This design comes from an exercise in tuning for small area on the open sky130 flow, not from production work. The RTL was checked by simulation tests, not by an equivalence proof against the original design. The series may have gaps, and a smaller design here may also do less where the tests do not look. Power is estimated from default activity; no workload was simulated.

**design/flow/design.v**
```verilog
module trading_core #(
    parameter RSI_PERIOD = 14
)(
    input  logic        clk,
    input  logic        rst,
    input  logic [31:0] price_in,
    input  logic        price_valid,
    output logic [1:0]  action,         
    output logic        action_valid,
    output logic [15:0] rsi_value       
);
    logic [31:0] prices [0:15];   
    logic [3:0]  write_ptr;
    logic [4:0]  num_samples;     
    logic [31:0] gains_sum;
    logic [31:0] losses_sum;
    logic [31:0] avg_gain;
    logic [31:0] avg_loss;
    logic [15:0] rsi;
    logic        holding;
    logic [31:0] entry_price;
    typedef enum logic [2:0] {
        IDLE,
        CALC_RSI,
        DECIDE,
        OUTPUT
    } state_t;
    state_t state;
    logic [3:0] calc_step;
    localparam HOLD = 2'b00;
    localparam BUY  = 2'b01;
    localparam SELL = 2'b10;
    always_ff @(posedge clk) begin
        if (rst) begin
            state <= IDLE;
            write_ptr <= 4'd0;
            num_samples <= 5'd0;
            holding <= 1'b0;
            action <= HOLD;
            action_valid <= 1'b0;
            rsi <= 16'd5000;   
            calc_step <= 4'd0;
        end else begin
            case (state)
                IDLE: begin
                    action_valid <= 1'b0;
                    if (price_valid) begin
                        prices[write_ptr] <= price_in;
                        write_ptr <= write_ptr + 4'd1;
                        if (num_samples < 5'd16)
                            num_samples <= num_samples + 5'd1;
                        if (num_samples >= RSI_PERIOD) begin
                            state <= CALC_RSI;
                            calc_step <= 4'd0;
                            gains_sum <= 32'd0;
                            losses_sum <= 32'd0;
                        end
                    end
                end
                CALC_RSI: begin
                    if (calc_step < RSI_PERIOD - 1) begin
                        logic [3:0] idx_curr, idx_prev;
                        logic signed [31:0] change;
                        idx_curr = write_ptr - calc_step - 4'd1;
                        idx_prev = write_ptr - calc_step - 4'd2;
                        change = $signed(prices[idx_curr]) - $signed(prices[idx_prev]);
                        if (change > 0)
                            gains_sum <= gains_sum + change;
                        else if (change < 0)
                            losses_sum <= losses_sum + (-change);
                        calc_step <= calc_step + 4'd1;
                    end else begin
                        avg_gain <= gains_sum >> 4;
                        avg_loss <= losses_sum >> 4;
                        state <= DECIDE;
                    end
                end
                DECIDE: begin
                    if (avg_loss == 32'd0) begin
                        rsi <= 16'd10000;   
                    end else if (avg_gain == 32'd0) begin
                        rsi <= 16'd0;
                    end else begin
                        logic [47:0] num, den;
                        logic [31:0] ratio;
                        num = avg_gain << 16;
                        den = avg_gain + avg_loss;
                        ratio = num / den;
                        rsi <= (ratio * 10000) >> 16;
                    end
                    state <= OUTPUT;
                end
                OUTPUT: begin
                    if (!holding && rsi < 16'd3000) begin   
                        action <= BUY;
                        holding <= 1'b1;
                        entry_price <= prices[write_ptr - 4'd1];
                    end else if (holding && rsi > 16'd7000) begin   
                        action <= SELL;
                        holding <= 1'b0;
                    end else begin
                        action <= HOLD;
                    end
                    action_valid <= 1'b1;
                    state <= IDLE;
                end
            endcase
        end
    end
    assign rsi_value = rsi;
endmodule
module uart_txrx #(
    parameter CLK_FREQ = 50_000_000,
    parameter BAUD_RATE = 9600
)(
    input  logic       clk,
    input  logic       rst,
    input  logic       rx,
    output logic       tx,
    input  logic [7:0] tx_data,
    input  logic       tx_start,
    output logic       tx_busy,
    output logic [7:0] rx_data,
    output logic       rx_ready
);
    localparam CLKS_PER_BIT = CLK_FREQ / BAUD_RATE;
    typedef enum logic [2:0] {
        TX_IDLE,
        TX_START,
        TX_DATA,
        TX_STOP,
        TX_DONE
    } tx_state_t;
    tx_state_t tx_state;
    logic [31:0] tx_clk_count;
    logic [2:0]  tx_bit_index;
    logic [7:0]  tx_data_reg;
    always_ff @(posedge clk) begin
        if (rst) begin
            tx_state <= TX_IDLE;
            tx <= 1'b1;
            tx_busy <= 1'b0;
            tx_clk_count <= 32'd0;
            tx_bit_index <= 3'd0;
        end else begin
            case (tx_state)
                TX_IDLE: begin
                    tx <= 1'b1;
                    tx_busy <= 1'b0;
                    tx_clk_count <= 32'd0;
                    tx_bit_index <= 3'd0;
                    if (tx_start) begin
                        tx_data_reg <= tx_data;
                        tx_busy <= 1'b1;
                        tx_state <= TX_START;
                    end
                end
                TX_START: begin
                    tx <= 1'b0;   
                    if (tx_clk_count < CLKS_PER_BIT - 1) begin
                        tx_clk_count <= tx_clk_count + 1;
                    end else begin
                        tx_clk_count <= 32'd0;
                        tx_state <= TX_DATA;
                    end
                end
                TX_DATA: begin
                    tx <= tx_data_reg[tx_bit_index];
                    if (tx_clk_count < CLKS_PER_BIT - 1) begin
                        tx_clk_count <= tx_clk_count + 1;
                    end else begin
                        tx_clk_count <= 32'd0;
                        if (tx_bit_index < 7) begin
                            tx_bit_index <= tx_bit_index + 1;
                        end else begin
                            tx_bit_index <= 3'd0;
                            tx_state <= TX_STOP;
                        end
                    end
                end
                TX_STOP: begin
                    tx <= 1'b1;   
                    if (tx_clk_count < CLKS_PER_BIT - 1) begin
                        tx_clk_count <= tx_clk_count + 1;
                    end else begin
                        tx_clk_count <= 32'd0;
                        tx_state <= TX_DONE;
                    end
                end
                TX_DONE: begin
                    tx_busy <= 1'b0;
                    tx_state <= TX_IDLE;
                end
            endcase
        end
    end
    typedef enum logic [2:0] {
        RX_IDLE,
        RX_START,
        RX_DATA,
        RX_STOP,
        RX_DONE
    } rx_state_t;
    rx_state_t rx_state;
    logic [31:0] rx_clk_count;
    logic [2:0]  rx_bit_index;
    logic [7:0]  rx_data_reg;
    logic        rx_sync1, rx_sync2;   
    always_ff @(posedge clk) begin
        if (rst) begin
            rx_sync1 <= 1'b1;
            rx_sync2 <= 1'b1;
        end else begin
            rx_sync1 <= rx;
            rx_sync2 <= rx_sync1;
        end
    end
    always_ff @(posedge clk) begin
        if (rst) begin
            rx_state <= RX_IDLE;
            rx_ready <= 1'b0;
            rx_clk_count <= 32'd0;
            rx_bit_index <= 3'd0;
            rx_data <= 8'd0;
        end else begin
            case (rx_state)
                RX_IDLE: begin
                    rx_ready <= 1'b0;
                    rx_clk_count <= 32'd0;
                    rx_bit_index <= 3'd0;
                    if (rx_sync2 == 1'b0) begin   
                        rx_state <= RX_START;
                    end
                end
                RX_START: begin
                    if (rx_clk_count < (CLKS_PER_BIT / 2) - 1) begin
                        rx_clk_count <= rx_clk_count + 1;
                    end else begin
                        if (rx_sync2 == 1'b0) begin   
                            rx_clk_count <= 32'd0;
                            rx_state <= RX_DATA;
                        end else begin
                            rx_state <= RX_IDLE;   
                        end
                    end
                end
                RX_DATA: begin
                    if (rx_clk_count < CLKS_PER_BIT - 1) begin
                        rx_clk_count <= rx_clk_count + 1;
                    end else begin
                        rx_clk_count <= 32'd0;
                        rx_data_reg[rx_bit_index] <= rx_sync2;
                        if (rx_bit_index < 7) begin
                            rx_bit_index <= rx_bit_index + 1;
                        end else begin
                            rx_bit_index <= 3'd0;
                            rx_state <= RX_STOP;
                        end
                    end
                end
                RX_STOP: begin
                    if (rx_clk_count < CLKS_PER_BIT - 1) begin
                        rx_clk_count <= rx_clk_count + 1;
                    end else begin
                        rx_clk_count <= 32'd0;
                        rx_data <= rx_data_reg;
                        rx_ready <= 1'b1;
                        rx_state <= RX_DONE;
                    end
                end
                RX_DONE: begin
                    rx_ready <= 1'b0;
                    rx_state <= RX_IDLE;
                end
            endcase
        end
    end
endmodule
module hft_accelerator #(
    parameter CLK_FREQ = 5_000_000,
    parameter BAUD_RATE = 115200
)(
    input  logic clk,
    input  logic rst,
    input  logic uart_rx,
    output logic uart_tx
);
    logic [7:0] rx_data;
    logic       rx_ready;
    logic [7:0] tx_data;
    logic       tx_start;
    logic       tx_busy;
    typedef enum logic [2:0] {
        WAIT_PRICE,
        RCV_BYTE0,
        RCV_BYTE1,
        RCV_BYTE2,
        RCV_BYTE3,
        PROCESS
    } rx_state_t;
    rx_state_t rx_state;
    logic [31:0] price_buffer;
    logic [1:0]  byte_count;
    logic [31:0] current_price;
    logic        price_valid;
    logic [1:0]  action;
    logic        action_valid;
    logic [15:0] rsi_value;
    typedef enum logic [1:0] {
        TX_IDLE,
        TX_ACTION,
        TX_RSI_LOW,
        TX_RSI_HIGH
    } tx_state_t;
    tx_state_t tx_state;
    uart_txrx #(
        .CLK_FREQ(CLK_FREQ),
        .BAUD_RATE(BAUD_RATE)
    ) uart (
        .clk(clk),
        .rst(rst),
        .rx(uart_rx),
        .tx(uart_tx),
        .tx_data(tx_data),
        .tx_start(tx_start),
        .tx_busy(tx_busy),
        .rx_data(rx_data),
        .rx_ready(rx_ready)
    );
    trading_core trading (
        .clk(clk),
        .rst(rst),
        .price_in(current_price),
        .price_valid(price_valid),
        .action(action),
        .action_valid(action_valid),
        .rsi_value(rsi_value)
    );
    always_ff @(posedge clk) begin
        if (rst) begin
            rx_state <= WAIT_PRICE;
            byte_count <= 2'd0;
            price_valid <= 1'b0;
            current_price <= 32'd0;
        end else begin
            price_valid <= 1'b0;   
            case (rx_state)
                WAIT_PRICE: begin
                    if (rx_ready) begin
                        price_buffer[31:24] <= rx_data;
                        rx_state <= RCV_BYTE1;
                    end
                end
                RCV_BYTE1: begin
                    if (rx_ready) begin
                        price_buffer[23:16] <= rx_data;
                        rx_state <= RCV_BYTE2;
                    end
                end
                RCV_BYTE2: begin
                    if (rx_ready) begin
                        price_buffer[15:8] <= rx_data;
                        rx_state <= RCV_BYTE3;
                    end
                end
                RCV_BYTE3: begin
                    if (rx_ready) begin
                        price_buffer[7:0] <= rx_data;
                        rx_state <= PROCESS;
                    end
                end
                PROCESS: begin
                    current_price <= price_buffer;
                    price_valid <= 1'b1;
                    rx_state <= WAIT_PRICE;
                end
            endcase
        end
    end
    always_ff @(posedge clk) begin
        if (rst) begin
            tx_state <= TX_IDLE;
            tx_start <= 1'b0;
            tx_data <= 8'd0;
        end else begin
            tx_start <= 1'b0;   
            case (tx_state)
                TX_IDLE: begin
                    if (action_valid) begin
                        tx_data <= {6'd0, action};   
                        tx_start <= 1'b1;
                        tx_state <= TX_ACTION;
                    end
                end
                TX_ACTION: begin
                    if (!tx_busy && !tx_start) begin
                        tx_data <= rsi_value[7:0];   
                        tx_start <= 1'b1;
                        tx_state <= TX_RSI_LOW;
                    end
                end
                TX_RSI_LOW: begin
                    if (!tx_busy && !tx_start) begin
                        tx_data <= rsi_value[15:8];   
                        tx_start <= 1'b1;
                        tx_state <= TX_RSI_HIGH;
                    end
                end
                TX_RSI_HIGH: begin
                    if (!tx_busy && !tx_start) begin
                        tx_state <= TX_IDLE;
                    end
                end
            endcase
        end
    end
endmodule
```
**design/flow/run.sh**
```bash
#!/bin/bash
# synth_recipe.tcl (not shown) runs the flow's synth.tcl, then flattens the netlist and writes it again
# the make line also repeats each setting of config.mk as NAME=value (left out here)
make -C /OpenROAD-flow-scripts/flow DESIGN_CONFIG=/design/flow/config.mk WORK_HOME=/design/flow/orfs CLKGATE_MAP_FILE= SYNTH_SCRIPT=/design/flow/synth_recipe.tcl finish
```
**design/flow/config.mk**
```make
export PLATFORM = sky130hd
export DESIGN_NAME = hft_accelerator
export DESIGN_NICKNAME = hft_accelerator
export VERILOG_FILES = /design/flow/design.v
export SDC_FILE = /design/flow/constraint.sdc
export NUM_CORES = 4
export LEC_CHECK = 0
export CAP_MARGIN = 20
export CORE_MARGIN = 2
export CORE_UTILIZATION = 40
export SLEW_MARGIN = 20
```
**design/flow/constraint.sdc**
```tcl
create_clock -name core_clock -period 200.0 [get_ports {clk}]
set_input_delay 40.0000 -clock core_clock [delete_from_list [all_inputs] [get_ports {clk}]]
set_output_delay 40.0000 -clock core_clock [all_outputs]
set_load 0.01 [all_outputs]
```
==> key figures, run 1 <==
Cells and area
  – Antenna diode count: 0
  – Final core occ: a little over two fifths
  – P&R area growth vs syn: 6.68%
  – Most frequent cells in the layout: nor2_1 (1280), a21oi_1 (1242), ha_1 (1179)
  – Leading cell type in the layout, fill and taps excluded: nor2_1
  – Max reg flops: 512
  – Final #Nets: between 10000 and 15000
  – Layout cells sized above 1: 10.5%
  – FILL cells: 26000
  – Largest reg by FF count: trading.prices
  – Sequential cell area: 23800 um2
  – Area taken by multi-input logic gates: 78300 um2

Worst hold path
  – Hold depth: 0
  – Hold Crit Class: reg -> reg
  – Worst min-delay path startpoint: tx_data[5]

GRT
  – Overflow after GRT: 0
  – Initial antenna violation count: 2
  – Overall routing resource usage: 24.9%
  – Vias in the first global route: a little under 90000

Synth
  – Count leader, synth: nor2_1
  – Ys flop type: edfxtp_1
  – Compound-gate portion of the synthesized area: 22.5%
  – Mux share of post-synthesis cell area: 9.99%
  – Largest family of logic cells by synthesized area: compound AO/OA/AOI/OAI gates
  – Simple-Gate Fraction of Synth Area: 18.2%
  – Ys async rst share: 0%
  – Synthesis warning total: 3
  – Main area contributors after synthesis: edfxtp_1 (19%), ha_1 (14%), mux4_2 (6.8%), a21oi_1 (5.9%), xnor2_1 (5.1%)
  – Syn avg cell area: 8.66 um2
  – Register area share after synthesis: 22.5%
  – Synth cell types: 155
  – #FFs+latches synth: 851
  – Synth top area share: 19.3%
  – Cells after Synth: 12200
  – Adder-Cell Fraction of Synth Area: 15.2%
  – Post-synth EDFFs: slightly below 700

Power and ir drop
  – Leakage power: 0.0449 uW
  – Switching power: 118 uW
  – Logic pwr share: 18.8%
  – Sequential share of power: ~45%
  – Leading power group: registers
  – Power Density: 3.87 nW/um2
  – Seq. pwr: 195 uW
  – P_int: roughly 320 uW
  – Clock group power: 161 uW
  – Worst vdd ir: roughly 0.0000085 V
  – Clock share of power: 36.7%
  – P_comb: between 80 and 90 uW
  – Sw frac: between 20% and 30%

Floorplanning
  – Core area: 263000 um2
  – Die ar.: 269000 um2
  – Num rows: between 150 and 200
  – Height of the die: 519 um
  – Die X: 519 um
  – Initial Util: 40.3%

Timing
  – Final setup fails: 0
  – Final hold violations: 0
  – Slew @ Worst Pin: 1140 ps
  – Fin crit share: 92.2%
  – Max Clock Skew: 53.1 ps
  – Max Slew Vio Count: 0
  – Min Tclk post-route: 184450 ps
  – Highest Clock Rate: 0.00542 GHz
  – Relative slew slack: approximately a quarter

Detailed routing
  – DRC errors left: 0
  – Vias per cell: between 6 and 7
  – Post-route ant nets: 0
  – Drt initial violations: 8837
  – First-pass DRT Iterations: 7
  – Avg WL per Cell: 22.4 um

Setup path
  – Reg2reg setup slack: about 16000 ps
  – Reg2Reg Launch Point: trading.avg_gain[0]
  – Delay-heaviest family, CP: compound AO/OA/AOI/OAI gates
  – CP max FO: 64
  – CP Launch Type: flip-flop
  – Critical path origin: trading.avg_gain[0]
  – Cell depth of the worst setup path: 908
  – CP dominant cell by count: nor2_1
  – CP endpoint kind: flip-flop
  – Crit path to: trading.rsi[12]
  – Slowest cell on crit path: or4_1
  – Setup CP Type: reg -> reg
  – Buffers plus inverters on the worst setup path: 53
  – Crit path largest cell delay: slightly above 800 ps
  – Cell count of the worst reg-to-reg path: approximately 900
  – Req. time, crit path: around 200000 ps
  – Reg2reg end: trading.rsi[12]
  – WP data arrival: 184990 ps

Placement
  – Routability cong.: between 0.9 and 1
  – Detail Placement HPWL: approximately 260 mm

Clock tree
  – CTS buffer count: a little over 80
  – H-tree depth: 3
  – Clock latency (worst-skew pair): 690 ps
  – Clock Path Buffers: 3
  – Clk pin slew, worst setup/hold paths: 60 ps
  – Clk sink count: 851
  – CTS tree: yes

Run status
  – Outcome: timing/DRC/antenna clean

Flow run
  – Max_cap viols: 0
## run 1: through the flow
| step | area, um2 | hold slack [ps] | power (uW) | instances | setup slack [ps] |
|---|---|---|---|---|---|
| floorplan | 106000 | 389 | 261 | 12200 | 36830 |
| global placement | 110000 | 415 | 280 | 15500 | 14010 |
| detailed placement | 110000 | 404 | 281 | 15500 | 10850 |
| CTS | 113000 | 409 | 441 | 15600 | 10100 |
| global route | 113000 | 410 | 456 | 15700 | -115 |
| finish | 113000 | 415 | 437 | 15700 | 15550 |
## run 1: area by class of cell
cell class / instances / area share (%)
inverter: 629 / 2.13
tap: 3515 / 3.89
timing repair buffer: 162 / 1.10
clock inverter: 51 / 0.535
clock buffer: 101 / 1.93
sequential: 851 / 21.1
multi-input combinational: 10300 / 69.3
timing repair inverter: 1 / 0.00443
## run 1: layer usage
metal	share of wire [%]	GRT usage, %
met5	0	0
met4	3.2	7.27
met3	6.9	2.24
met2	45	40.6
met1	45	34.9
## run 1: repair_timing
item,CTS,global route
hold buffers,0,0
buffers inserted,0,9
endpoints found under the setup margin,0,16
endpoints found under the hold margin,0,0
gates resized for setup,0,63
### Routed clock nets over the placement, run 1

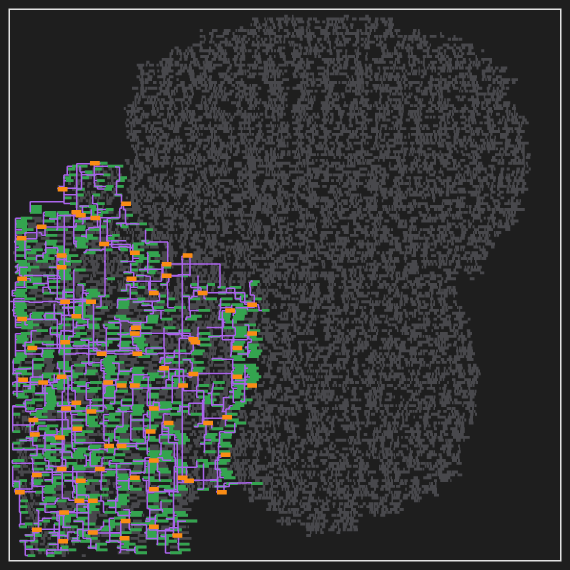
[green] flip-flops | count: 851
[orange] clock drivers | count: 82
[purple] clock wires | length: 10200 um
routed clock nets: 83

### Signal wires on met3, run 1

Bar = 200 um.
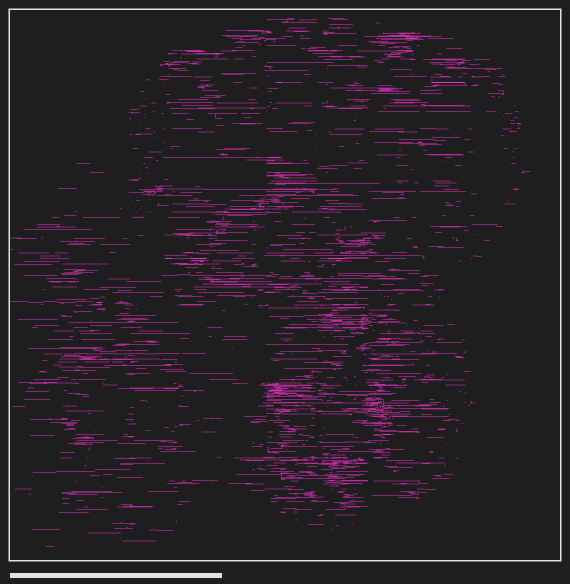
longest straight run: 147 um
main direction: horizontal
nets with wire on the layer: 1115
share of all routed wire: 6.9%
Vias: 95000
final WL: 350 mm
routing usage on met3: 2.24%

### Port wiring, run 1

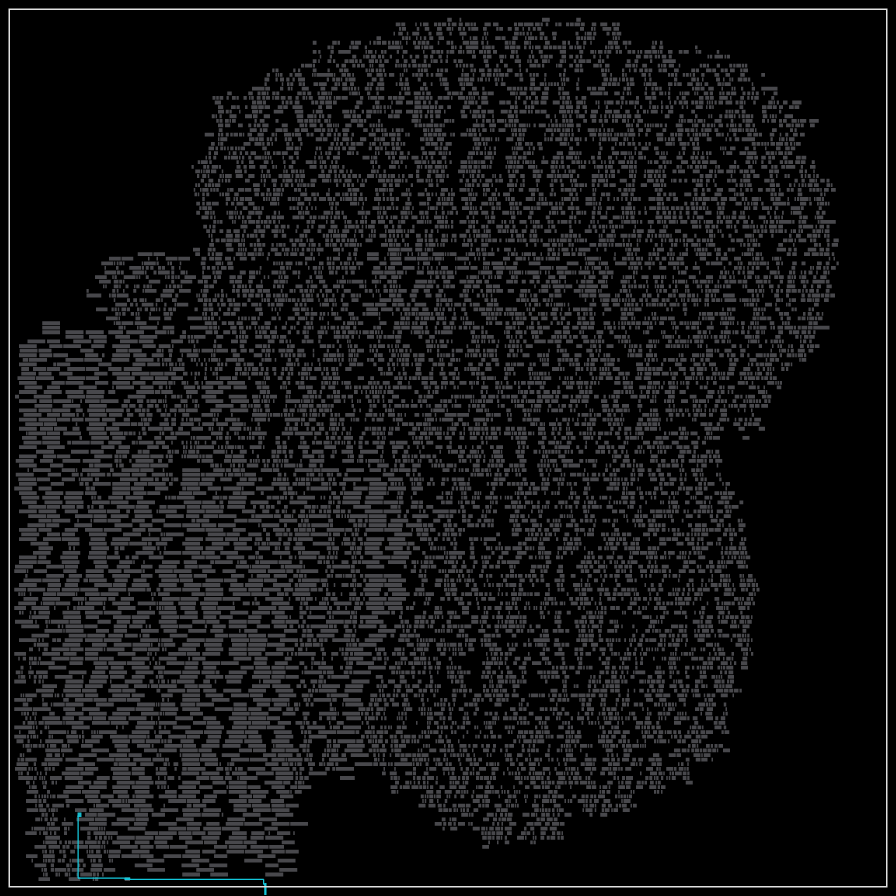
| color | port | bits | direction | edge | end cells | wire |
|---|---|---|---|---|---|---|
| cyan | uart_rx | 1 | input | south | 1 | 155 um |
IO buf count: 3
I/O pins: 4

### Clock routing, run 1

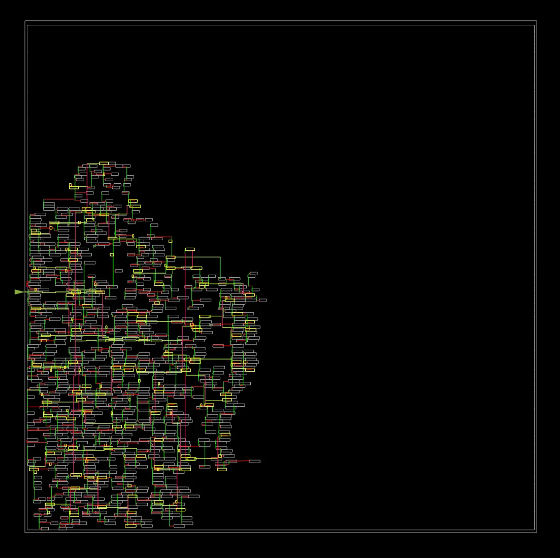

## Run 2: files that changed since run 1, shown whole
==> design/flow/design.v <==
module hft_accelerator #(
    parameter CLK_FREQ = 5_000_000,
    parameter BAUD_RATE = 115200
)(
    input  logic clk,
    input  logic rst,
    input  logic uart_rx,
    output logic uart_tx
);
    localparam int CPB = CLK_FREQ / BAUD_RATE;    
    localparam logic [31:0] K_BUY  = 32'd12288000;
    localparam logic [31:0] K_SELL = 32'd28676096;
    logic [31:0] pr [14];           
    logic [13:0] tl;                
    logic [31:0] acc;               
    logic [15:0] qr;                
    logic [4:0]  ph;                
    logic [5:0]  pc;                
    logic        run;               
    logic        rxact, txact;      
    logic [5:0]  timer;             
    logic [3:0]  bitc;              
    logic [1:0]  bcnt;              
    logic [3:0]  npr;               
    logic        rxs;               
    logic        tx, nb;            
    logic        c0, c1, pos, sub, alnz, adel, holding;
    wire ph0   = (ph == 5'd0);
    wire ph31  = (ph == 5'd31);
    wire ph_lo28 = ~&ph[4:2];                                
    wire t_end = (timer == 6'(CPB - 1));
    wire g_rng  = run & (pc >= 6'd35) & (pc <= 6'd60);
    wire g_cmp  = g_rng & ~pc[0];                            
    wire g_add  = g_rng &  pc[0];                            
    wire l_pass = run & (pc == 6'd34);                       
    wire d_pass = run & (pc == 6'd33);                       
    wire div_p  = run & (pc >= 6'd17) & (pc <= 6'd32);       
    wire qwr_p  = run & (pc[5:4] == 2'b01);                  
    wire mul_p  = run & (pc >= 6'd7) & (pc <= 6'd16);        
    wire mfirst = (pc == 6'd16);
    wire mlast  = run & (pc == 6'd7);
    logic bconst;
    always_comb begin
        case (pc[3:0])
            4'd0, 4'd13, 4'd12, 4'd11, 4'd7: bconst = 1'b1;
            default:                         bconst = 1'b0;
        endcase
    end
    wire rx_shift = rxact & (bcnt == 2'd0) & (bitc == 4'd15) & ~timer[5];
    wire shift    = rx_shift | g_add | l_pass;
    wire rx_wr    = rxact & ~bitc[3] & ~timer[5] & (ph == {~bcnt, bitc[2:0]});
    wire a    = pr[12][31];
    wire b    = pr[13][31];
    wire at   = acc[31];
    wire a27  = acc[27] & ph_lo28;           
    wire m27  = pr[13][27] & ph_lo28;        
    wire xdel = adel & ~ph0;                 
    wire gl   = g_add | l_pass;
    wire en   = l_pass | pos;
    wire qwr  = qwr_p & (ph[3:0] == pc[3:0]);
    wire qin  = qwr ? sub : qr[15];
    wire qs   = alnz ? (~ph[4] & qin) : (ph == 5'd16);
    logic x1, y1;
    always_comb begin
        if (d_pass)                         x1 = a27;
        else if (div_p | (mul_p & ~mfirst)) x1 = xdel;
        else if (gl)                        x1 = at;
        else                                x1 = 1'b0;
        if (d_pass)      y1 = m27;
        else if (div_p)  y1 = b ^ sub;
        else if (mul_p)  y1 = bconst & qs;
        else             y1 = gl & en & a;
    end
    wire ci1 = ph0 ? (div_p & sub) : c0;
    wire s1  = x1 ^ y1 ^ ci1;
    wire co1 = (x1 & y1) | (x1 & ci1) | (y1 & ci1);
    wire y2  = gl & en & ~b;
    wire ci2 = ph0 ? (gl & en) : c1;
    wire s2  = s1 ^ y2 ^ ci2;
    wire co2 = (s1 & y2) | (s1 & ci2) | (y2 & ci2);
    wire bwi  = ~ph0 & c0;
    wire dd   = a ^ b ^ bwi;
    wire bwo  = (~a & b) | (~(a ^ b) & bwi);
    wire nzo  = (~ph0 & c1) | dd;
    wire kb   = K_BUY[ph];
    wire ks   = K_SELL[ph];
    wire b1i  = ~ph0 & c1;
    wire b1o  = (~s1 & kb) | (~(s1 ^ kb) & b1i);
    wire b2i  = ~ph0 & pos;
    wire b2o  = (~s1 & ks) | (~(s1 ^ ks) & b2i);
    logic [13:0] pin;                        
    always_comb begin
        pin[0] = rx_wr ? rxs : (shift ? pr[13][31] : pr[0][31]);
        for (int k = 1; k < 13; k++)
            pin[k] = shift ? tl[k-1] : tl[k];
        if (l_pass)      pin[13] = s2;
        else if (d_pass) pin[13] = s1;
        else             pin[13] = shift ? pr[12][31] : pr[13][31];
    end
    for (genvar k = 0; k < 14; k++) begin : g_ring
        assign tl[k] = pr[k][31];
        always_ff @(posedge clk)
            pr[k] <= {pr[k][30:0], pin[k]};
    end
    always_ff @(posedge clk) begin
        acc[31:1] <= acc[30:0];
        if (run & (pc == 6'd60))  acc[0] <= 1'b0;
        else if (g_add)           acc[0] <= s2;
        else if (d_pass)          acc[0] <= a27;
        else if (div_p | mul_p)   acc[0] <= s1;
        else                      acc[0] <= at;
        qr <= {qr[14:0], qin};
        adel <= at;
        rxs <= uart_rx;
    end
    always_ff @(posedge clk) begin
        if (g_cmp) begin
            c0 <= bwo;
            c1 <= nzo;
            if (ph31) pos <= ~dd & nzo;
        end else if (gl) begin
            c0 <= co1;
            c1 <= co2;
        end else if (d_pass | div_p | mul_p) begin
            c0 <= co1;
        end
        if (mlast) begin
            c1  <= ph31 ? (~holding & b1o) : b1o;     
            pos <= ph31 ? ( holding & ~b2o) : b2o;    
        end
        if (d_pass) begin
            sub  <= 1'b1;
            alnz <= (~ph0 & alnz) | m27;
        end else if (div_p & ph31) begin
            sub <= ~s1;
        end
        if (rst)                holding <= 1'b0;
        else if (mlast & ph31)  holding <= holding ? b2o : b1o;
    end
    always_ff @(posedge clk) begin
        if (rst) begin
            ph    <= 5'd0;
            run   <= 1'b0;
            rxact <= 1'b0;
            txact <= 1'b0;
            bcnt  <= 2'd0;
            npr   <= 4'd0;
            tx    <= 1'b1;
        end else begin
            ph <= ph + 5'd1;
            if (rxact | txact) begin
                if (t_end) begin
                    timer <= 6'd0;
                    bitc  <= bitc + 4'd1;
                end else begin
                    timer <= timer + 6'd1;
                end
            end
            if (~rxact & ~run & ~txact & ~rxs) begin
                rxact <= 1'b1;
                timer <= 6'd0;
                bitc  <= 4'd15;
            end
            if (rxact & t_end & (bitc == 4'd7)) begin
                rxact <= 1'b0;
                bcnt  <= bcnt + 2'd1;
                if (bcnt == 2'd3) begin
                    if (npr == 4'd14) begin
                        run <= 1'b1;
                        pc  <= 6'd61;
                    end else begin
                        npr <= npr + 4'd1;
                    end
                end
            end
            if (run & ph31) begin
                pc <= pc - 6'd1;
                if (pc == 6'd7) begin
                    run   <= 1'b0;
                    txact <= 1'b1;
                    timer <= 6'd0;
                    bitc  <= 4'd0;
                    tx    <= 1'b0;
                end
            end
            if (txact & ~bitc[3] & (ph == {bcnt, bitc[2:0]}))
                nb <= (bcnt == 2'd0) ? ((bitc[2:0] == 3'd0) ? c1 :
                                        (bitc[2:0] == 3'd1) ? pos : 1'b0)
                                     : acc[27];
            if (txact & t_end) begin
                if (bitc == 4'd9) begin
                    bitc <= 4'd0;
                    if (bcnt == 2'd2) begin
                        txact <= 1'b0;
                        bcnt  <= 2'd0;
                    end else begin
                        bcnt <= bcnt + 2'd1;
                        tx   <= 1'b0;
                    end
                end else begin
                    tx <= (bitc == 4'd8) ? 1'b1 : nb;
                end
            end
        end
    end
    assign uart_tx = tx;
endmodule
==> design/flow/config.mk <==
export PLATFORM = sky130hd
export DESIGN_NAME = hft_accelerator
export DESIGN_NICKNAME = hft_accelerator
export VERILOG_FILES = /design/flow/design.v
export SDC_FILE = /design/flow/constraint.sdc
export NUM_CORES = 4
export LEC_CHECK = 0
export CAP_MARGIN = 20
export CORE_MARGIN = 2
export CORE_UTILIZATION = 70
export CTS_BUF_LIST = sky130_fd_sc_hd__clkbuf_16
export CTS_CLUSTER_DIAMETER = 60
export CTS_CLUSTER_SIZE = 30
export SLEW_MARGIN = 20
### Clock routing, run 2

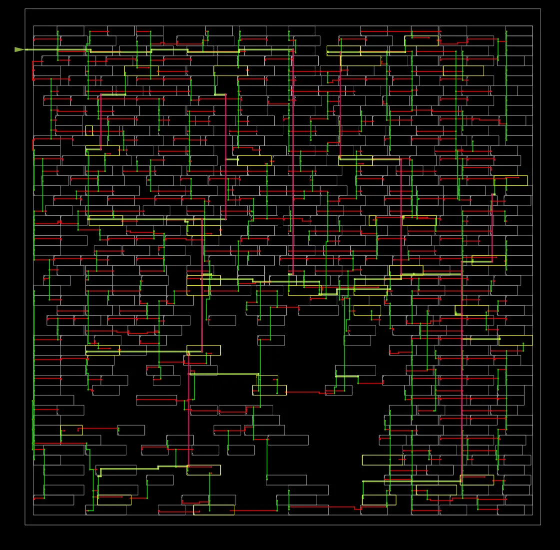
clk sink count: 536
CTS buffer count: 25

### Port wiring, run 2

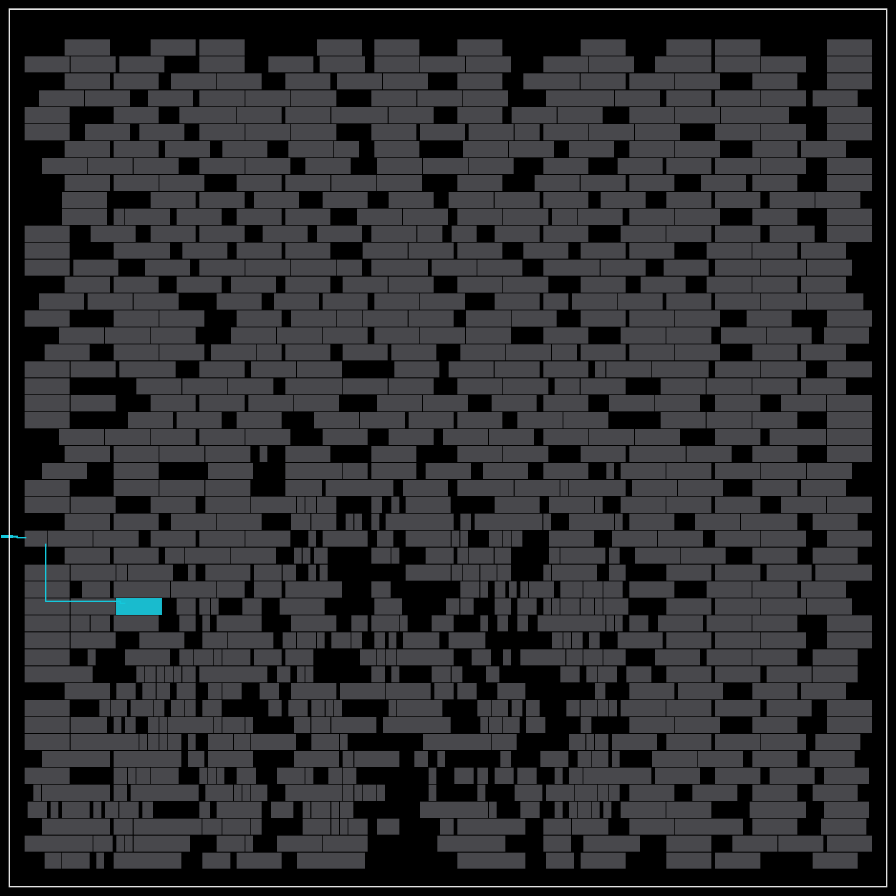
| color | port | bits | direction | edge | end cells | wire |
|---|---|---|---|---|---|---|
| cyan | uart_rx | 1 | input | west | 1 | 24.5 um |

==> run 2 against run 1 <==
Effect of this change:
- critical endpoint is now uart_tx
- still clean on timing, DRC and antenna
- clock-buffer cell count shrank 76
- first-iteration DRC count is 97% lower
- critical path type is now reg -> out
- sequential share of layout area is 56 points higher
- setup slack improved by 140000 ps
- synthesized area is 88% lower
- power shrank 61%
==> key figures, run 2 <==
Run status
  – Outcome: timing/DRC/antenna clean

Synth
  – Synthesis warning total: 2
  – Ys flop type: dfxtp_1
  – Syn avg cell area: 15.4 um2
  – Register area share after synthesis: a little over four fifths
  – Synth cell types: 61
  – Cells after Synth: 848
  – Main area contributors after synthesis: dfxtp_1 (79%), edfxtp_1 (4.8%), ha_1 (2.4%), nor2_1 (1.1%), xor2_1 (1.1%)
  – Ys async rst share: 0%

GRT
  – Overflow after GRT: 0
  – Vias in the first global route: about 6000

Cells and area
  – Fin cells: ~1100
  – Sequential cell area: 10900 um2
  – Layout cells sized above 1: 6.67%
  – Max reg flops: 448
  – Final #Nets: 891
  – Multi-input gate share of total cell area: 13.8%
  – Number of sequential cells: 536
  – Multi-In Gates: 273
  – Seq/total area: 77.3%
  – Clk_buf instances: 25
  – Antenna diode count: 0
  – Leading cell type in the layout, fill and taps excluded: dfxtp_1
  – Signal buffers: 3
  – Area taken by multi-input logic gates: 1960 um2

Timing
  – Relative slew slack: 38.8%
  – Slew @ Worst Pin: 915 ps
  – Worst hold margin: 311 ps
  – Max Clock Skew: 28.8 ps
  – Fin crit share: 20.7%
  – Final setup fails: 0
  – Setup ws final: 158600 ps
  – Max Slew Vio Count: 0
  – Final hold violations: 0

Power and ir drop
  – Leakage power: 0.00566 uW
  – Sequential share of power: 63.2%
  – Worst vdd ir: between 0.000008 and 0.000009 V
  – Switching power: 34.6 uW
  – Clock share of power: 35.8%
  – P_int: 137 uW
  – Power Density: between 10 and 15 nW/um2
  – Logic pwr share: approximately 1.0%
  – Sw frac: 20.2%

Detailed routing
  – Final WL: 19.3 mm
  – Avg WL per Cell: around 18 um
  – Post-route ant nets: 0
  – DRC errors left: 0
  – Vias per cell: around 5.1
  – WL met1: 9.05 mm
  – First-pass DRT Iterations: 5

Clock tree
  – Buffer count from post-CTS setup fixing: 0
  – Post-CTS Hold Fix Bufs: 0
  – Clock latency (worst-skew pair): 550 ps
  – Clock Path Buffers: 3
  – H-tree depth: 1

Setup path
  – CP endpoint kind: primary output
  – WP data arrival: between 1000 and 1500 ps
  – Req. time, crit path: 160000 ps
  – Slowest cell on crit path: clkdlybuf4s50_1
  – CP Launch Type: flip-flop
  – Delay-heaviest family, CP: buffers and inverters
  – CP max FO: 2
  – Buffers plus inverters on the worst setup path: 1

Floorplanning
  – Height of the die: 141 um
  – I/O pins: 4
  – Die X: around 140 um
  – Num rows: 49
  – Tap cells: roughly 230
  – Initial Util: 72.0%

Worst hold path
  – Hold Crit Class: reg -> reg

Placement
  – Post-DP Area: roughly 13000 um2
  – IO buf count: 3
  – Inst Count DP: 1063
  – Pre-CTS WS: 158020 ps
  – Routability cong.: 0.840
  – Detail Placement HPWL: 10.7 mm

Flow run
  – Max_cap viols: 0
### Drive-strength map, run 2

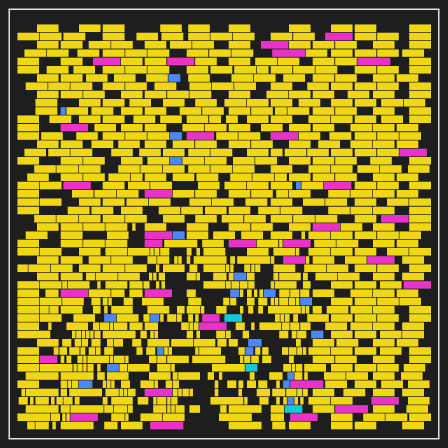
| color | size | cells |
|---|---|---|
| blue | _2 cells | 21 |
| yellow | _0 and _1 cells | 812 |
| magenta | _6 and larger | 34 |
| cyan | _3 and _4 cells | 3 |

[run 2: cell types whose count changed after synthesis, sizes merged, moves of 354 or more]
cell,change
nor2,-1268
a21oi,-1244
ha,-1159
nand2,-814
edfxtp,-659
inv,-605
xnor2,-605
o21ai,-531
nor3,-354
[run 2: power by group through the flow]
stage	Sequential [uW]	Clock, uW	Combinational [uW]
final	108	61.2	1.71
after global routing	108	65.9	1.92
after CTS	108	62.2	1.70
after detailed placement	111	0	1.65
after global placement	111	0	1.54
after floorplan	111	0	1.32
[run 2: per-layer routing]
layer  GRT usage, %  vias up
met3           3.33       31
met5              0        -
li1               -     2788
met2           33.7      109
met4           5.32        0
met1           28.5     2673
[run 2: path summary, 6_finish.rpt]
kind,from,to,slack (ps),cells past startpoint
worst max register to register,pc[0],c1,195850,12
worst max-delay path,tx,uart_tx,158600,1
worst min-delay path,pr[3][4],pr[3][5],310,0
worst min register to register,pr[3][4],pr[3][5],310,0
[run 2: cell families after synthesis]
family,Yosys count,synth area share (%)
adder cells (fa/ha/maj),27,2.70
XOR/XNOR,27,1.81
flip-flops,536,83.7
AND/OR/NAND/NOR,142,5.71
multiplexers,21,1.77
AO/OA/AOI/OAI,56,2.98
buffers and inverters,39,1.34
### Routed clock nets over the placement, run 2

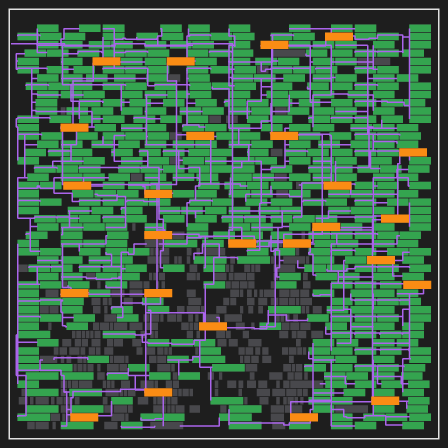

--- run 3 (diff from run 2) ---
--- a/design/flow/config.mk
+++ b/design/flow/config.mk
@@ -8,7 +8,7 @@
 export CAP_MARGIN = 20
 export CORE_MARGIN = 2
 export CORE_UTILIZATION = 70
-export CTS_BUF_LIST = sky130_fd_sc_hd__clkbuf_16
-export CTS_CLUSTER_DIAMETER = 60
-export CTS_CLUSTER_SIZE = 30
+export CTS_BUF_LIST = sky130_fd_sc_hd__clkbuf_8
+export CTS_CLUSTER_DIAMETER = 50
+export CTS_CLUSTER_SIZE = 16
 export SLEW_MARGIN = 20
### Routed clock nets over the placement, run 3

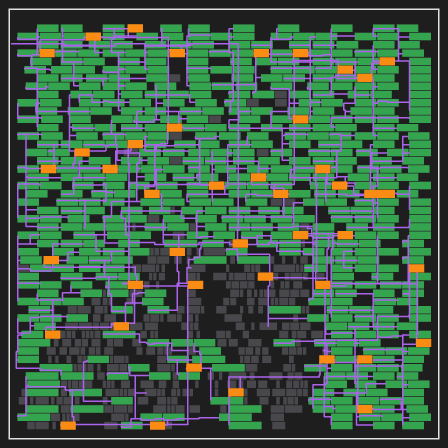
[orange] clock drivers | count: 43
[green] flip-flops | count: 536
[purple] clock wires | length: 4490 um
flops lie: all over the die

### Signal wires on met3, run 3

Bar = 50 um.
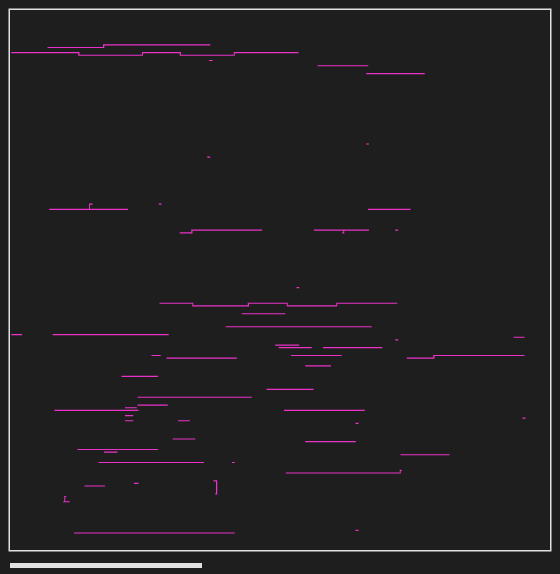
main direction: horizontal
share of all routed wire: 4.2%
wire length on this layer: 745 um
Vias: 5582
routing usage on met3: 4.14%
final WL: 17.8 mm

==> run 3 against run 2 <==
Effect of this change:
- first-iteration DRC count down 16%
- setup slack got worse by 21 ps
- final cell count rose by 1.8%
- sequential share of layout area up 0.72 points
- critical path depth unchanged
- hold slack better by 6.8 ps
- clock skew fell by 4.0 ps
- register-to-register slack improved by 30 ps
- still clean on timing, DRC and antenna
- critical path type unchanged
- clock power down 14%
==> key figures, run 3 <==
Cells and area
  – Final core occ: 77.3%
  – Largest reg by FF count: pr
  – FILL cells: 1011
  – Leading cell type in the layout, fill and taps excluded: dfxtp_1
  – Fin cells: roughly 1100
  – Final #Nets: 909
  – Antenna diode count: 0
  – Layout cells sized above 1: 8.54%
  – Max reg flops: ~450
  – Most frequent cells in the layout: dfxtp_1 (515), clkbuf_8 (44), nor2_1 (39)
  – Largest registers: pr (448), acc (32), qr (16)

Setup path
  – CP endpoint kind: primary output
  – Reg2Reg Launch Point: pc[0]
  – Buffers plus inverters on the worst setup path: 1
  – Setup CP Type: reg -> out
  – Reg2reg setup slack: slightly below 200000 ps
  – Cell count of the worst reg-to-reg path: 12
  – CP Launch Type: flip-flop
  – CP max FO: 2
  – Delay-heaviest family, CP: buffers and inverters
  – Critical path origin: tx
  – Reg2reg end: c1
  – Cell depth of the worst setup path: 1
  – Crit path largest cell delay: 540 ps
  – WP data arrival: around 1400 ps
  – Crit path to: uart_tx
  – Req. time, crit path: 160000 ps
  – Slowest cell on crit path: clkdlybuf4s50_1
  – Cell Chain, Critical Path: clkdlybuf4s50_1

Detailed routing
  – DRC errors left: 0
  – First-pass DRT Iterations: 5
  – Avg WL per Cell: 15.9 um
  – Post-route ant nets: 0
  – Vias per cell: 4.99
  – Drt initial violations: 259

Synth
  – Synth area leader: dfxtp_1
  – Syn avg cell area: 15.4 um2
  – Ys flop type: dfxtp_1
  – Register area share after synthesis: 83.7%
  – Synthesis warning total: 2
  – Ys async rst share: 0%
  – Synth top area share: 78.9%
  – #FFs+latches synth: 536
  – Post-synth EDFFs: 21
  – Main area contributors after synthesis: dfxtp_1 (79%), edfxtp_1 (4.8%), ha_1 (2.4%), nor2_1 (1.1%), xor2_1 (1.1%)
  – Mapped Area: 13100 um2
  – Synth cell types: 61
  – Count leader, synth: dfxtp_1
  – Cells after Synth: 848
  – Top cells by count, synth: dfxtp_1 (515), nor2_1 (39), nand2_1 (32)

Power and ir drop
  – Leakage power: 0.00562 uW
  – Clock share of power: 32.5%
  – Sequential share of power: ~67%
  – Total power: 163 uW
  – Power Density: 11.6 nW/um2
  – Switching power: 33.3 uW
  – Logic pwr share: 1.0%
  – Worst vdd ir: 0.00000965 V
  – Sw frac: 20.4%
  – P_int: 130 uW

GRT
  – Largest net degree at the start of global routing: 18
  – Initial antenna violation count: 0
  – Overflow after GRT: 0
  – Overall routing resource usage: 19.0%
  – First-pass GRT wire length: 29.7 mm
  – Vias in the first global route: 5869

Clock tree
  – Clock latency (worst-skew pair): between 500 and 600 ps
  – CTS tree: yes
  – Clock Path Buffers: 3
  – CTS root buffer: clkbuf_8
  – Post-CTS Hold Fix Bufs: 0
  – Clk sink count: 536
  – CTS buffer count: 43
  – H-tree depth: 2
  – Buffer count from post-CTS setup fixing: 0
  – Resized Gates After CTS: 0
  – Clk pin slew, worst setup/hold paths: ~90 ps

Timing
  – Setup TNS: 0 ps
  – Relative slew slack: 39.0%
  – Worst hold margin: 317 ps
  – Final setup fails: 0
  – RSZ-0062 raised after global routing: false
  – Min Tclk post-route: 41420 ps
  – Highest Clock Rate: between 0.02 and 0.025 GHz
  – Fin crit share: 20.7%
  – Slew @ Worst Pin: 913 ps
  – Final hold violations: 0
  – Max Slew Vio Count: 0
  – Max Clock Skew: 24.9 ps

Floorplanning
  – Die X: between 100 and 150 um
  – Die ar.: 19800 um2
  – Height of the die: roughly 140 um
  – Core area: 18100 um2
  – Initial Util: 72.0%
  – I/O pins: 4
  – Num rows: between 40 and 50

Worst hold path
  – Hold depth: 0
  – Hold Crit Class: reg -> reg
  – Min-Delay Endpoint: acc[10]
  – Worst min-delay path startpoint: acc[9]

Placement
  – Routability cong.: 0.840
  – Detail Placement HPWL: 10.7 mm
  – Pre-CTS WS: roughly 160000 ps
  – IO buf count: 3
  – Inst Count DP: 1063
  – Post-DP Area: 13300 um2

Flow run
  – Max_cap viols: 0

Run status
  – Outcome: timing/DRC/antenna clean
### Drive-strength map, run 3

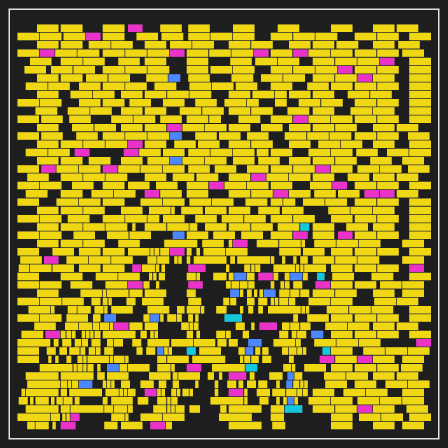
| color | size | cells |
|---|---|---|
| magenta | _6 and larger | 50 |
| cyan | _3 and _4 cells | 7 |
| blue | _2 cells | 19 |
| yellow | _0 and _1 cells | 814 |
setup ws final: 158580 ps
design area: 14000 um2
P&R area growth vs syn: 7.25%
Signal buffers: 3

[run 3: kinds of logic (layout without fill, tap and decap cells)]
logic type	Yosys count	in the layout	share of synthesized area (%)
flip-flops	536	536	83.7
XOR/XNOR	27	27	1.81
buffers and inverters	39	81	1.34
adder cells (fa/ha/maj)	27	27	2.70
AND/OR/NAND/NOR	142	142	5.71
multiplexers	21	21	1.77
AO/OA/AOI/OAI	56	56	2.98
[run 3: metal layers]
metal  wire length, um  vias up  GRT usage, %
li1                  -     2806             -
met1              8710     2650          26.9
met2              8050       99          29.9
met3               745       27          4.14
met4               331        0          6.05
met5                 0        -             0
[run 3: area by class of cell]
class / instances / area, um2 / share of cell area [%]
Clock buffer: 44 / 606 / 4.32
Clock inverter: 12 / 118 / 0.839
Inverter: 22 / 82.6 / 0.589
Multi-Input combinational cell: 273 / 1960 / 14.0
Sequential cell: 536 / 10900 / 78.0
Tap cell: 229 / 287 / 2.04
Timing Repair Buffer: 3 / 30.0 / 0.214
[run 3: power by group through the flow]
stage	clock network [uW]	logic, uW	registers, uW
detailed placement	0	1.65	111
CTS	54.5	1.67	108
global placement	0	1.54	111
finish	52.9	1.66	108
floorplan	0	1.32	111
global route	58.1	1.90	108
### Port wiring, run 3

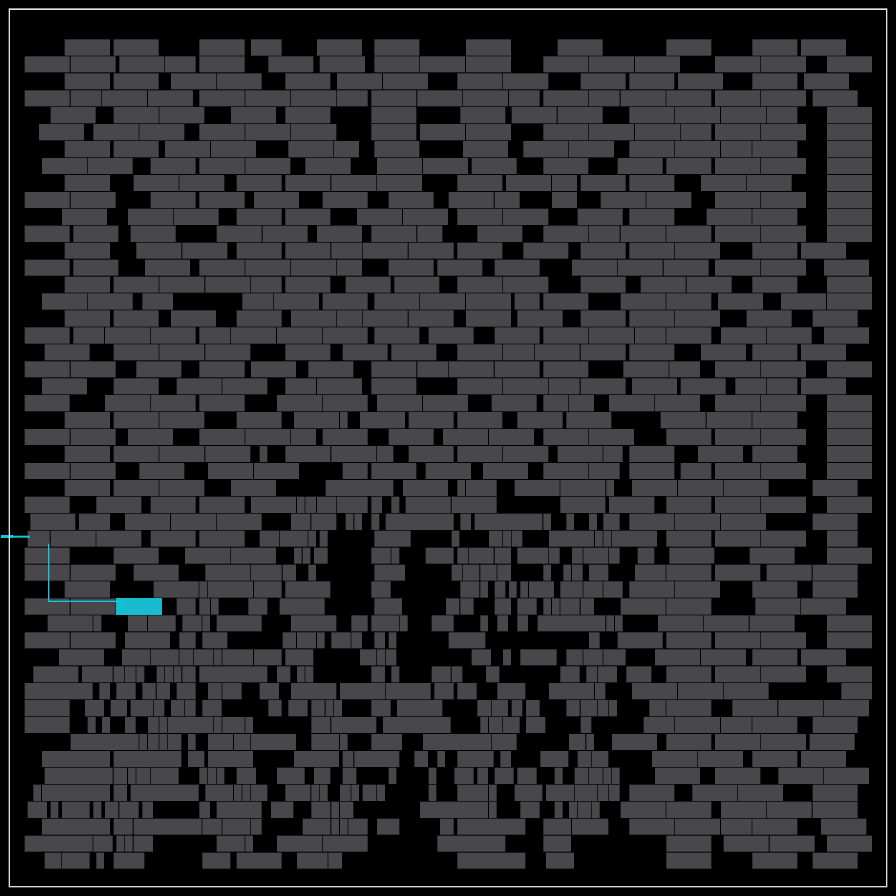

--- run 4 (diff from run 3) ---
==> design/flow/config.mk (replaced) <==
export PLATFORM = sky130hd
export DESIGN_NAME = hft_accelerator
export DESIGN_NICKNAME = hft_accelerator
export VERILOG_FILES = /design/flow/design.v
export SDC_FILE = /design/flow/constraint.sdc
export NUM_CORES = 4
export LEC_CHECK = 0
export CAP_MARGIN = 20
export CORE_MARGIN = 2
export CORE_UTILIZATION = 40
export SLEW_MARGIN = 20
### Port wiring, run 4

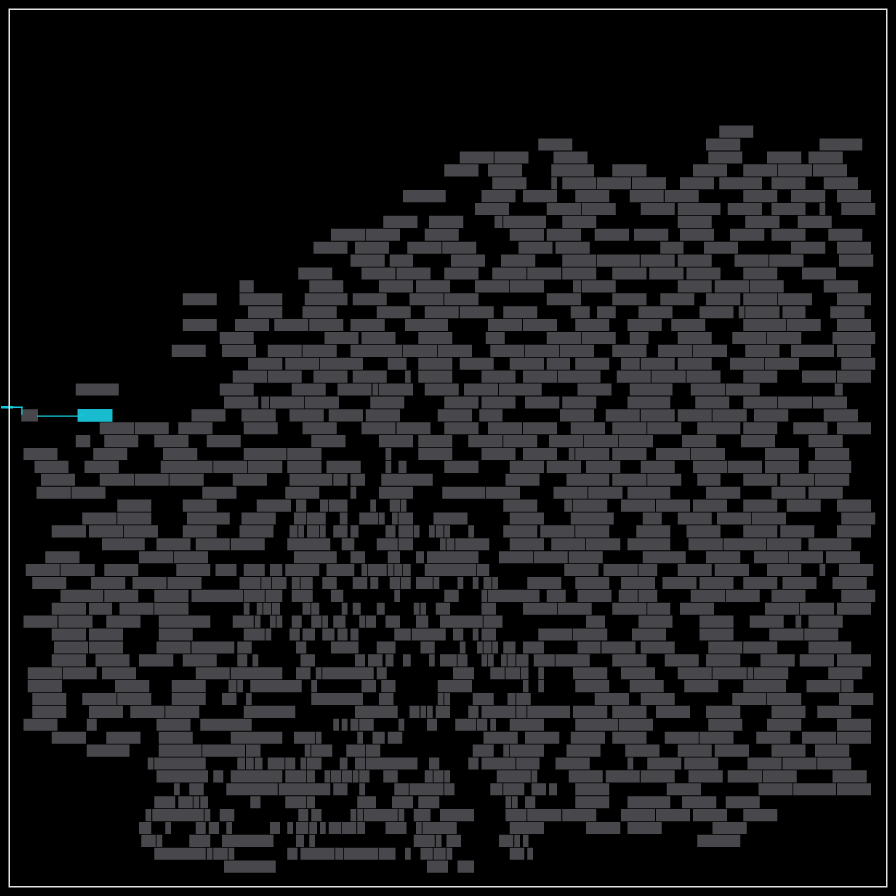
| color | port | bits | direction | edge | end cells | wire |
|---|---|---|---|---|---|---|
| cyan | uart_rx | 1 | input | west | 1 | 14.0 um |

### Clock routing, run 4

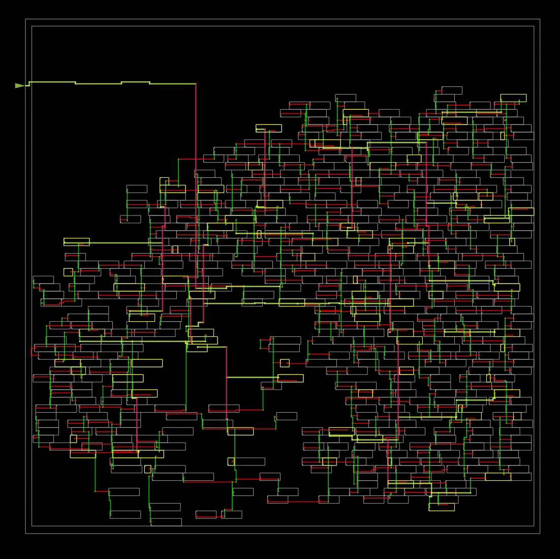
clk_buf instances: 68
clock group power: 90.7 uW
number of sequential cells: 536
Max Clock Skew: 17.4 ps

### Signal wires on met3, run 4

Bar = 50 um.
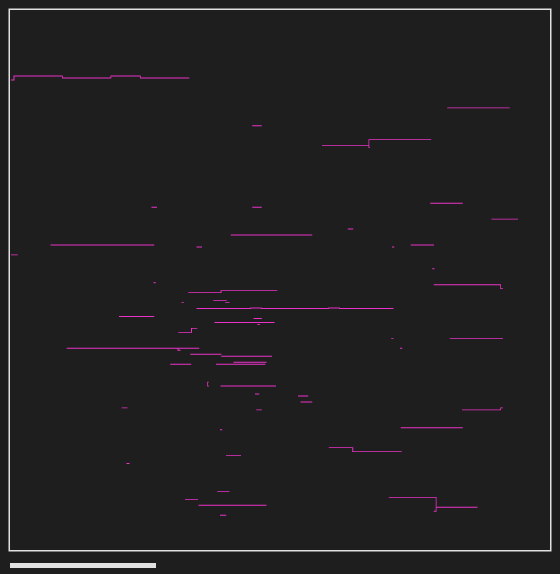
wire length on this layer: 694 um
share of all routed wire: 4.2%

==> run 4 against run 3 <==
Effect of this change:
- die area increased by 73%
- cell area rose by 8.3%
- synthesized area unchanged
- clock power increased by 71%
- clock-buffer cell count rose by 24
- synthesized cell count unchanged
- final cell count rose by 22%
- flip-flop and latch count unchanged
- hold slack about the same
- sequential power is essentially flat
==> key figures, run 4 <==
Run status
  – Outcome: timing/DRC/antenna clean

Setup path
  – Req. time, crit path: 200240 ps
  – CP endpoint kind: flip-flop
  – Cell count of the worst reg-to-reg path: 12
  – Reg2Reg Launch Point: pc[0]
  – Reg2reg end: pr[13][0]
  – CP max FO: 15
  – Crit path to: nb
  – WP data arrival: 41650 ps

Synth
  – Syn avg cell area: 15.4 um2
  – Synth top area share: 78.9%
  – Synth area leader: dfxtp_1
  – Top cells by count, synth: dfxtp_1 (515), nor2_1 (39), nand2_1 (32)
  – Main area contributors after synthesis: dfxtp_1 (79%), edfxtp_1 (4.8%), ha_1 (2.4%), nor2_1 (1.1%), xor2_1 (1.1%)
  – #FFs+latches synth: about 540
  – Post-synth EDFFs: 21

Cells and area
  – Final #Nets: 913
  – Sequential cell area: about 11000 um2
  – Antenna diode count: 0
  – Most frequent cells in the layout: dfxtp_1 (515), clkbuf_16 (49), nor2_1 (39)
  – Area taken by multi-input logic gates: 1960 um2
  – Largest registers: pr (448), acc (32), qr (16)
  – Max reg flops: around 450
  – Multi-input gate share of total cell area: around an eighth
  – Clock network area share: 10.6%
  – Seq/total area: 72.1%
  – Inverters: 22
  – Layout cells sized above 1: 10.7%

Floorplanning
  – Height of the die: 185 um
  – Initial Util: 40.4%
  – Core area: 32400 um2
  – I/O pins: 4
  – Tap cells: 442
  – Die X: 185 um

Timing
  – Highest Clock Rate: between 0.02 and 0.025 GHz
  – Setup TNS: 0 ps
  – Worst hold margin: between 300 and 400 ps
  – Final setup fails: 0
  – Final hold violations: 0

GRT
  – Overflow after GRT: 0
  – Overall routing resource usage: 10.2%
  – First-pass GRT wire length: 28.2 mm
  – Initial antenna violation count: 0
  – Vias in the first global route: between 5000 and 6000

Clock tree
  – Resized Gates After CTS: 0
  – Clock latency (worst-skew pair): 550 ps
  – Post-CTS Hold Fix Bufs: 0
  – CTS tree: yes

Power and ir drop
  – Sequential share of power: 54.0%
  – Power Density: 13.2 nW/um2
  – Leading power group: registers
  – Leakage power: 0.00605 uW
  – P_int: 162 uW
  – Worst vdd ir: 0.00000787 V

Worst hold path
  – Worst min-delay path startpoint: pr[7][29]
  – Min-Delay Endpoint: pr[7][30]

Detailed routing
  – DRC errors left: 0
  – Final WL: 16.7 mm
  – Vias: roughly 5600
  – Met3 Wirelength: 693 um

Placement
  – IO buf count: 3
[run 4: cell count changes in the layout (fill, tap and decap cells not counted), sizes merged]
cell and delta:
clkinvlp -1, inv -1, bufinv +3, clkinv +4, clkbuf +24
[run 4: stage by stage]
step                      worst slack (ps)  std cells  total power [uW]  area (um2)
after floorplan                     159060        848               112       13100
after detailed placement            158030       1276               112       13600
after global placement              158000       1276               112       13600
after global routing                158410       1361               208       15200
after CTS                           158560       1361               203       15200
final                               158590       1361               201       15200
[run 4: per-layer routing]
metal	GRT usage, %	up-vias
met1	15.2	2658
met2	13.6	83
met4	4.76	0
met5	0	-
li1	-	2844
met3	2.85	40
[run 4: kinds of logic (layout without fill, tap and decap cells)]
| family | after synthesis | after routing | synth area share, % |
|---|---|---|---|
| and+or+nand+nor | 142 | 142 | 5.71 |
| buffers and inverters | 39 | 110 | 1.34 |
| adders and majority gates | 27 | 27 | 2.70 |
| AOI/OAI and AO/OA | 56 | 56 | 2.98 |
| muxes | 21 | 21 | 1.77 |
| xor gates and xnor gates | 27 | 27 | 1.81 |
| DFF | 536 | 536 | 83.7 |
[run 4: worst max-delay path, stage by stage]
cell,delay (ps)
clkdlybuf4s50_1,700
inv_1,540
nand2_1,100
nor4_1,310
--- run 5 (diff from run 4) ---
--- a/design/flow/design.v
+++ b/design/flow/design.v
@@ -15,7 +15,6 @@
     logic [31:0] acc;               
     logic [15:0] qr;                
     logic [4:0]  ph;                
-    logic [5:0]  pc;                
     logic        run;               
     logic        rxact, txact;      
     logic [5:0]  timer;             
@@ -29,21 +28,22 @@
     wire ph31  = (ph == 5'd31);
     wire ph_lo28 = ~&ph[4:2];                                
     wire t_end = (timer == 6'(CPB - 1));
-    wire g_rng  = run & (pc >= 6'd35) & (pc <= 6'd60);
-    wire g_cmp  = g_rng & ~pc[0];                            
-    wire g_add  = g_rng &  pc[0];                            
-    wire l_pass = run & (pc == 6'd34);                       
-    wire d_pass = run & (pc == 6'd33);                       
-    wire div_p  = run & (pc >= 6'd17) & (pc <= 6'd32);       
-    wire qwr_p  = run & (pc[5:4] == 2'b01);                  
-    wire mul_p  = run & (pc >= 6'd7) & (pc <= 6'd16);        
-    wire mfirst = (pc == 6'd16);
-    wire mlast  = run & (pc == 6'd7);
+    wire [5:0] pc = timer;
+    wire g_rng  = run & (pc >= 6'd3) & (pc <= 6'd28);
+    wire g_cmp  = g_rng &  pc[0];                            
+    wire g_add  = g_rng & ~pc[0];                            
+    wire l_pass = run & (pc == 6'd29);                       
+    wire d_pass = run & (pc == 6'd30);                       
+    wire div_p  = run & (pc >= 6'd31) & (pc <= 6'd46);       
+    wire qwr_p  = run & (pc[5:4] == 2'b10);                  
+    wire mul_p  = run & (pc >= 6'd47) & (pc <= 6'd56);       
+    wire mfirst = (pc == 6'd47);
+    wire mlast  = run & (pc == 6'd56);
     logic bconst;
     always_comb begin
         case (pc[3:0])
-            4'd0, 4'd13, 4'd12, 4'd11, 4'd7: bconst = 1'b1;
-            default:                         bconst = 1'b0;
+            4'd15, 4'd2, 4'd3, 4'd4, 4'd8: bconst = 1'b1;
+            default:                       bconst = 1'b0;
         endcase
     end
     wire rx_shift = rxact & (bcnt == 2'd0) & (bitc == 4'd15) & ~timer[5];
@@ -57,7 +57,7 @@
     wire xdel = adel & ~ph0;                 
     wire gl   = g_add | l_pass;
     wire en   = l_pass | pos;
-    wire qwr  = qwr_p & (ph[3:0] == pc[3:0]);
+    wire qwr  = qwr_p & (ph[3:0] == ~pc[3:0]);
     wire qin  = qwr ? sub : qr[15];
     wire qs   = alnz ? (~ph[4] & qin) : (ph == 5'd16);
     logic x1, y1;
@@ -104,7 +104,7 @@
     end
     always_ff @(posedge clk) begin
         acc[31:1] <= acc[30:0];
-        if (run & (pc == 6'd60))  acc[0] <= 1'b0;
+        if (run & (pc == 6'd3))   acc[0] <= 1'b0;
         else if (g_add)           acc[0] <= s2;
         else if (d_pass)          acc[0] <= a27;
         else if (div_p | mul_p)   acc[0] <= s1;
@@ -166,16 +166,16 @@
                 bcnt  <= bcnt + 2'd1;
                 if (bcnt == 2'd3) begin
                     if (npr == 4'd14) begin
-                        run <= 1'b1;
-                        pc  <= 6'd61;
+                        run   <= 1'b1;
+                        timer <= 6'd2;
                     end else begin
                         npr <= npr + 4'd1;
                     end
                 end
             end
             if (run & ph31) begin
-                pc <= pc - 6'd1;
-                if (pc == 6'd7) begin
+                timer <= timer + 6'd1;
+                if (pc == 6'd56) begin
                     run   <= 1'b0;
                     txact <= 1'b1;
                     timer <= 6'd0;
--- a/design/flow/config.mk
+++ b/design/flow/config.mk
@@ -7,5 +7,8 @@
 export LEC_CHECK = 0
 export CAP_MARGIN = 20
 export CORE_MARGIN = 2
-export CORE_UTILIZATION = 40
+export CORE_UTILIZATION = 85
+export CTS_BUF_LIST = sky130_fd_sc_hd__clkbuf_4
+export CTS_CLUSTER_DIAMETER = 40
+export CTS_CLUSTER_SIZE = 10
 export SLEW_MARGIN = 20
==> run 5 against run 4 <==
Effect of this change:
- the flow now stops in detailed placement
- synthesized cell count decreased by 1.7%
- synthesized area decreased by 2.2%
==> key figures, run 5 <==
Run status
  – Outcome: did not finish
  – Last stage: detailed placement
  – Tool error: [ERROR DPL-0033] detailed placement checks failed during check placement.

Synth
  – Count leader, synth: dfxtp_1
  – Mapped Area: 12800 um2
  – Synthesis warning total: 2
  – Ys async rst share: 0%
  – Synth top area share: 80.6%
  – Main area contributors after synthesis: dfxtp_1 (81%), edfxtp_1 (3.5%), ha_1 (2.2%), mux2_2 (1.3%), nand2_1 (0.91%)
  – #FFs+latches synth: 530
  – Synth area leader: dfxtp_1
  – Synth cell types: 55
  – Register area share after synthesis: ~84%
  – Top cells by count, synth: dfxtp_1 (515), nand2_1 (31), nor2_1 (24)
  – Post-synth EDFFs: 15
  – Ys flop type: dfxtp_1
  – Cells after Synth: roughly 830
  – Syn avg cell area: between 15 and 20 um2

Floorplanning
  – I/O pins: 4
  – Num rows: 44
  – Initial Util: 87.6%
  – Die X: between 100 and 150 um
  – Height of the die: 127 um

Placement
  – IO buf count: 3
  – Routability cong.: 0.850
  – Detail Placement HPWL: between 15 and 20 mm
-- run 5: logic make-up after synthesis --
group	Yosys count	share of synthesized area [%]
flops	530	84.2
simple gates	131	5.30
fa+ha+maj	24	2.47
xor+xnor	19	1.30
compound gates	75	3.89
mux	19	1.68
buf+inv	36	1.19
-- run 5: power by group through the flow --
stage	logic, uW	clock network [uW]	registers, uW
2_1_floorplan	2.12	0	109
3_3_place_gp	2.20	0	109
-- run 5: worst min path at each step --
stage	from	end	slack (ps)
2_1_floorplan	acc[9]	acc[10]	310
3_3_place_gp	qr[1]	qr[2]	310
-- run 5: through the flow --
step	hold WS (ps)	power (uW)	setup WS [ps]	cells
floorplan	310	111	158960	834
global placement	311	112	158440	1005
--- run 6 (diff from run 5) ---
--- a/design/flow/config.mk
+++ b/design/flow/config.mk
@@ -7,7 +7,7 @@
 export LEC_CHECK = 0
 export CAP_MARGIN = 20
 export CORE_MARGIN = 2
-export CORE_UTILIZATION = 85
+export CORE_UTILIZATION = 72
 export CTS_BUF_LIST = sky130_fd_sc_hd__clkbuf_4
 export CTS_CLUSTER_DIAMETER = 40
 export CTS_CLUSTER_SIZE = 10
### Clock routing, run 6

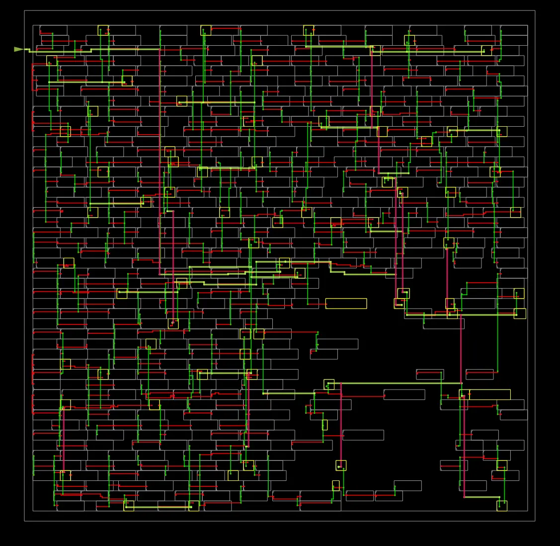
Max Clock Skew: 50.2 ps
clk_buf instances: 66
number of sequential cells: 530
clock group power: 48.3 uW

### Drive-strength map, run 6

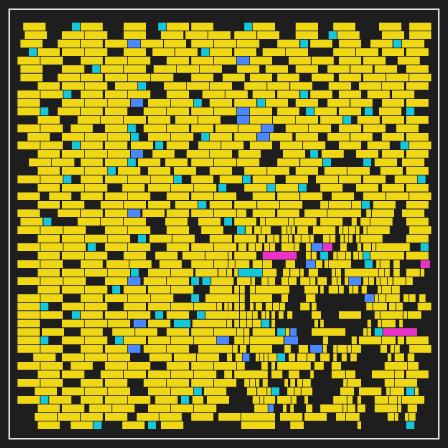
| color | size | cells |
|---|---|---|
| cyan | _3 and _4 cells | 73 |
| blue | _2 cells | 22 |
| magenta | _6 and larger | 4 |
| yellow | _0 and _1 cells | 797 |
design area: 13600 um2
P&R area growth vs syn: 6.63%

==> run 6 against run 5 <==
Effect of this change:
- now clean on timing, DRC and antenna
- synthesized cell count unchanged
- synthesized area unchanged
==> key figures, run 6 <==
Detailed routing
  – DRC errors left: 0
  – Drt initial violations: approximately 340
  – Vias per cell: 5.20
  – WL met2: between 8 and 9 mm
  – Top layer in use: met4
  – WL met1: roughly 8.5 mm
  – Post-route ant nets: 0
  – First-pass DRT Iterations: 5

Power and ir drop
  – Total power: 158 uW
  – Logic pwr share: 1.5%
  – Switching power: 32.3 uW
  – Leading power group: registers
  – Leakage power: 0.00547 uW
  – Power Density: around 12 nW/um2
  – Sw frac: 20.5%
  – Seq. pwr: about 110 uW
  – Clock share of power: 30.7%
  – P_int: 125 uW

Setup path
  – Crit path largest cell delay: 550 ps
  – Delay-heaviest family, CP: buffers and inverters
  – Cell depth of the worst setup path: 1
  – WP data arrival: ~1600 ps
  – CP endpoint kind: primary output
  – Cell count of the worst reg-to-reg path: 14
  – Setup CP Type: reg -> out
  – Slowest cell on crit path: clkdlybuf4s50_1
  – CP max FO: 2
  – CP Launch Type: flip-flop
  – Req. time, crit path: 160000 ps

Clock tree
  – CTS tree: yes
  – Clock latency (worst-skew pair): 730 ps
  – Buffer count from post-CTS setup fixing: 0
  – H-tree depth: 2
  – Clock Path Buffers: 3
  – Clk sink count: 530
  – Clk pin slew, worst setup/hold paths: 100 ps
  – Resized Gates After CTS: 0
  – CTS buffer count: 61

Synth
  – Synth top area share: 80.6%
  – XOR/XNOR Fraction of Synth Area: 1.30%
  – Mux share of post-synthesis cell area: 1.68%
  – Ys flop type: dfxtp_1
  – #FFs+latches synth: 530
  – Adder-Cell Fraction of Synth Area: about 2.5%
  – Top cells by count, synth: dfxtp_1 (515), nand2_1 (31), nor2_1 (24)
  – Synth area leader: dfxtp_1
  – Synth cell types: 55
  – Syn avg cell area: 15.3 um2
  – Mapped Area: around 13000 um2
  – Ys async rst share: 0%
  – Register area share after synthesis: 84.2%
  – Cells after Synth: 834
  – Count leader, synth: dfxtp_1
  – Simple-Gate Fraction of Synth Area: under 10%
  – Largest family of logic cells by synthesized area: simple AND/OR/NAND/NOR gates
  – Post-synth EDFFs: 15
  – Compound-gate portion of the synthesized area: 3.89%
  – Synthesis warning total: 2

Cells and area
  – Final #Nets: 911
  – Leading cell type in the layout, fill and taps excluded: dfxtp_1
  – Max reg flops: 448
  – Largest registers: pr (448), acc (32), qr (16)
  – Layout cells sized above 1: 11.0%
  – Most frequent cells in the layout: dfxtp_1 (515), clkbuf_4 (66), nand2_1 (31)
  – Largest reg by FF count: pr

GRT
  – Overall routing resource usage: 20.7%
  – GR Util met1: 28.9%
  – First-pass GRT wire length: between 20 and 30 mm
  – Gr busiest metal: met2
  – Initial antenna violation count: 1
  – Largest net degree at the start of global routing: 20
  – Met2 Usage GRT: 31.8%
  – Vias in the first global route: a little under 6000

Floorplanning
  – Core area: 17400 um2
  – Initial Util: 73.7%
  – Die X: 137 um
  – Num rows: 48
  – I/O pins: 4

Timing
  – Max Slew Vio Count: 0
  – Relative slew slack: 58.7%
  – Min Tclk post-route: 41590 ps
  – Highest Clock Rate: between 0.02 and 0.025 GHz
  – RSZ-0062 raised after global routing: false
  – Slew @ Worst Pin: slightly above 600 ps
  – Setup TNS: 0 ps

Worst hold path
  – Hold Crit Class: reg -> reg
  – Hold depth: 0

Placement
  – Detail Placement HPWL: 11.1 mm

Run status
  – Outcome: timing/DRC/antenna clean
### Signal wires on met3, run 6

Bar = 50 um.
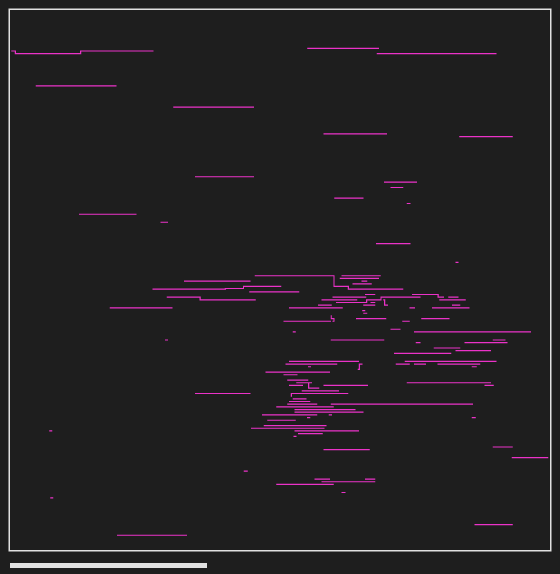
wire length on this layer: 1040 um
longest straight run: 35.9 um
routing usage on met3: 4.67%
final WL: 18.5 mm
Vias: 5829

==> run 6: cell counts after synthesis <==
No cell type changed its count.
==> run 6: metrics by stage <==
| step | instance area (um2) | cells | util (%) | setup slack, ps |
|---|---|---|---|---|
| 5_1_grt | 13600 | 1122 | 78.5 | 158340 |
| 4_1_cts | 13600 | 1121 | 78.5 | 158360 |
| 6_report | 13600 | 1122 | 78.5 | 158410 |
| 3_3_place_gp | 13000 | 1046 | 75.0 | 158410 |
| 3_5_place_dp | 13000 | 1046 | 75.0 | 158400 |
| 2_1_floorplan | 12800 | 834 | - | 158960 |
==> run 6: cell type report <==
type | count | area (um2)
inverters | 18 | 67.6
multi-input cells | 268 | 1870
fillers | 909 | 3730
clock buffers | 66 | 495
well taps | 225 | 282
repair buffers | 5 | 45.0
clock inverters | 9 | 108
flip-flops and latches | 530 | 10800
diodes | 1 | 2.50
==> run 6: worst paths after layout <==
check / from / endpoint / slack [ps]
hold / removal: pr[11][2] / pr[11][3] / 290
setup / recovery: tx / uart_tx / 158410
hold reg to reg: pr[11][2] / pr[11][3] / 290
setup reg to reg: timer[0] / c1 / 195590
### Port wiring, run 6

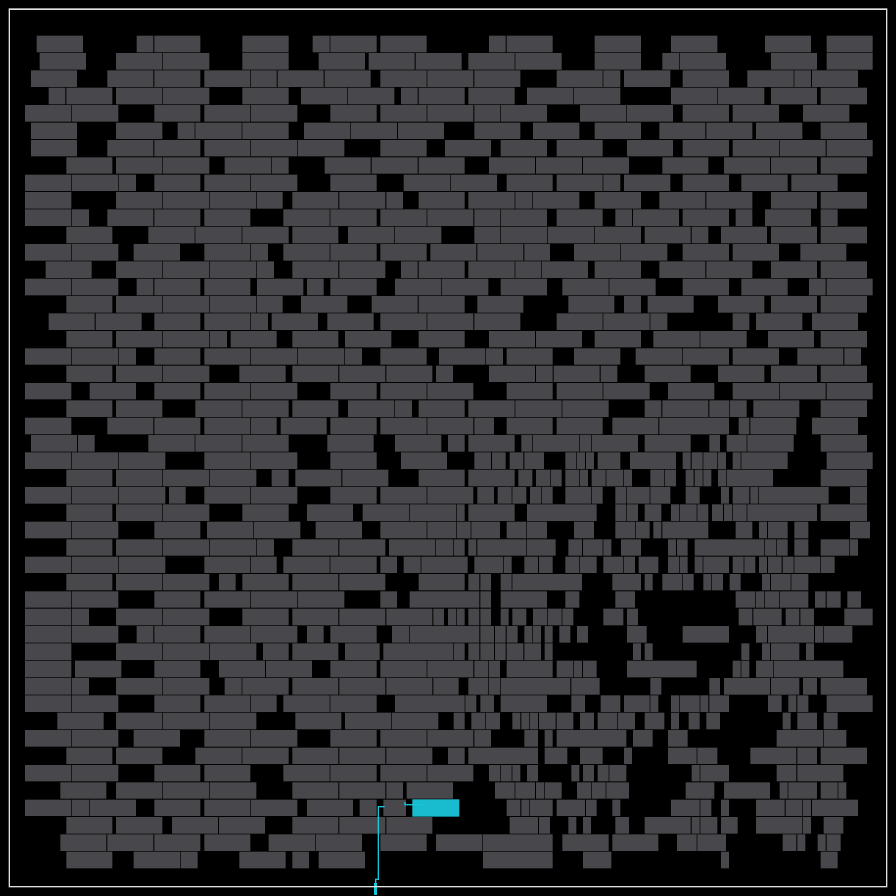

--- run 7 (diff from run 6) ---
--- a/design/flow/config.mk
+++ b/design/flow/config.mk
@@ -8,7 +8,7 @@
 export CAP_MARGIN = 20
 export CORE_MARGIN = 2
 export CORE_UTILIZATION = 72
-export CTS_BUF_LIST = sky130_fd_sc_hd__clkbuf_4
+export CTS_BUF_LIST = sky130_fd_sc_hd__clkbuf_4 sky130_fd_sc_hd__clkbuf_8
 export CTS_CLUSTER_DIAMETER = 40
-export CTS_CLUSTER_SIZE = 10
+export CTS_CLUSTER_SIZE = 20
 export SLEW_MARGIN = 20
### Port wiring, run 7

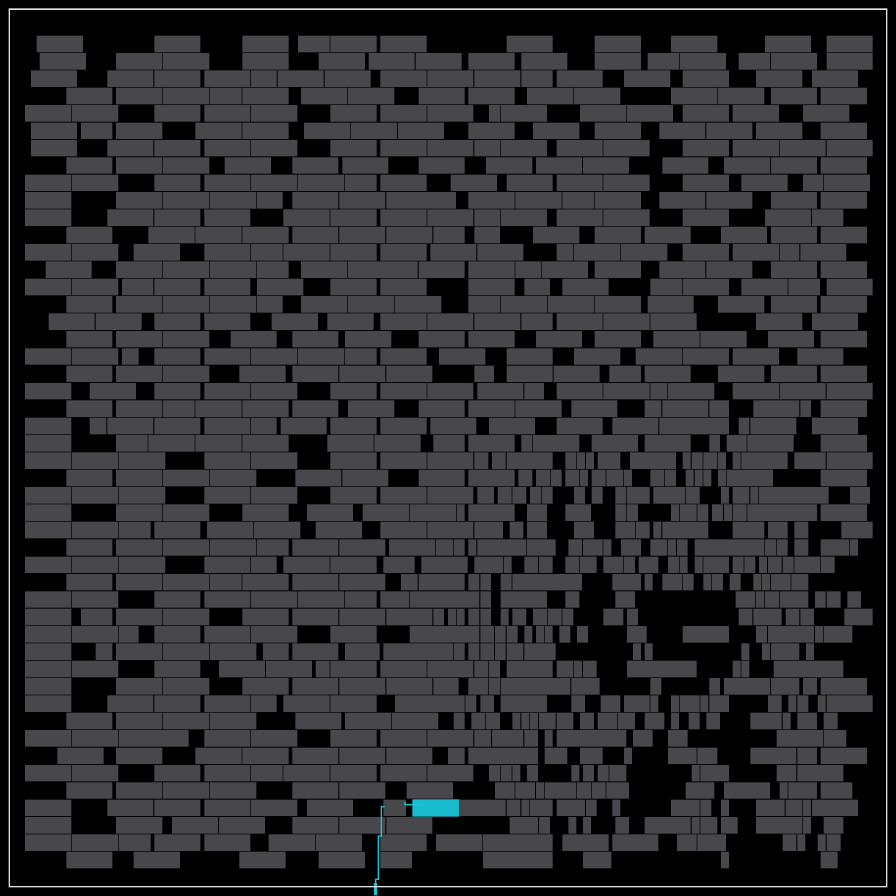
| color | port | bits | direction | edge | end cells | wire |
|---|---|---|---|---|---|---|
| cyan | uart_rx | 1 | input | south | 1 | 16.4 um |

### Signal wires on met3, run 7

Bar = 50 um.
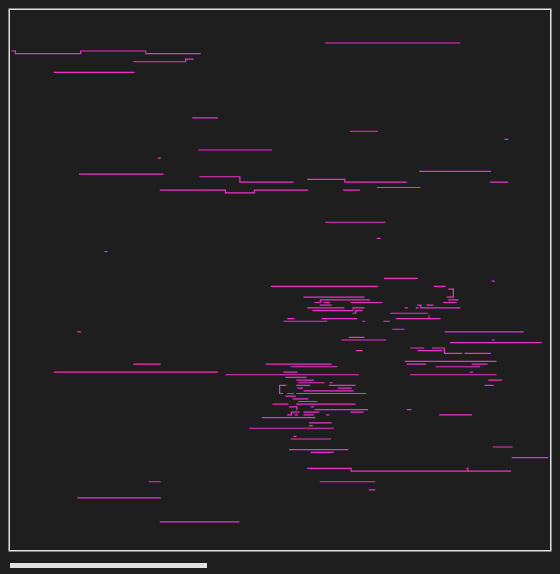
share of all routed wire: 5.8%
wire length on this layer: 1090 um
nets with wire on the layer: 62
routing usage on met3: 4.49%
Vias: 5738

### Drive-strength map, run 7

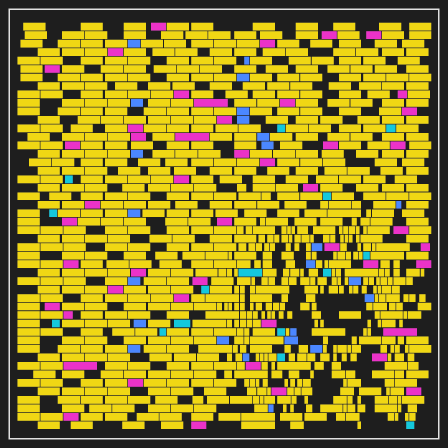
| color | size | cells | most used |
|---|---|---|---|
| yellow | _0 and _1 cells | 796 | dfxtp_1 |
| magenta | _6 and larger | 47 | clkbuf_8 |
| cyan | _3 and _4 cells | 15 | clkbuf_4 |
| blue | _2 cells | 24 | mux2_2 |

==> run 7 against run 6 <==
Effect of this change:
- clock-buffer cell count decreased by 21
- routed wire length increased by 1.3%
- utilization increased by 1.1 points
==> key figures, run 7 <==
Synth
  – XOR/XNOR Fraction of Synth Area: 1.30%
  – Mux share of post-synthesis cell area: under 10%
  – Post-synth EDFFs: 15
  – Synthesis warning total: 2
  – #FFs+latches synth: 530
  – Top cells by count, synth: dfxtp_1 (515), nand2_1 (31), nor2_1 (24)
  – Compound-gate portion of the synthesized area: 3.89%
  – Register area share after synthesis: 84.2%
  – Ys flop type: dfxtp_1
  – Largest family of logic cells by synthesized area: simple AND/OR/NAND/NOR gates
  – Synth area leader: dfxtp_1
  – Synth top area share: 80.6%
  – Syn avg cell area: 15.3 um2
  – Synth cell types: 55
  – Mapped Area: between 10000 and 15000 um2
  – Count leader, synth: dfxtp_1
  – Cells after Synth: 834
  – Ys async rst share: 0%
  – Simple-Gate Fraction of Synth Area: 5.30%
  – Adder-Cell Fraction of Synth Area: 2.47%
  – Main area contributors after synthesis: dfxtp_1 (81%), edfxtp_1 (3.5%), ha_1 (2.2%), mux2_2 (1.3%), nand2_1 (0.91%)

Floorplanning
  – Core area: 17400 um2
  – Num rows: 48
  – Die X: 137 um
  – Height of the die: 137 um
  – Initial Util: 73.7%
  – Die ar.: 18800 um2
  – I/O pins: 4

Timing
  – Max Slew Vio Count: 0
  – Slew @ Worst Pin: 645 ps
  – Setup ws final: around 160000 ps
  – Worst hold margin: 297 ps
  – Relative slew slack: 57.0%
  – Highest Clock Rate: ~0.024 GHz
  – Final setup fails: 0
  – RSZ-0062 raised after global routing: false
  – Setup TNS: 0 ps
  – Fin crit share: 20.7%
  – Min Tclk post-route: 41410 ps
  – Max Clock Skew: 37.5 ps
  – Final hold violations: 0

Flow run
  – Max_cap viols: 0

Placement
  – Routability cong.: 0.851
  – IO buf count: 3
  – Inst Count DP: ~1000
  – Detail Placement HPWL: between 10 and 15 mm
  – Pre-CTS WS: approximately 160000 ps
  – Post-DP Area: ~13000 um2

GRT
  – GR Util met1: 30.4%
  – Overall routing resource usage: about a fifth
  – Vias in the first global route: 5724
  – First-pass GRT wire length: 30.4 mm
  – Overflow after GRT: 0
  – Largest net degree at the start of global routing: 22
  – Met2 Usage GRT: 32.4%
  – Gr busiest metal: met2
  – Initial antenna violation count: 0

Cells and area
  – FILL cells: between 800 and 900
  – Most frequent cells in the layout: dfxtp_1 (515), clkbuf_8 (40), nand2_1 (31)
  – Largest registers: pr (448), acc (32), qr (16)
  – Final core occ: 79.6%
  – Final #Nets: 889
  – Fin cells: roughly 1100
  – Max reg flops: 448
  – Largest reg by FF count: pr
  – Design area: around 14000 um2
  – Antenna diode count: 0
  – Layout cells sized above 1: 9.75%
  – Leading cell type in the layout, fill and taps excluded: dfxtp_1
  – P&R area growth vs syn: 8.09%

Clock tree
  – CTS buffer count: 39
  – Clock Path Buffers: 3
  – CTS tree: yes
  – Clk pin slew, worst setup/hold paths: 110 ps
  – Buffer count from post-CTS setup fixing: 0
  – Clock latency (worst-skew pair): roughly 560 ps
  – Post-CTS Hold Fix Bufs: 0
  – Resized Gates After CTS: 0
  – Clk sink count: 530
  – CTS root buffer: clkbuf_8
  – H-tree depth: 2

Detailed routing
  – WL met2: 8.41 mm
  – DRC errors left: 0
  – Met3 Wirelength: 1.09 mm
  – First-pass DRT Iterations: 5
  – Post-route ant nets: 0
  – Vias per cell: 5.18
  – Drt initial violations: between 300 and 400
  – Avg WL per Cell: 16.9 um
  – Final WL: 18.7 mm
  – WL met1: roughly 8.7 mm
  – Top layer in use: met4

Power and ir drop
  – Leakage power: roughly 0.0055 uW
  – Power Density: 12.0 nW/um2
  – Worst vdd ir: 0.00000875 V
  – Total power: around 170 uW

Setup path
  – Setup CP Type: reg -> out
  – Buffers plus inverters on the worst setup path: 1
  – CP Launch Type: flip-flop
  – WP data arrival: ~1400 ps
  – Slowest cell on crit path: clkdlybuf4s50_1
  – CP max FO: 2
  – CP endpoint kind: primary output
  – Req. time, crit path: 160000 ps
  – Cell depth of the worst setup path: 1
  – Cell count of the worst reg-to-reg path: 14
  – Crit path largest cell delay: 550 ps
  – Delay-heaviest family, CP: buffers and inverters
  – Reg2reg setup slack: slightly below 200000 ps
  – Cell Chain, Critical Path: clkdlybuf4s50_1

Worst hold path
  – Hold Crit Class: reg -> reg
  – Hold depth: 0

Run status
  – Outcome: timing/DRC/antenna clean
[run 7: cell counts after synthesis]
No cell type changed its count.
[run 7: power by group]
part | leakage (uW) | internal, uW | switching [uW] | total [uW]
registers | 0.00429 | 106 | 0.704 | 107
clock network | 0.000406 | 25.3 | 31.5 | 56.7
logic | 0.000832 | 0.984 | 1.45 | 2.43
[run 7: cell type report]
type                            count  area (um2)  area share, %
Tap cell                          225         282           2.04
Multi-Input combinational cell    268        1870           13.5
Sequential cell                   530       10800           77.9
Clock buffer                       45         588           4.26
Clock inverter                     16         205           1.48
Inverter                           18        67.6          0.489
Timing Repair Buffer                5        45.0          0.326
[run 7: cell families (layout without fill, tap and decap cells)]
logic type | after synthesis | after routing
buffers and inverters | 36 | 84
AOI/OAI and AO/OA | 75 | 75
DFF | 530 | 530
xor gates and xnor gates | 19 | 19
adders and majority gates | 24 | 24
and+or+nand+nor | 131 | 131
muxes | 19 | 19
[run 7: worst paths after layout]
path	start	to
setup reg to reg	timer[0]	c1
hold / removal	acc[12]	acc[13]
hold reg to reg	acc[12]	acc[13]
setup / recovery	tx	uart_tx
--- run 8 (diff from run 7) ---
==> design/flow/config.mk (replaced) <==
export PLATFORM = sky130hd
export DESIGN_NAME = hft_accelerator
export DESIGN_NICKNAME = hft_accelerator
export VERILOG_FILES = /design/flow/design.v
export SDC_FILE = /design/flow/constraint.sdc
export NUM_CORES = 4
export LEC_CHECK = 0
export CAP_MARGIN = 20
export CORE_MARGIN = 2
export CORE_UTILIZATION = 85
export CTS_BUF_LIST = sky130_fd_sc_hd__clkbuf_8
export CTS_CLUSTER_DIAMETER = 60
export CTS_CLUSTER_SIZE = 20
export SLEW_MARGIN = 20
==> run 8 against run 7 <==
Effect of this change:
- the run now fails in detailed placement
- synthesized cell count stayed put
- synthesized area did not move
==> key figures, run 8 <==
Synth
  – Top cells by count, synth: dfxtp_1 (515), nand2_1 (31), nor2_1 (24)
  – Largest family of logic cells by synthesized area: simple AND/OR/NAND/NOR gates
  – Ys async rst share: 0%
  – Register area share after synthesis: 84.2%
  – Ys flop type: dfxtp_1
  – Mux share of post-synthesis cell area: roughly 1.7%
  – #FFs+latches synth: between 500 and 600
  – Post-synth EDFFs: 15
  – Adder-Cell Fraction of Synth Area: between 2 and 2.5%
  – Simple-Gate Fraction of Synth Area: roughly 5.3%
  – Syn avg cell area: about 15 um2
  – Cells after Synth: approximately 830
  – Count leader, synth: dfxtp_1
  – Main area contributors after synthesis: dfxtp_1 (81%), edfxtp_1 (3.5%), ha_1 (2.2%), mux2_2 (1.3%), nand2_1 (0.91%)
  – Synth cell types: 55
  – Mapped Area: ~13000 um2
  – Synth top area share: 80.6%
  – XOR/XNOR Fraction of Synth Area: 1.30%
  – Synthesis warning total: 2
  – Synth area leader: dfxtp_1
  – Compound-gate portion of the synthesized area: 3.89%

Run status
  – Last stage: detailed placement
  – Tool error: [ERROR DPL-0033] detailed placement checks failed during check placement.
  – Outcome: did not finish

Floorplanning
  – Num rows: 44
  – I/O pins: 4
  – Height of the die: 127 um
  – Die X: between 100 and 150 um
  – Initial Util: between 80% and 90%

Placement
  – Detail Placement HPWL: 18.5 mm
  – IO buf count: 3
  – Routability cong.: 0.850
## run 8: cells by family after synthesis
family,after synthesis
adders and majority gates,24
AOI/OAI and AO/OA,75
xor gates and xnor gates,19
and+or+nand+nor,131
muxes,19
DFF,530
buffers and inverters,36
## run 8: stage by stage
step | area, um2 | std cells | worst slack [ps]
after floorplan | 12800 | 834 | 158960
after global placement | 13000 | 1005 | 158440
## run 8: worst max path at each step
stage             cells past startpoint  endpoint
global placement                      2  timer[0]
floorplan                             3   bitc[0]
## run 8: power by group through the flow
stage / Sequential [uW] / Clock [uW] / Combinational (uW)
floorplan: 109 / 0 / 2.12
global placement: 109 / 0 / 2.20
--- run 9 (diff from run 8) ---
--- a/design/flow/config.mk
+++ b/design/flow/config.mk
@@ -7,8 +7,8 @@
 export LEC_CHECK = 0
 export CAP_MARGIN = 20
 export CORE_MARGIN = 2
-export CORE_UTILIZATION = 85
+export CORE_UTILIZATION = 72
 export CTS_BUF_LIST = sky130_fd_sc_hd__clkbuf_8
-export CTS_CLUSTER_DIAMETER = 60
-export CTS_CLUSTER_SIZE = 20
+export CTS_CLUSTER_DIAMETER = 50
+export CTS_CLUSTER_SIZE = 18
 export SLEW_MARGIN = 20
### Clock routing, run 9

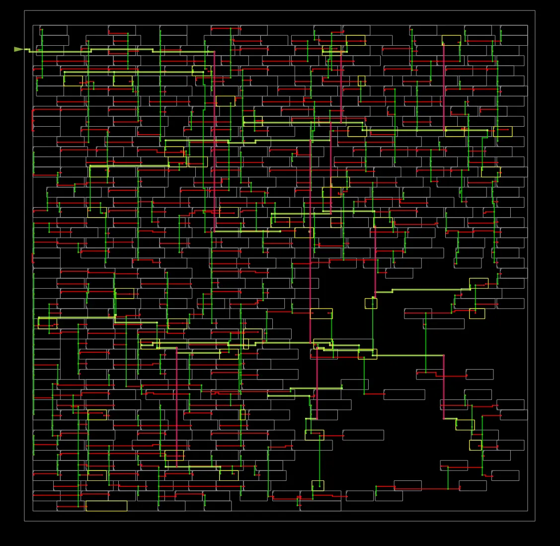
clock latency (worst-skew pair): 560 ps
CTS buffer count: 37
clk sink count: 530
clk_buf instances: 38
clock group power: 49.4 uW

### Port wiring, run 9

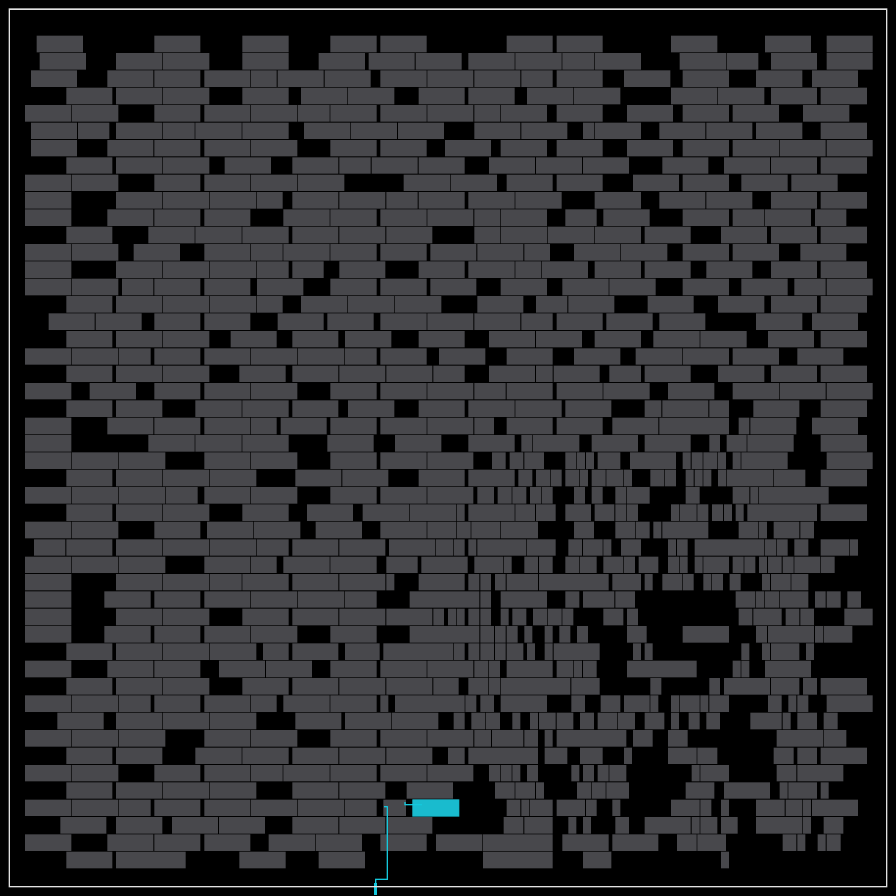
| color | port | bits | direction | edge | end cells | wire |
|---|---|---|---|---|---|---|
| cyan | uart_rx | 1 | input | south | 1 | 17.3 um |

==> run 9 against run 8 <==
Effect of this change:
- the run now finishes clean
- synthesized area unchanged
- synthesized cell count stayed put
==> key figures, run 9 <==
GRT
  – Overall routing resource usage: 20.9%
  – Largest net degree at the start of global routing: 20
  – Overflow after GRT: 0
  – First-pass GRT wire length: 30.0 mm
  – Initial antenna violation count: 1
  – Vias in the first global route: 5649

Placement
  – Detail Placement HPWL: around 11 mm
  – Inst Count DP: 1046
  – Post-DP Area: 13000 um2
  – IO buf count: 3
  – Routability cong.: 0.851
  – Pre-CTS WS: 158400 ps

Floorplanning
  – Num rows: 48
  – Die X: 137 um
  – Core area: 17400 um2
  – Die ar.: 18800 um2
  – Height of the die: 137 um
  – I/O pins: 4
  – Initial Util: 73.7%

Synth
  – Simple-Gate Fraction of Synth Area: 5.30%
  – Synthesis warning total: 2
  – Synth cell types: 55
  – Synth top area share: 80.6%
  – Synth area leader: dfxtp_1
  – Mapped Area: 12800 um2
  – Ys flop type: dfxtp_1
  – Ys async rst share: 0%
  – Largest family of logic cells by synthesized area: simple AND/OR/NAND/NOR gates
  – Post-synth EDFFs: 15
  – Count leader, synth: dfxtp_1
  – Register area share after synthesis: 84.2%
  – Syn avg cell area: ~15 um2
  – XOR/XNOR Fraction of Synth Area: 1.30%
  – Top cells by count, synth: dfxtp_1 (515), nand2_1 (31), nor2_1 (24)
  – Compound-gate portion of the synthesized area: just under 4%
  – #FFs+latches synth: 530
  – Adder-Cell Fraction of Synth Area: under 10%
  – Cells after Synth: 834
  – Main area contributors after synthesis: dfxtp_1 (81%), edfxtp_1 (3.5%), ha_1 (2.2%), mux2_2 (1.3%), nand2_1 (0.91%)
  – Mux share of post-synthesis cell area: 1.68%

Timing
  – Max Clock Skew: 33.2 ps
  – RSZ-0062 raised after global routing: false
  – Setup TNS: 0 ps
  – Slew @ Worst Pin: 615 ps
  – Final setup fails: 0
  – Max Slew Vio Count: 0
  – Highest Clock Rate: around 0.024 GHz
  – Relative slew slack: about three fifths
  – Fin crit share: 20.7%
  – Final hold violations: 0
  – Min Tclk post-route: 41450 ps
  – Worst hold margin: 308 ps

Cells and area
  – Final core occ: 78.7%
  – Design area: 13700 um2
  – Antenna diode count: 0
  – Most frequent cells in the layout: dfxtp_1 (515), clkbuf_8 (38), nand2_1 (31)
  – Leading cell type in the layout, fill and taps excluded: dfxtp_1
  – Layout cells sized above 1: 8.17%
  – Fin cells: between 1000 and 1500
  – Max reg flops: approximately 450
  – Largest registers: pr (448), acc (32), qr (16)
  – FILL cells: 865
  – Largest reg by FF count: pr
  – Final #Nets: 887

Setup path
  – Crit path largest cell delay: 550 ps
  – WP data arrival: between 1000 and 1500 ps
  – Cell count of the worst reg-to-reg path: 14
  – Slowest cell on crit path: clkdlybuf4s50_1
  – Reg2Reg Launch Point: timer[0]
  – Reg2reg setup slack: 195670 ps
  – CP endpoint kind: primary output
  – CP max FO: 2
  – Setup CP Type: reg -> out
  – Delay-heaviest family, CP: buffers and inverters
  – Cell Chain, Critical Path: clkdlybuf4s50_1
  – Req. time, crit path: 160000 ps
  – Cell depth of the worst setup path: 1
  – Buffers plus inverters on the worst setup path: 1
  – Reg2reg end: c1
  – CP Launch Type: flip-flop

Power and ir drop
  – Power Density: about 12 nW/um2
  – Leakage power: 0.00545 uW
  – Total power: 159 uW
  – Worst vdd ir: 0.0000112 V

Worst hold path
  – Hold depth: 0
  – Min-Delay Endpoint: pr[3][25]
  – Hold Crit Class: reg -> reg
  – Worst min-delay path startpoint: pr[3][24]

Detailed routing
  – Vias per cell: just over 5
  – Avg WL per Cell: 16.8 um
  – Drt initial violations: 333
  – Vias: 5636
  – First-pass DRT Iterations: 5
  – Final WL: 18.4 mm
  – DRC errors left: 0
  – Post-route ant nets: 0

Clock tree
  – Buffer count from post-CTS setup fixing: 0
  – H-tree depth: 2
  – Clock Path Buffers: 3
  – Clk pin slew, worst setup/hold paths: 120 ps
  – CTS root buffer: clkbuf_8
  – Resized Gates After CTS: 0
  – CTS tree: yes
  – Post-CTS Hold Fix Bufs: 0

Run status
  – Outcome: timing/DRC/antenna clean

Flow run
  – Max_cap viols: 0
### Drive-strength map, run 9

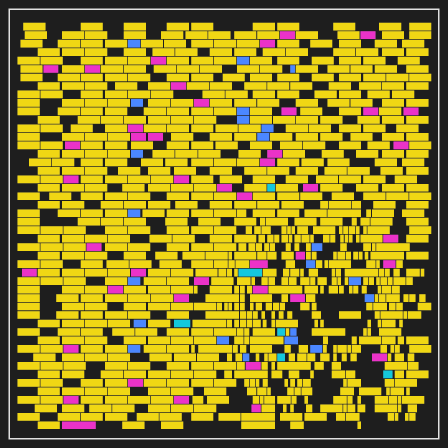
| color | size | cells | most used |
|---|---|---|---|
| blue | _2 cells | 22 | mux2_2 |
| magenta | _6 and larger | 43 | clkbuf_8 |
| cyan | _3 and _4 cells | 6 | buf_4 |
| yellow | _0 and _1 cells | 798 | dfxtp_1 |
P&R area growth vs syn: 6.79%
setup ws final: 158550 ps

[run 9: cell counts after synthesis]
No cell type changed its count.
[run 9: power by group]
group | internal, uW | total (uW) | leakage (uW) | switching (uW)
clock | 19.3 | 49.4 | 0.000328 | 30.2
sequential | 106 | 107 | 0.00429 | 0.693
combinational | 0.982 | 2.42 | 0.000832 | 1.43
[run 9: worst max-delay path by stage]
stage	from	to	slack (ps)
after CTS	tx	uart_tx	158520
after detailed placement	rst	timer[0]	158400
final	tx	uart_tx	158550
after global routing	tx	uart_tx	158490
after global placement	rst	timer[0]	158410
after floorplan	rst	bitc[0]	158960
[run 9: cell type report]
class / count / area (um2) / share of cell area, %
clock inverters: 10 / 104 / 0.761
repair buffers: 5 / 45.0 / 0.330
multi-input cells: 268 / 1870 / 13.7
clock buffers: 38 / 523 / 3.83
well taps: 225 / 282 / 2.06
inverters: 18 / 67.6 / 0.495
flip-flops and latches: 530 / 10800 / 78.8
[run 9: routing by layer]
layer | global-route usage, % | wire length [um]
met5 | 0 | 0
met3 | 5.26 | 1100
met4 | 6.01 | 410
met2 | 31.8 | 8290
met1 | 30.2 | 8600
### Routed clock nets over the placement, run 9

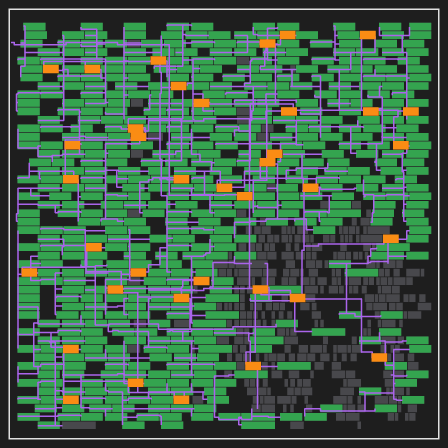

--- run 10 (diff from run 9) ---
==> design/flow/flow/run.sh (new file) <==
#!/bin/bash
set -euo pipefail
export CTS_ARGS="-sink_clustering_enable -repair_clock_nets -dont_use_dummy_load -buf_list sky130_fd_sc_hd__clkbuf_8 -root_buf sky130_fd_sc_hd__clkbuf_16 -sink_clustering_size 16 -sink_clustering_max_diameter 45"
bash standard.sh > standard_flow.log 2>&1
==> design/flow/standard.sh (new file) <==
#!/bin/bash
# synth_recipe.tcl (not shown) runs the flow's synth.tcl, then flattens the netlist and writes it again
# the make line also repeats each setting of config.mk as NAME=value (left out here)
make -C /OpenROAD-flow-scripts/flow DESIGN_CONFIG=/design/flow/config.mk WORK_HOME=/design/flow/orfs CLKGATE_MAP_FILE= SYNTH_SCRIPT=/design/flow/synth_recipe.tcl "${@:-finish}"
--- a/design/flow/config.mk
+++ b/design/flow/config.mk
@@ -8,7 +8,4 @@
 export CAP_MARGIN = 20
 export CORE_MARGIN = 2
 export CORE_UTILIZATION = 72
-export CTS_BUF_LIST = sky130_fd_sc_hd__clkbuf_8
-export CTS_CLUSTER_DIAMETER = 50
-export CTS_CLUSTER_SIZE = 18
 export SLEW_MARGIN = 20
removed: design/flow/run.sh
### Routed clock nets over the placement, run 10

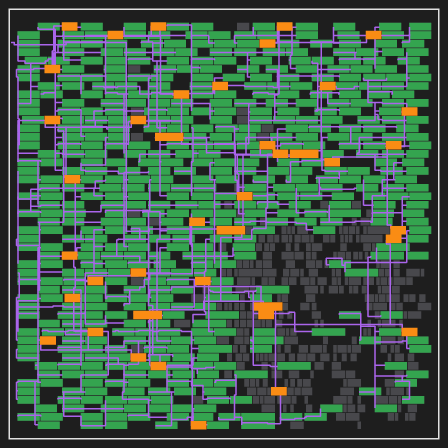
[purple] clock wires | length: 4720 um
[green] flip-flops | count: 530
[orange] clock drivers | count: 40
routed clock nets: 41
flops lie: all over the die
clock share of power: 31.5%
clock latency (worst-skew pair): 500 ps

### Drive-strength map, run 10

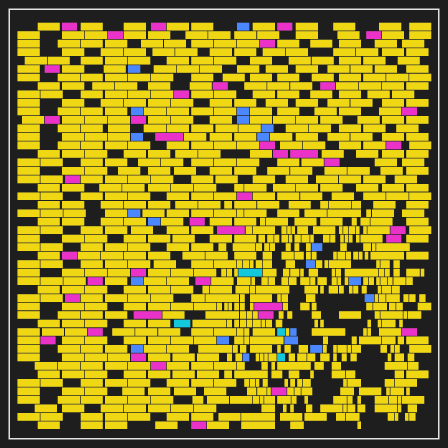
| color | size | cells | most used |
|---|---|---|---|
| blue | _2 cells | 21 | mux2_2 |
| magenta | _6 and larger | 40 | clkbuf_8 |
| yellow | _0 and _1 cells | 796 | dfxtp_1 |
| cyan | _3 and _4 cells | 4 | buf_4 |

### Signal wires on met3, run 10

Bar = 50 um.
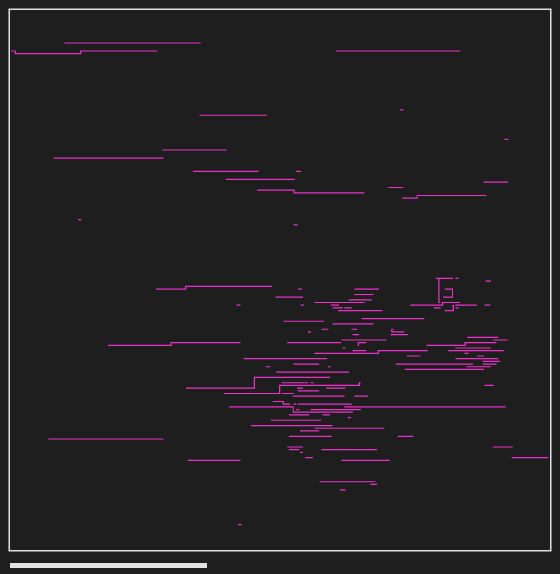
main direction: horizontal
wire length on this layer: 1090 um

==> run 10 against run 9 <==
Effect of this change:
- die area unchanged
- setup slack improved by 120 ps
- sequential share of layout area increased by 0.12 points
- critical endpoint unchanged
- largest cell class unchanged
- largest power group unchanged
==> key figures, run 10 <==
Synth
  – Main area contributors after synthesis: dfxtp_1 (81%), edfxtp_1 (3.5%), ha_1 (2.2%), mux2_2 (1.3%), nand2_1 (0.91%)
  – Synth cell types: 55
  – Synth top area share: 80.6%
  – Ys async rst share: 0%
  – Post-synth EDFFs: 15
  – Syn avg cell area: 15.3 um2
  – Synthesis warning total: 2
  – Cells after Synth: between 800 and 900
  – Mapped Area: 12800 um2

Cells and area
  – Final #Nets: just under 900
  – Most frequent cells in the layout: dfxtp_1 (515), clkbuf_8 (35), nand2_1 (31)
  – Design area: 13600 um2
  – Leading cell type in the layout, fill and taps excluded: dfxtp_1
  – Fin cells: roughly 1100
  – Largest registers: pr (448), acc (32), qr (16)
  – P&R area growth vs syn: 6.64%

Power and ir drop
  – Power Density: 11.7 nW/um2
  – Leakage power: 0.00543 uW
  – Sw frac: 20.1%
  – Total power: 160 uW
  – Sequential share of power: ~67%
  – Switching power: 32.1 uW
  – Seq. pwr: 107 uW
  – P_comb: 2.46 uW
  – P_int: between 100 and 150 uW
  – Worst vdd ir: slightly below 0.00001 V
  – Clock group power: 50.2 uW
  – Leading power group: registers

Detailed routing
  – First-pass DRT Iterations: 19
  – DRC errors left: 0
  – WL met2: a little under 10 mm
  – Top layer in use: met4
  – Drt initial violations: 310
  – Vias per cell: between 5 and 6
  – Post-route ant nets: 0
  – Met3 Wirelength: 1.09 mm

Setup path
  – CP max FO: 2
  – Setup CP Type: reg -> out
  – Slowest cell on crit path: clkdlybuf4s50_1
  – WP data arrival: 1330 ps
  – Buffers plus inverters on the worst setup path: 1
  – Req. time, crit path: around 160000 ps
  – Reg2reg setup slack: 195620 ps
  – CP endpoint kind: primary output

Timing
  – Relative slew slack: just under 60%
  – Final setup fails: 0
  – RSZ-0062 raised after global routing: false
  – Setup TNS: 0 ps
  – Highest Clock Rate: around 0.024 GHz
  – Max Slew Vio Count: 0
  – Max Clock Skew: 56.4 ps
  – Min Tclk post-route: 41330 ps

Worst hold path
  – Hold Crit Class: reg -> reg

Clock tree
  – Clk pin slew, worst setup/hold paths: roughly 90 ps
  – H-tree depth: 2
  – CTS tree: yes
  – Buffer count from post-CTS setup fixing: 0
  – Clock Path Buffers: 3
  – Post-CTS Hold Fix Bufs: 0

Floorplanning
  – Initial Util: 73.7%
  – Height of the die: 137 um
  – Core area: 17400 um2
  – Num rows: 48
  – Die ar.: between 15000 and 20000 um2
  – I/O pins: 4

Placement
  – Detail Placement HPWL: 11.1 mm
  – Inst Count DP: 1046
  – IO buf count: 3

GRT
  – Largest net degree at the start of global routing: 20
  – Overflow after GRT: 0
  – Initial antenna violation count: 0
  – First-pass GRT wire length: 31.9 mm
  – Vias in the first global route: 5939
  – GR Util met1: 30.3%

Run status
  – Outcome: timing/DRC/antenna clean

Flow run
  – Max_cap viols: 0
==> run 10: changes by cell type in the layout (fill, tap and decap cells not counted), sizes merged <==
cell      before  now
bufinv         1    0
clkbuf        38   40
clkinv         3    0
clkinvlp       1    0
inv           23   18
==> run 10: path summary, 6_finish.rpt <==
kind                                from        to  depth (start not counted)
worst max-delay path                  tx   uart_tx                          1
worst min register to register  pr[0][2]  pr[0][3]                          0
worst min-delay path            pr[0][2]  pr[0][3]                          0
worst max register to register  timer[0]        c1                         14
==> run 10: logic make-up after synthesis <==
family | Yosys count | share of synthesized area [%]
flops | 530 | 84.2
buf+inv | 36 | 1.19
mux | 19 | 1.68
compound gates | 75 | 3.89
fa+ha+maj | 24 | 2.47
simple gates | 131 | 5.30
xor+xnor | 19 | 1.30
==> run 10: final cells by class <==
type,count,area [um2]
Timing Repair Buffer,5,45.0
Sequential cell,530,10800
Tap cell,225,282
Multi-Input combinational cell,268,1870
Fill cell,854,3720
Inverter,18,67.6
Clock buffer,40,607
==> run 10: through the flow <==
stage	utilization [%]	setup WS (ps)
floorplan	-	158960
global placement	75.0	158410
detailed placement	75.0	158400
CTS	78.5	158660
global route	78.5	158620
finish	78.5	158670
### Port wiring, run 10

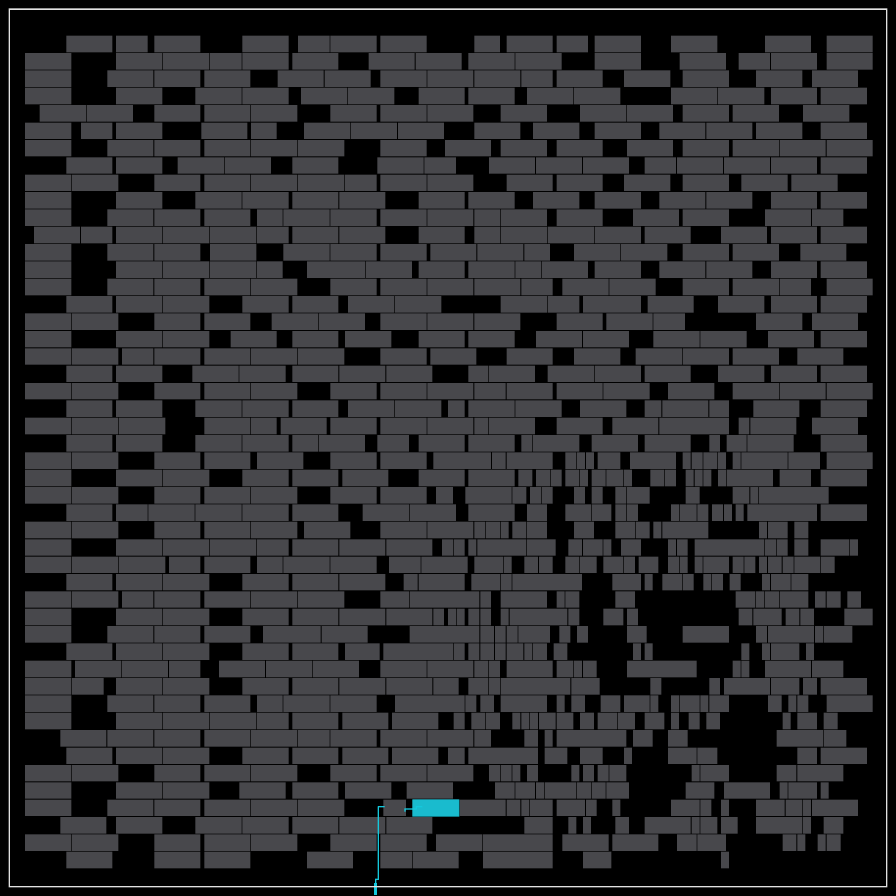

--- run 11 (diff from run 10) ---
==> design/flow/flow/run.sh (replaced) <==
#!/bin/bash
# The standard layout (standard.sh) with two changes:
#  * synthesis maps combinational logic with an area-oriented ABC script and
#    without half/full-adder cell extraction (registers are unchanged);
#  * the clock tree is built from clkbuf_8 leaf buffers in small clusters,
#    without dummy loads.
set -euo pipefail
W=$(pwd)
export FLOW_SYNTH_TCL=$W/synth_recipe.tcl
export AREA_ABC_SCRIPT=$W/flow/abc_area.script
export CTS_ARGS="-sink_clustering_enable -repair_clock_nets -dont_use_dummy_load -buf_list sky130_fd_sc_hd__clkbuf_8 -root_buf sky130_fd_sc_hd__clkbuf_16 -sink_clustering_size 16 -sink_clustering_max_diameter 45"
sed -e "s|SYNTH_SCRIPT=[^ ]*|SYNTH_SCRIPT=$W/flow/area_synth.tcl ADDER_MAP_FILE=|" standard.sh > area_standard.sh
grep -q "SYNTH_SCRIPT=$W/flow/area_synth.tcl" area_standard.sh
bash area_standard.sh > flow_make.log 2>&1
==> design/flow/flow/abc_area.script (new file) <==
strash
&get -n
&fraig -x
&put
dc2
strash
&get -n
&dch -f
&nf -R 1000
&put
==> design/flow/flow/area_synth.tcl (new file) <==
# The standard synthesis (synth_recipe.tcl), except that ABC maps the
# combinational logic with an area-oriented script (flow/abc_area.script) and
# without the speed script's timing constraints. Registers are not affected:
# the flip-flop mapping and naming happen before ABC runs.
proc abc {args} {
  set out {}
  set skip 0
  foreach a $args {
    if {$skip} { set skip 0; continue }
    if {$a eq "-script" || $a eq "-constr" || $a eq "-D"} { set skip 1; continue }
    lappend out $a
  }
  if {[lsearch $out "-dff"] >= 0} { yosys abc {*}$args; return }
  yosys abc -script $::env(AREA_ABC_SCRIPT) {*}$out
}
source $::env(FLOW_SYNTH_TCL)
### Port wiring, run 11

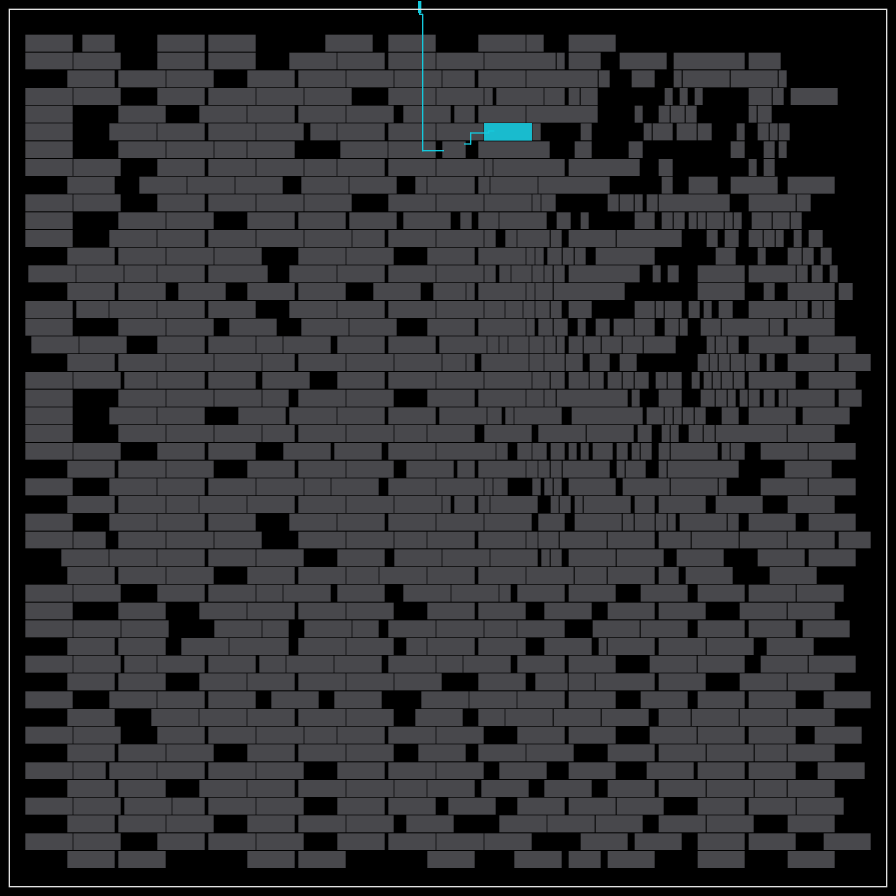
| color | port | bits | direction | edge | end cells | wire |
|---|---|---|---|---|---|---|
| cyan | uart_rx | 1 | input | north | 1 | 31.6 um |

### Clock routing, run 11

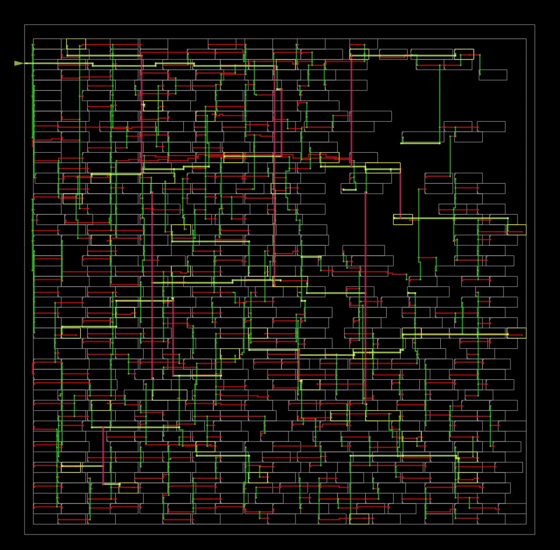
clk_buf instances: 40
clock group power: 50.3 uW
CTS buffer count: 40

==> run 11 against run 10 <==
Effect of this change:
- highest routed layer unchanged
- via count shrank 2.5%
- hold slack lost 24 ps
- setup slack better by 2.0 ps
- largest cell class unchanged
- synthesized area is 4.4% lower
- non-clock buffer count fell by 2
- combinational power is 27% lower
- sequential power barely moved
- fmax about the same
- synthesized cell count decreased by 6.4%
- clock-buffer cell count unchanged
- cell area fell by 3.5%
- register-to-register slack worse by 30 ps
==> key figures, run 11 <==
Cells and area
  – Most frequent cells in the layout: dfxtp_1 (515), clkbuf_8 (35), nand2_1 (34)
  – Antenna diode count: 0
  – Max reg flops: between 400 and 500
  – FILL cells: 776
  – Largest reg by FF count: pr
  – Layout cells sized above 1: 5.10%
  – Largest registers: pr (448), acc (32), qr (16)
  – P&R area growth vs syn: 7.67%
  – Final #Nets: 829

Setup path
  – Setup CP Type: reg -> out
  – Crit path largest cell delay: 540 ps
  – Delay-heaviest family, CP: buffers and inverters
  – WP data arrival: 1330 ps
  – CP endpoint kind: primary output
  – Cell Chain, Critical Path: clkdlybuf4s50_1

Floorplanning
  – Initial Util: 73.7%
  – Die X: 134 um
  – Height of the die: 134 um

Synth
  – Mux share of post-synthesis cell area: about 1.3%
  – #FFs+latches synth: 530
  – Syn avg cell area: 15.7 um2
  – Largest family of logic cells by synthesized area: simple AND/OR/NAND/NOR gates
  – Mapped Area: 12200 um2
  – Simple-Gate Fraction of Synth Area: 5.43%
  – Synth area leader: dfxtp_1
  – Post-synth EDFFs: 15
  – Cells after Synth: just under 800
  – Adder-Cell Fraction of Synth Area: 0.0819%
  – Top cells by count, synth: dfxtp_1 (515), nand2_1 (34), nor2_1 (33)
  – Register area share after synthesis: 88.0%

Power and ir drop
  – Power Density: 12.1 nW/um2

Detailed routing
  – Avg WL per Cell: ~19 um
  – Final WL: 20.0 mm
  – Met3 Wirelength: 1.26 mm
  – First-pass DRT Iterations: 5
  – Vias: between 5000 and 6000
  – Top layer in use: met4
  – Drt initial violations: 420

Placement
  – Routability cong.: 0.845
  – Pre-CTS WS: 158280 ps
  – IO buf count: 3

GRT
  – Initial antenna violation count: 1
  – Vias in the first global route: between 5000 and 6000
  – Overflow after GRT: 0
  – First-pass GRT wire length: 32.5 mm
  – Met2 Usage GRT: a little under two fifths
  – Routing usage on met3: about 5%
  – GR Util met1: 31.8%

Clock tree
  – H-tree depth: 2
  – Clock latency (worst-skew pair): 520 ps
  – CTS tree: yes
  – Resized Gates After CTS: 0
  – CTS root buffer: clkbuf_16

Timing
  – Relative slew slack: 45.7%
  – Final hold violations: 0
  – Slew @ Worst Pin: roughly 800 ps
  – Setup ws final: 158670 ps
  – Fin crit share: around a fifth

Flow run
  – Max_cap viols: 0

Worst hold path
  – Hold Crit Class: reg -> reg

Run status
  – Outcome: timing/DRC/antenna clean
### Drive-strength map, run 11

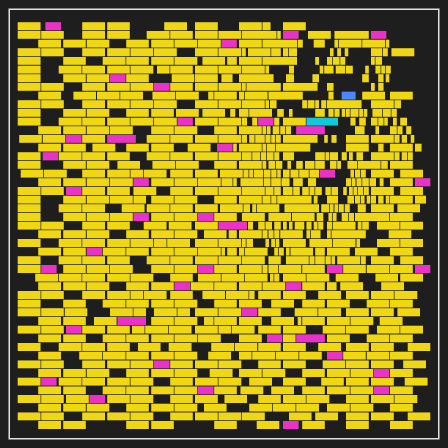
| color | size | cells | most used |
|---|---|---|---|
| magenta | _6 and larger | 40 | clkbuf_8 |
| yellow | _0 and _1 cells | 782 | dfxtp_1 |
| cyan | _3 and _4 cells | 1 | a41oi_4 |
| blue | _2 cells | 1 | nor4_2 |

==> run 11: cell types whose count changed after synthesis, moves of 8 or more <==
cell / before / now
clkbuf_1: 9 / 0
buf_2: 8 / 0
o21ai_0: 15 / 29
mux2_2: 15 / 0
inv_1: 18 / 0
ha_1: 22 / 0
nor2_1: 24 / 33
mux2_1: 1 / 12
==> run 11: final timing paths <==
path / from / endpoint / slack (ps) / cells past startpoint
setup / recovery: tx / uart_tx / 158670 / 1
hold / removal: pr[0][7] / pr[0][8] / 280 / 0
setup reg to reg: timer[3] / c1 / 195590 / 14
hold reg to reg: pr[0][7] / pr[0][8] / 280 / 0
==> run 11: per-stage QoR <==
stage	cell area (um2)	hold WS, ps	instances
after global routing	13200	278	1044
after detailed placement	12500	312	1004
after CTS	13100	269	1044
after global placement	12500	311	1004
after floorplan	12200	310	781
final	13200	277	1044
==> run 11: layout make-up <==
type,count,area share [%]
multi-input combinational,245,11.1
inverter,6,0.171
sequential,530,81.8
timing repair buffer,3,0.228
tap,220,2.09
clock buffer,40,4.61
==> run 11: where the power goes <==
group	total (uW)	switching [uW]	internal (uW)
Sequential	107	0.720	106
Combinational	1.79	1.10	0.695
Clock	50.3	30.0	20.3
Total	159	31.8	127
### Routed clock nets over the placement, run 11

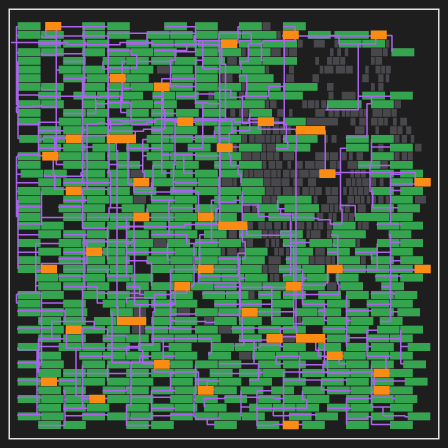

--- run 12 (diff from run 11) ---
--- a/design/flow/flow/run.sh
+++ b/design/flow/flow/run.sh
@@ -8,7 +8,7 @@
 W=$(pwd)
 export FLOW_SYNTH_TCL=$W/synth_recipe.tcl
 export AREA_ABC_SCRIPT=$W/flow/abc_area.script
-export CTS_ARGS="-sink_clustering_enable -repair_clock_nets -dont_use_dummy_load -buf_list sky130_fd_sc_hd__clkbuf_8 -root_buf sky130_fd_sc_hd__clkbuf_16 -sink_clustering_size 16 -sink_clustering_max_diameter 45"
+export CTS_ARGS="-sink_clustering_enable -repair_clock_nets -dont_use_dummy_load -buf_list sky130_fd_sc_hd__clkbuf_8 -root_buf sky130_fd_sc_hd__clkbuf_16 -sink_clustering_size 18 -sink_clustering_max_diameter 40"
 sed -e "s|SYNTH_SCRIPT=[^ ]*|SYNTH_SCRIPT=$W/flow/area_synth.tcl ADDER_MAP_FILE=|" standard.sh > area_standard.sh
 grep -q "SYNTH_SCRIPT=$W/flow/area_synth.tcl" area_standard.sh
 bash area_standard.sh > flow_make.log 2>&1
--- a/design/flow/config.mk
+++ b/design/flow/config.mk
@@ -7,5 +7,5 @@
 export LEC_CHECK = 0
 export CAP_MARGIN = 20
 export CORE_MARGIN = 2
-export CORE_UTILIZATION = 72
+export CORE_UTILIZATION = 78
 export SLEW_MARGIN = 20
### Routed clock nets over the placement, run 12

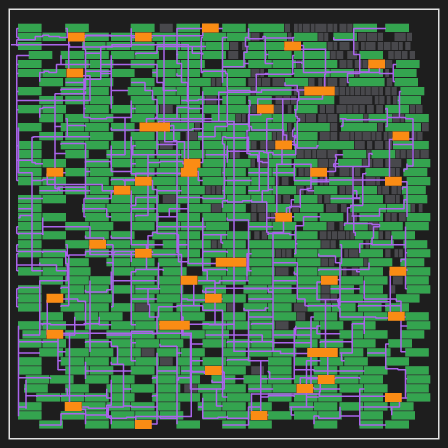
[green] flip-flops | count: 530
[orange] clock drivers | count: 38
[purple] clock wires | length: 4650 um
routed clock nets: 39

### Drive-strength map, run 12

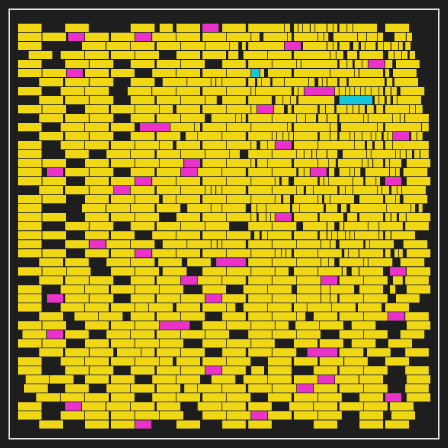
| color | size | cells |
|---|---|---|
| yellow | _0 and _1 cells | 783 |
| cyan | _3 and _4 cells | 2 |
| magenta | _6 and larger | 38 |

==> run 12 against run 11 <==
Effect of this change:
- die area down 7.5%
- clock power is 1% lower
- still clean on timing, DRC and antenna
- cell area is 0.23% lower
- highest routed layer unchanged
==> key figures, run 12 <==
Synth
  – Mux share of post-synthesis cell area: between 1 and 1.5%
  – XOR/XNOR Fraction of Synth Area: 1.22%
  – Synth area leader: dfxtp_1
  – Syn avg cell area: 15.7 um2
  – Synth top area share: 84.3%
  – Count leader, synth: dfxtp_1
  – Simple-Gate Fraction of Synth Area: between 5 and 6%
  – Synthesis warning total: 2
  – Post-synth EDFFs: 15
  – Register area share after synthesis: 88.0%
  – #FFs+latches synth: 530
  – Ys async rst share: 0%
  – Ys flop type: dfxtp_1
  – Synth cell types: 41
  – Adder-Cell Fraction of Synth Area: 0.0819%
  – Compound-gate portion of the synthesized area: under 10%
  – Top cells by count, synth: dfxtp_1 (515), nand2_1 (34), nor2_1 (33)
  – Main area contributors after synthesis: dfxtp_1 (84%), edfxtp_1 (3.7%), o21ai_0 (1.2%), mux2_1 (1.1%), nand2_1 (1.0%)
  – Mapped Area: 12200 um2
  – Largest family of logic cells by synthesized area: simple AND/OR/NAND/NOR gates
  – Cells after Synth: around 780

Placement
  – IO buf count: 3
  – Post-DP Area: 12500 um2
  – Routability cong.: a little under 0.9
  – Detail Placement HPWL: about 13 mm

Detailed routing
  – Avg WL per Cell: 24.0 um
  – Final WL: 24.9 mm
  – First-pass DRT Iterations: 6
  – Vias per cell: around 5.8
  – Drt initial violations: ~770
  – DRC errors left: 0
  – Post-route ant nets: 0
  – Vias: 6043

Clock tree
  – Clk pin slew, worst setup/hold paths: 110 ps
  – CTS buffer count: 38
  – Buffer count from post-CTS setup fixing: 0
  – Clock Path Buffers: 3
  – CTS root buffer: clkbuf_16
  – Resized Gates After CTS: 0
  – Clk sink count: 530
  – Post-CTS Hold Fix Bufs: 0
  – CTS tree: yes
  – H-tree depth: 2

Setup path
  – Setup CP Type: reg -> out
  – Reg2reg setup slack: 194870 ps
  – Buffers plus inverters on the worst setup path: 1
  – Critical path origin: tx
  – Cell depth of the worst setup path: 1
  – Crit path to: uart_tx
  – Cell count of the worst reg-to-reg path: 14
  – WP data arrival: around 1400 ps
  – Cell Chain, Critical Path: clkdlybuf4s50_1
  – Slowest cell on crit path: clkdlybuf4s50_1
  – Delay-heaviest family, CP: buffers and inverters
  – Reg2Reg Launch Point: timer[1]
  – CP endpoint kind: primary output
  – CP Launch Type: flip-flop
  – Req. time, crit path: 160000 ps
  – Reg2reg end: acc[0]
  – Crit path largest cell delay: 530 ps
  – CP max FO: 2

Timing
  – Final hold violations: 0
  – Setup TNS: 0 ps
  – Highest Clock Rate: 0.0242 GHz
  – Slew @ Worst Pin: roughly 870 ps
  – RSZ-0062 raised after global routing: false
  – Max Slew Vio Count: 0
  – Final setup fails: 0
  – Relative slew slack: 41.9%
  – Fin crit share: 20.7%
  – Worst hold margin: 297 ps
  – Min Tclk post-route: 41360 ps

Power and ir drop
  – Worst vdd ir: ~0.0000088 V
  – Leakage power: 0.00511 uW
  – Power Density: 12.1 nW/um2

Cells and area
  – Final #Nets: 828
  – Most frequent cells in the layout: dfxtp_1 (515), nand2_1 (34), nor2_1 (33), clkbuf_8 (33), o21ai_0 (29)
  – Final core occ: approximately 86%
  – Max reg flops: between 400 and 500
  – Largest reg by FF count: pr
  – P&R area growth vs syn: 7.42%
  – Largest registers: pr (448), acc (32), qr (16)
  – Design area: 13100 um2
  – Leading cell type in the layout, fill and taps excluded: dfxtp_1
  – Layout cells sized above 1: 4.86%

Floorplanning
  – I/O pins: 4
  – Die X: 129 um
  – Core area: between 15000 and 20000 um2
  – Initial Util: 80.1%
  – Height of the die: approximately 130 um
  – Die ar.: 16700 um2
  – Num rows: 45

GRT
  – Gr busiest metal: met2
  – Met2 Usage GRT: 52.5%
  – GR Util met1: 37.7%
  – Largest net degree at the start of global routing: 19
  – Overflow after GRT: 0
  – Overall routing resource usage: between 30% and 40%
  – Routing usage on met3: 10.4%
  – Vias in the first global route: 6333
  – First-pass GRT wire length: 38.6 mm
  – Initial antenna violation count: 5

Worst hold path
  – Min-Delay Endpoint: pr[13][24]
  – Hold Crit Class: reg -> reg
  – Hold depth: 0
  – Worst min-delay path startpoint: pr[13][23]

Run status
  – Outcome: timing/DRC/antenna clean

Flow run
  – Max_cap viols: 0
### Clock routing, run 12

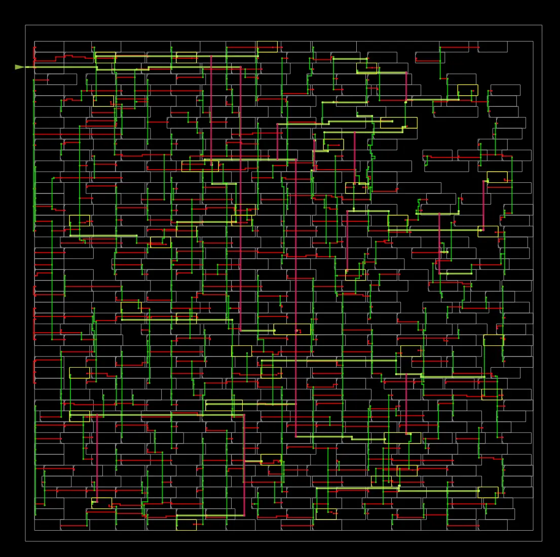
clock latency (worst-skew pair): 510 ps
clk_buf instances: 38
Max Clock Skew: 38.1 ps

[run 12: cell counts after synthesis]
No cell type changed its count.
[run 12: layout make-up]
type,count,area [um2]
flip-flops and latches,530,10800
fillers,520,2130
multi-input cells,245,1460
clock buffers,38,579
well taps,211,264
repair buffers,4,37.5
inverters,6,22.5
diodes,3,7.51
[run 12: cell families after synthesis]
family          after synthesis
simple gates                137
flops                       530
fa+ha+maj                     1
buf+inv                       6
mux                          14
xor+xnor                     17
compound gates               76
[run 12: metal layers]
| metal | part of all wire (%) | vias up |
|---|---|---|
| li1 | - | 2637 |
| met1 | 35 | 2840 |
| met2 | 48 | 402 |
| met3 | 8.7 | 164 |
| met4 | 7.7 | 0 |
| met5 | 0 | - |
[run 12: metrics by stage]
stage | setup slack [ps] | power [uW] | instances
2_1_floorplan | 159370 | 111 | 781
5_1_grt | 158610 | 163 | 1034
3_3_place_gp | 158310 | 111 | 996
3_5_place_dp | 158310 | 111 | 996
6_report | 158640 | 159 | 1037
4_1_cts | 158630 | 160 | 1034
[run 12: where the power goes]
group	switching, uW	total, uW	internal (uW)
logic	1.39	2.10	0.713
clock network	30.2	49.7	19.5
registers	0.861	107	107

## static timing again, ports no longer ideal
The flow's constraints put no driver on any port. The routed layouts listed below were extracted and timed again, unchanged, in two steps.
Step 1 sets driving cells, clkbuf_16 on the clock port and buf_2 on the other inputs (assumed; they add their load-dependent delay and slew).
Step 2 moves the port delays by t, midway between the first and last clock arrival at a register: inputs arrive t later, outputs are due t later. That takes back most of the time a late clock gives input paths.
a / b / c = ideal / step 1 / step 2; a / b = the first two.
run | shift t [ns] | setup slack, ns | worst slew at a driven data input, ns | cell pins on the clock port's net
run 1 | 0.713 | 15.551 / 15.551 / 15.551 | 0.06 | 1
run 2 | 0.577 | 158.598 / 158.552 / 158.085 | 0.03 | 1
run 3 | 0.587 | 158.577 / 158.536 / 158.082 | 0.03 | 1
run 4 | 0.589 | 158.586 / 158.542 / 158.023 | 0.03 | 1
run 6 | 0.742 | 158.411 / 158.371 / 158.389 | 0.03 | 1
run 7 | 0.579 | 158.592 / 158.557 / 158.348 | 0.03 | 1
run 9 | 0.585 | 158.554 / 158.515 / 158.386 | 0.03 | 1
run 10 | 0.520 | 158.669 / 158.624 / 158.359 | 0.03 | 1
run 11 | 0.534 | 158.671 / 158.627 / 158.188 | 0.04 | 1
run 12 | 0.537 | 158.641 / 158.598 / 158.242 | 0.04 | 1
After both steps every run listed still meets setup and hold. The setup slack of run 4, which loses most, moves by -0.044 ns with the drivers and by -0.563 ns with both steps.
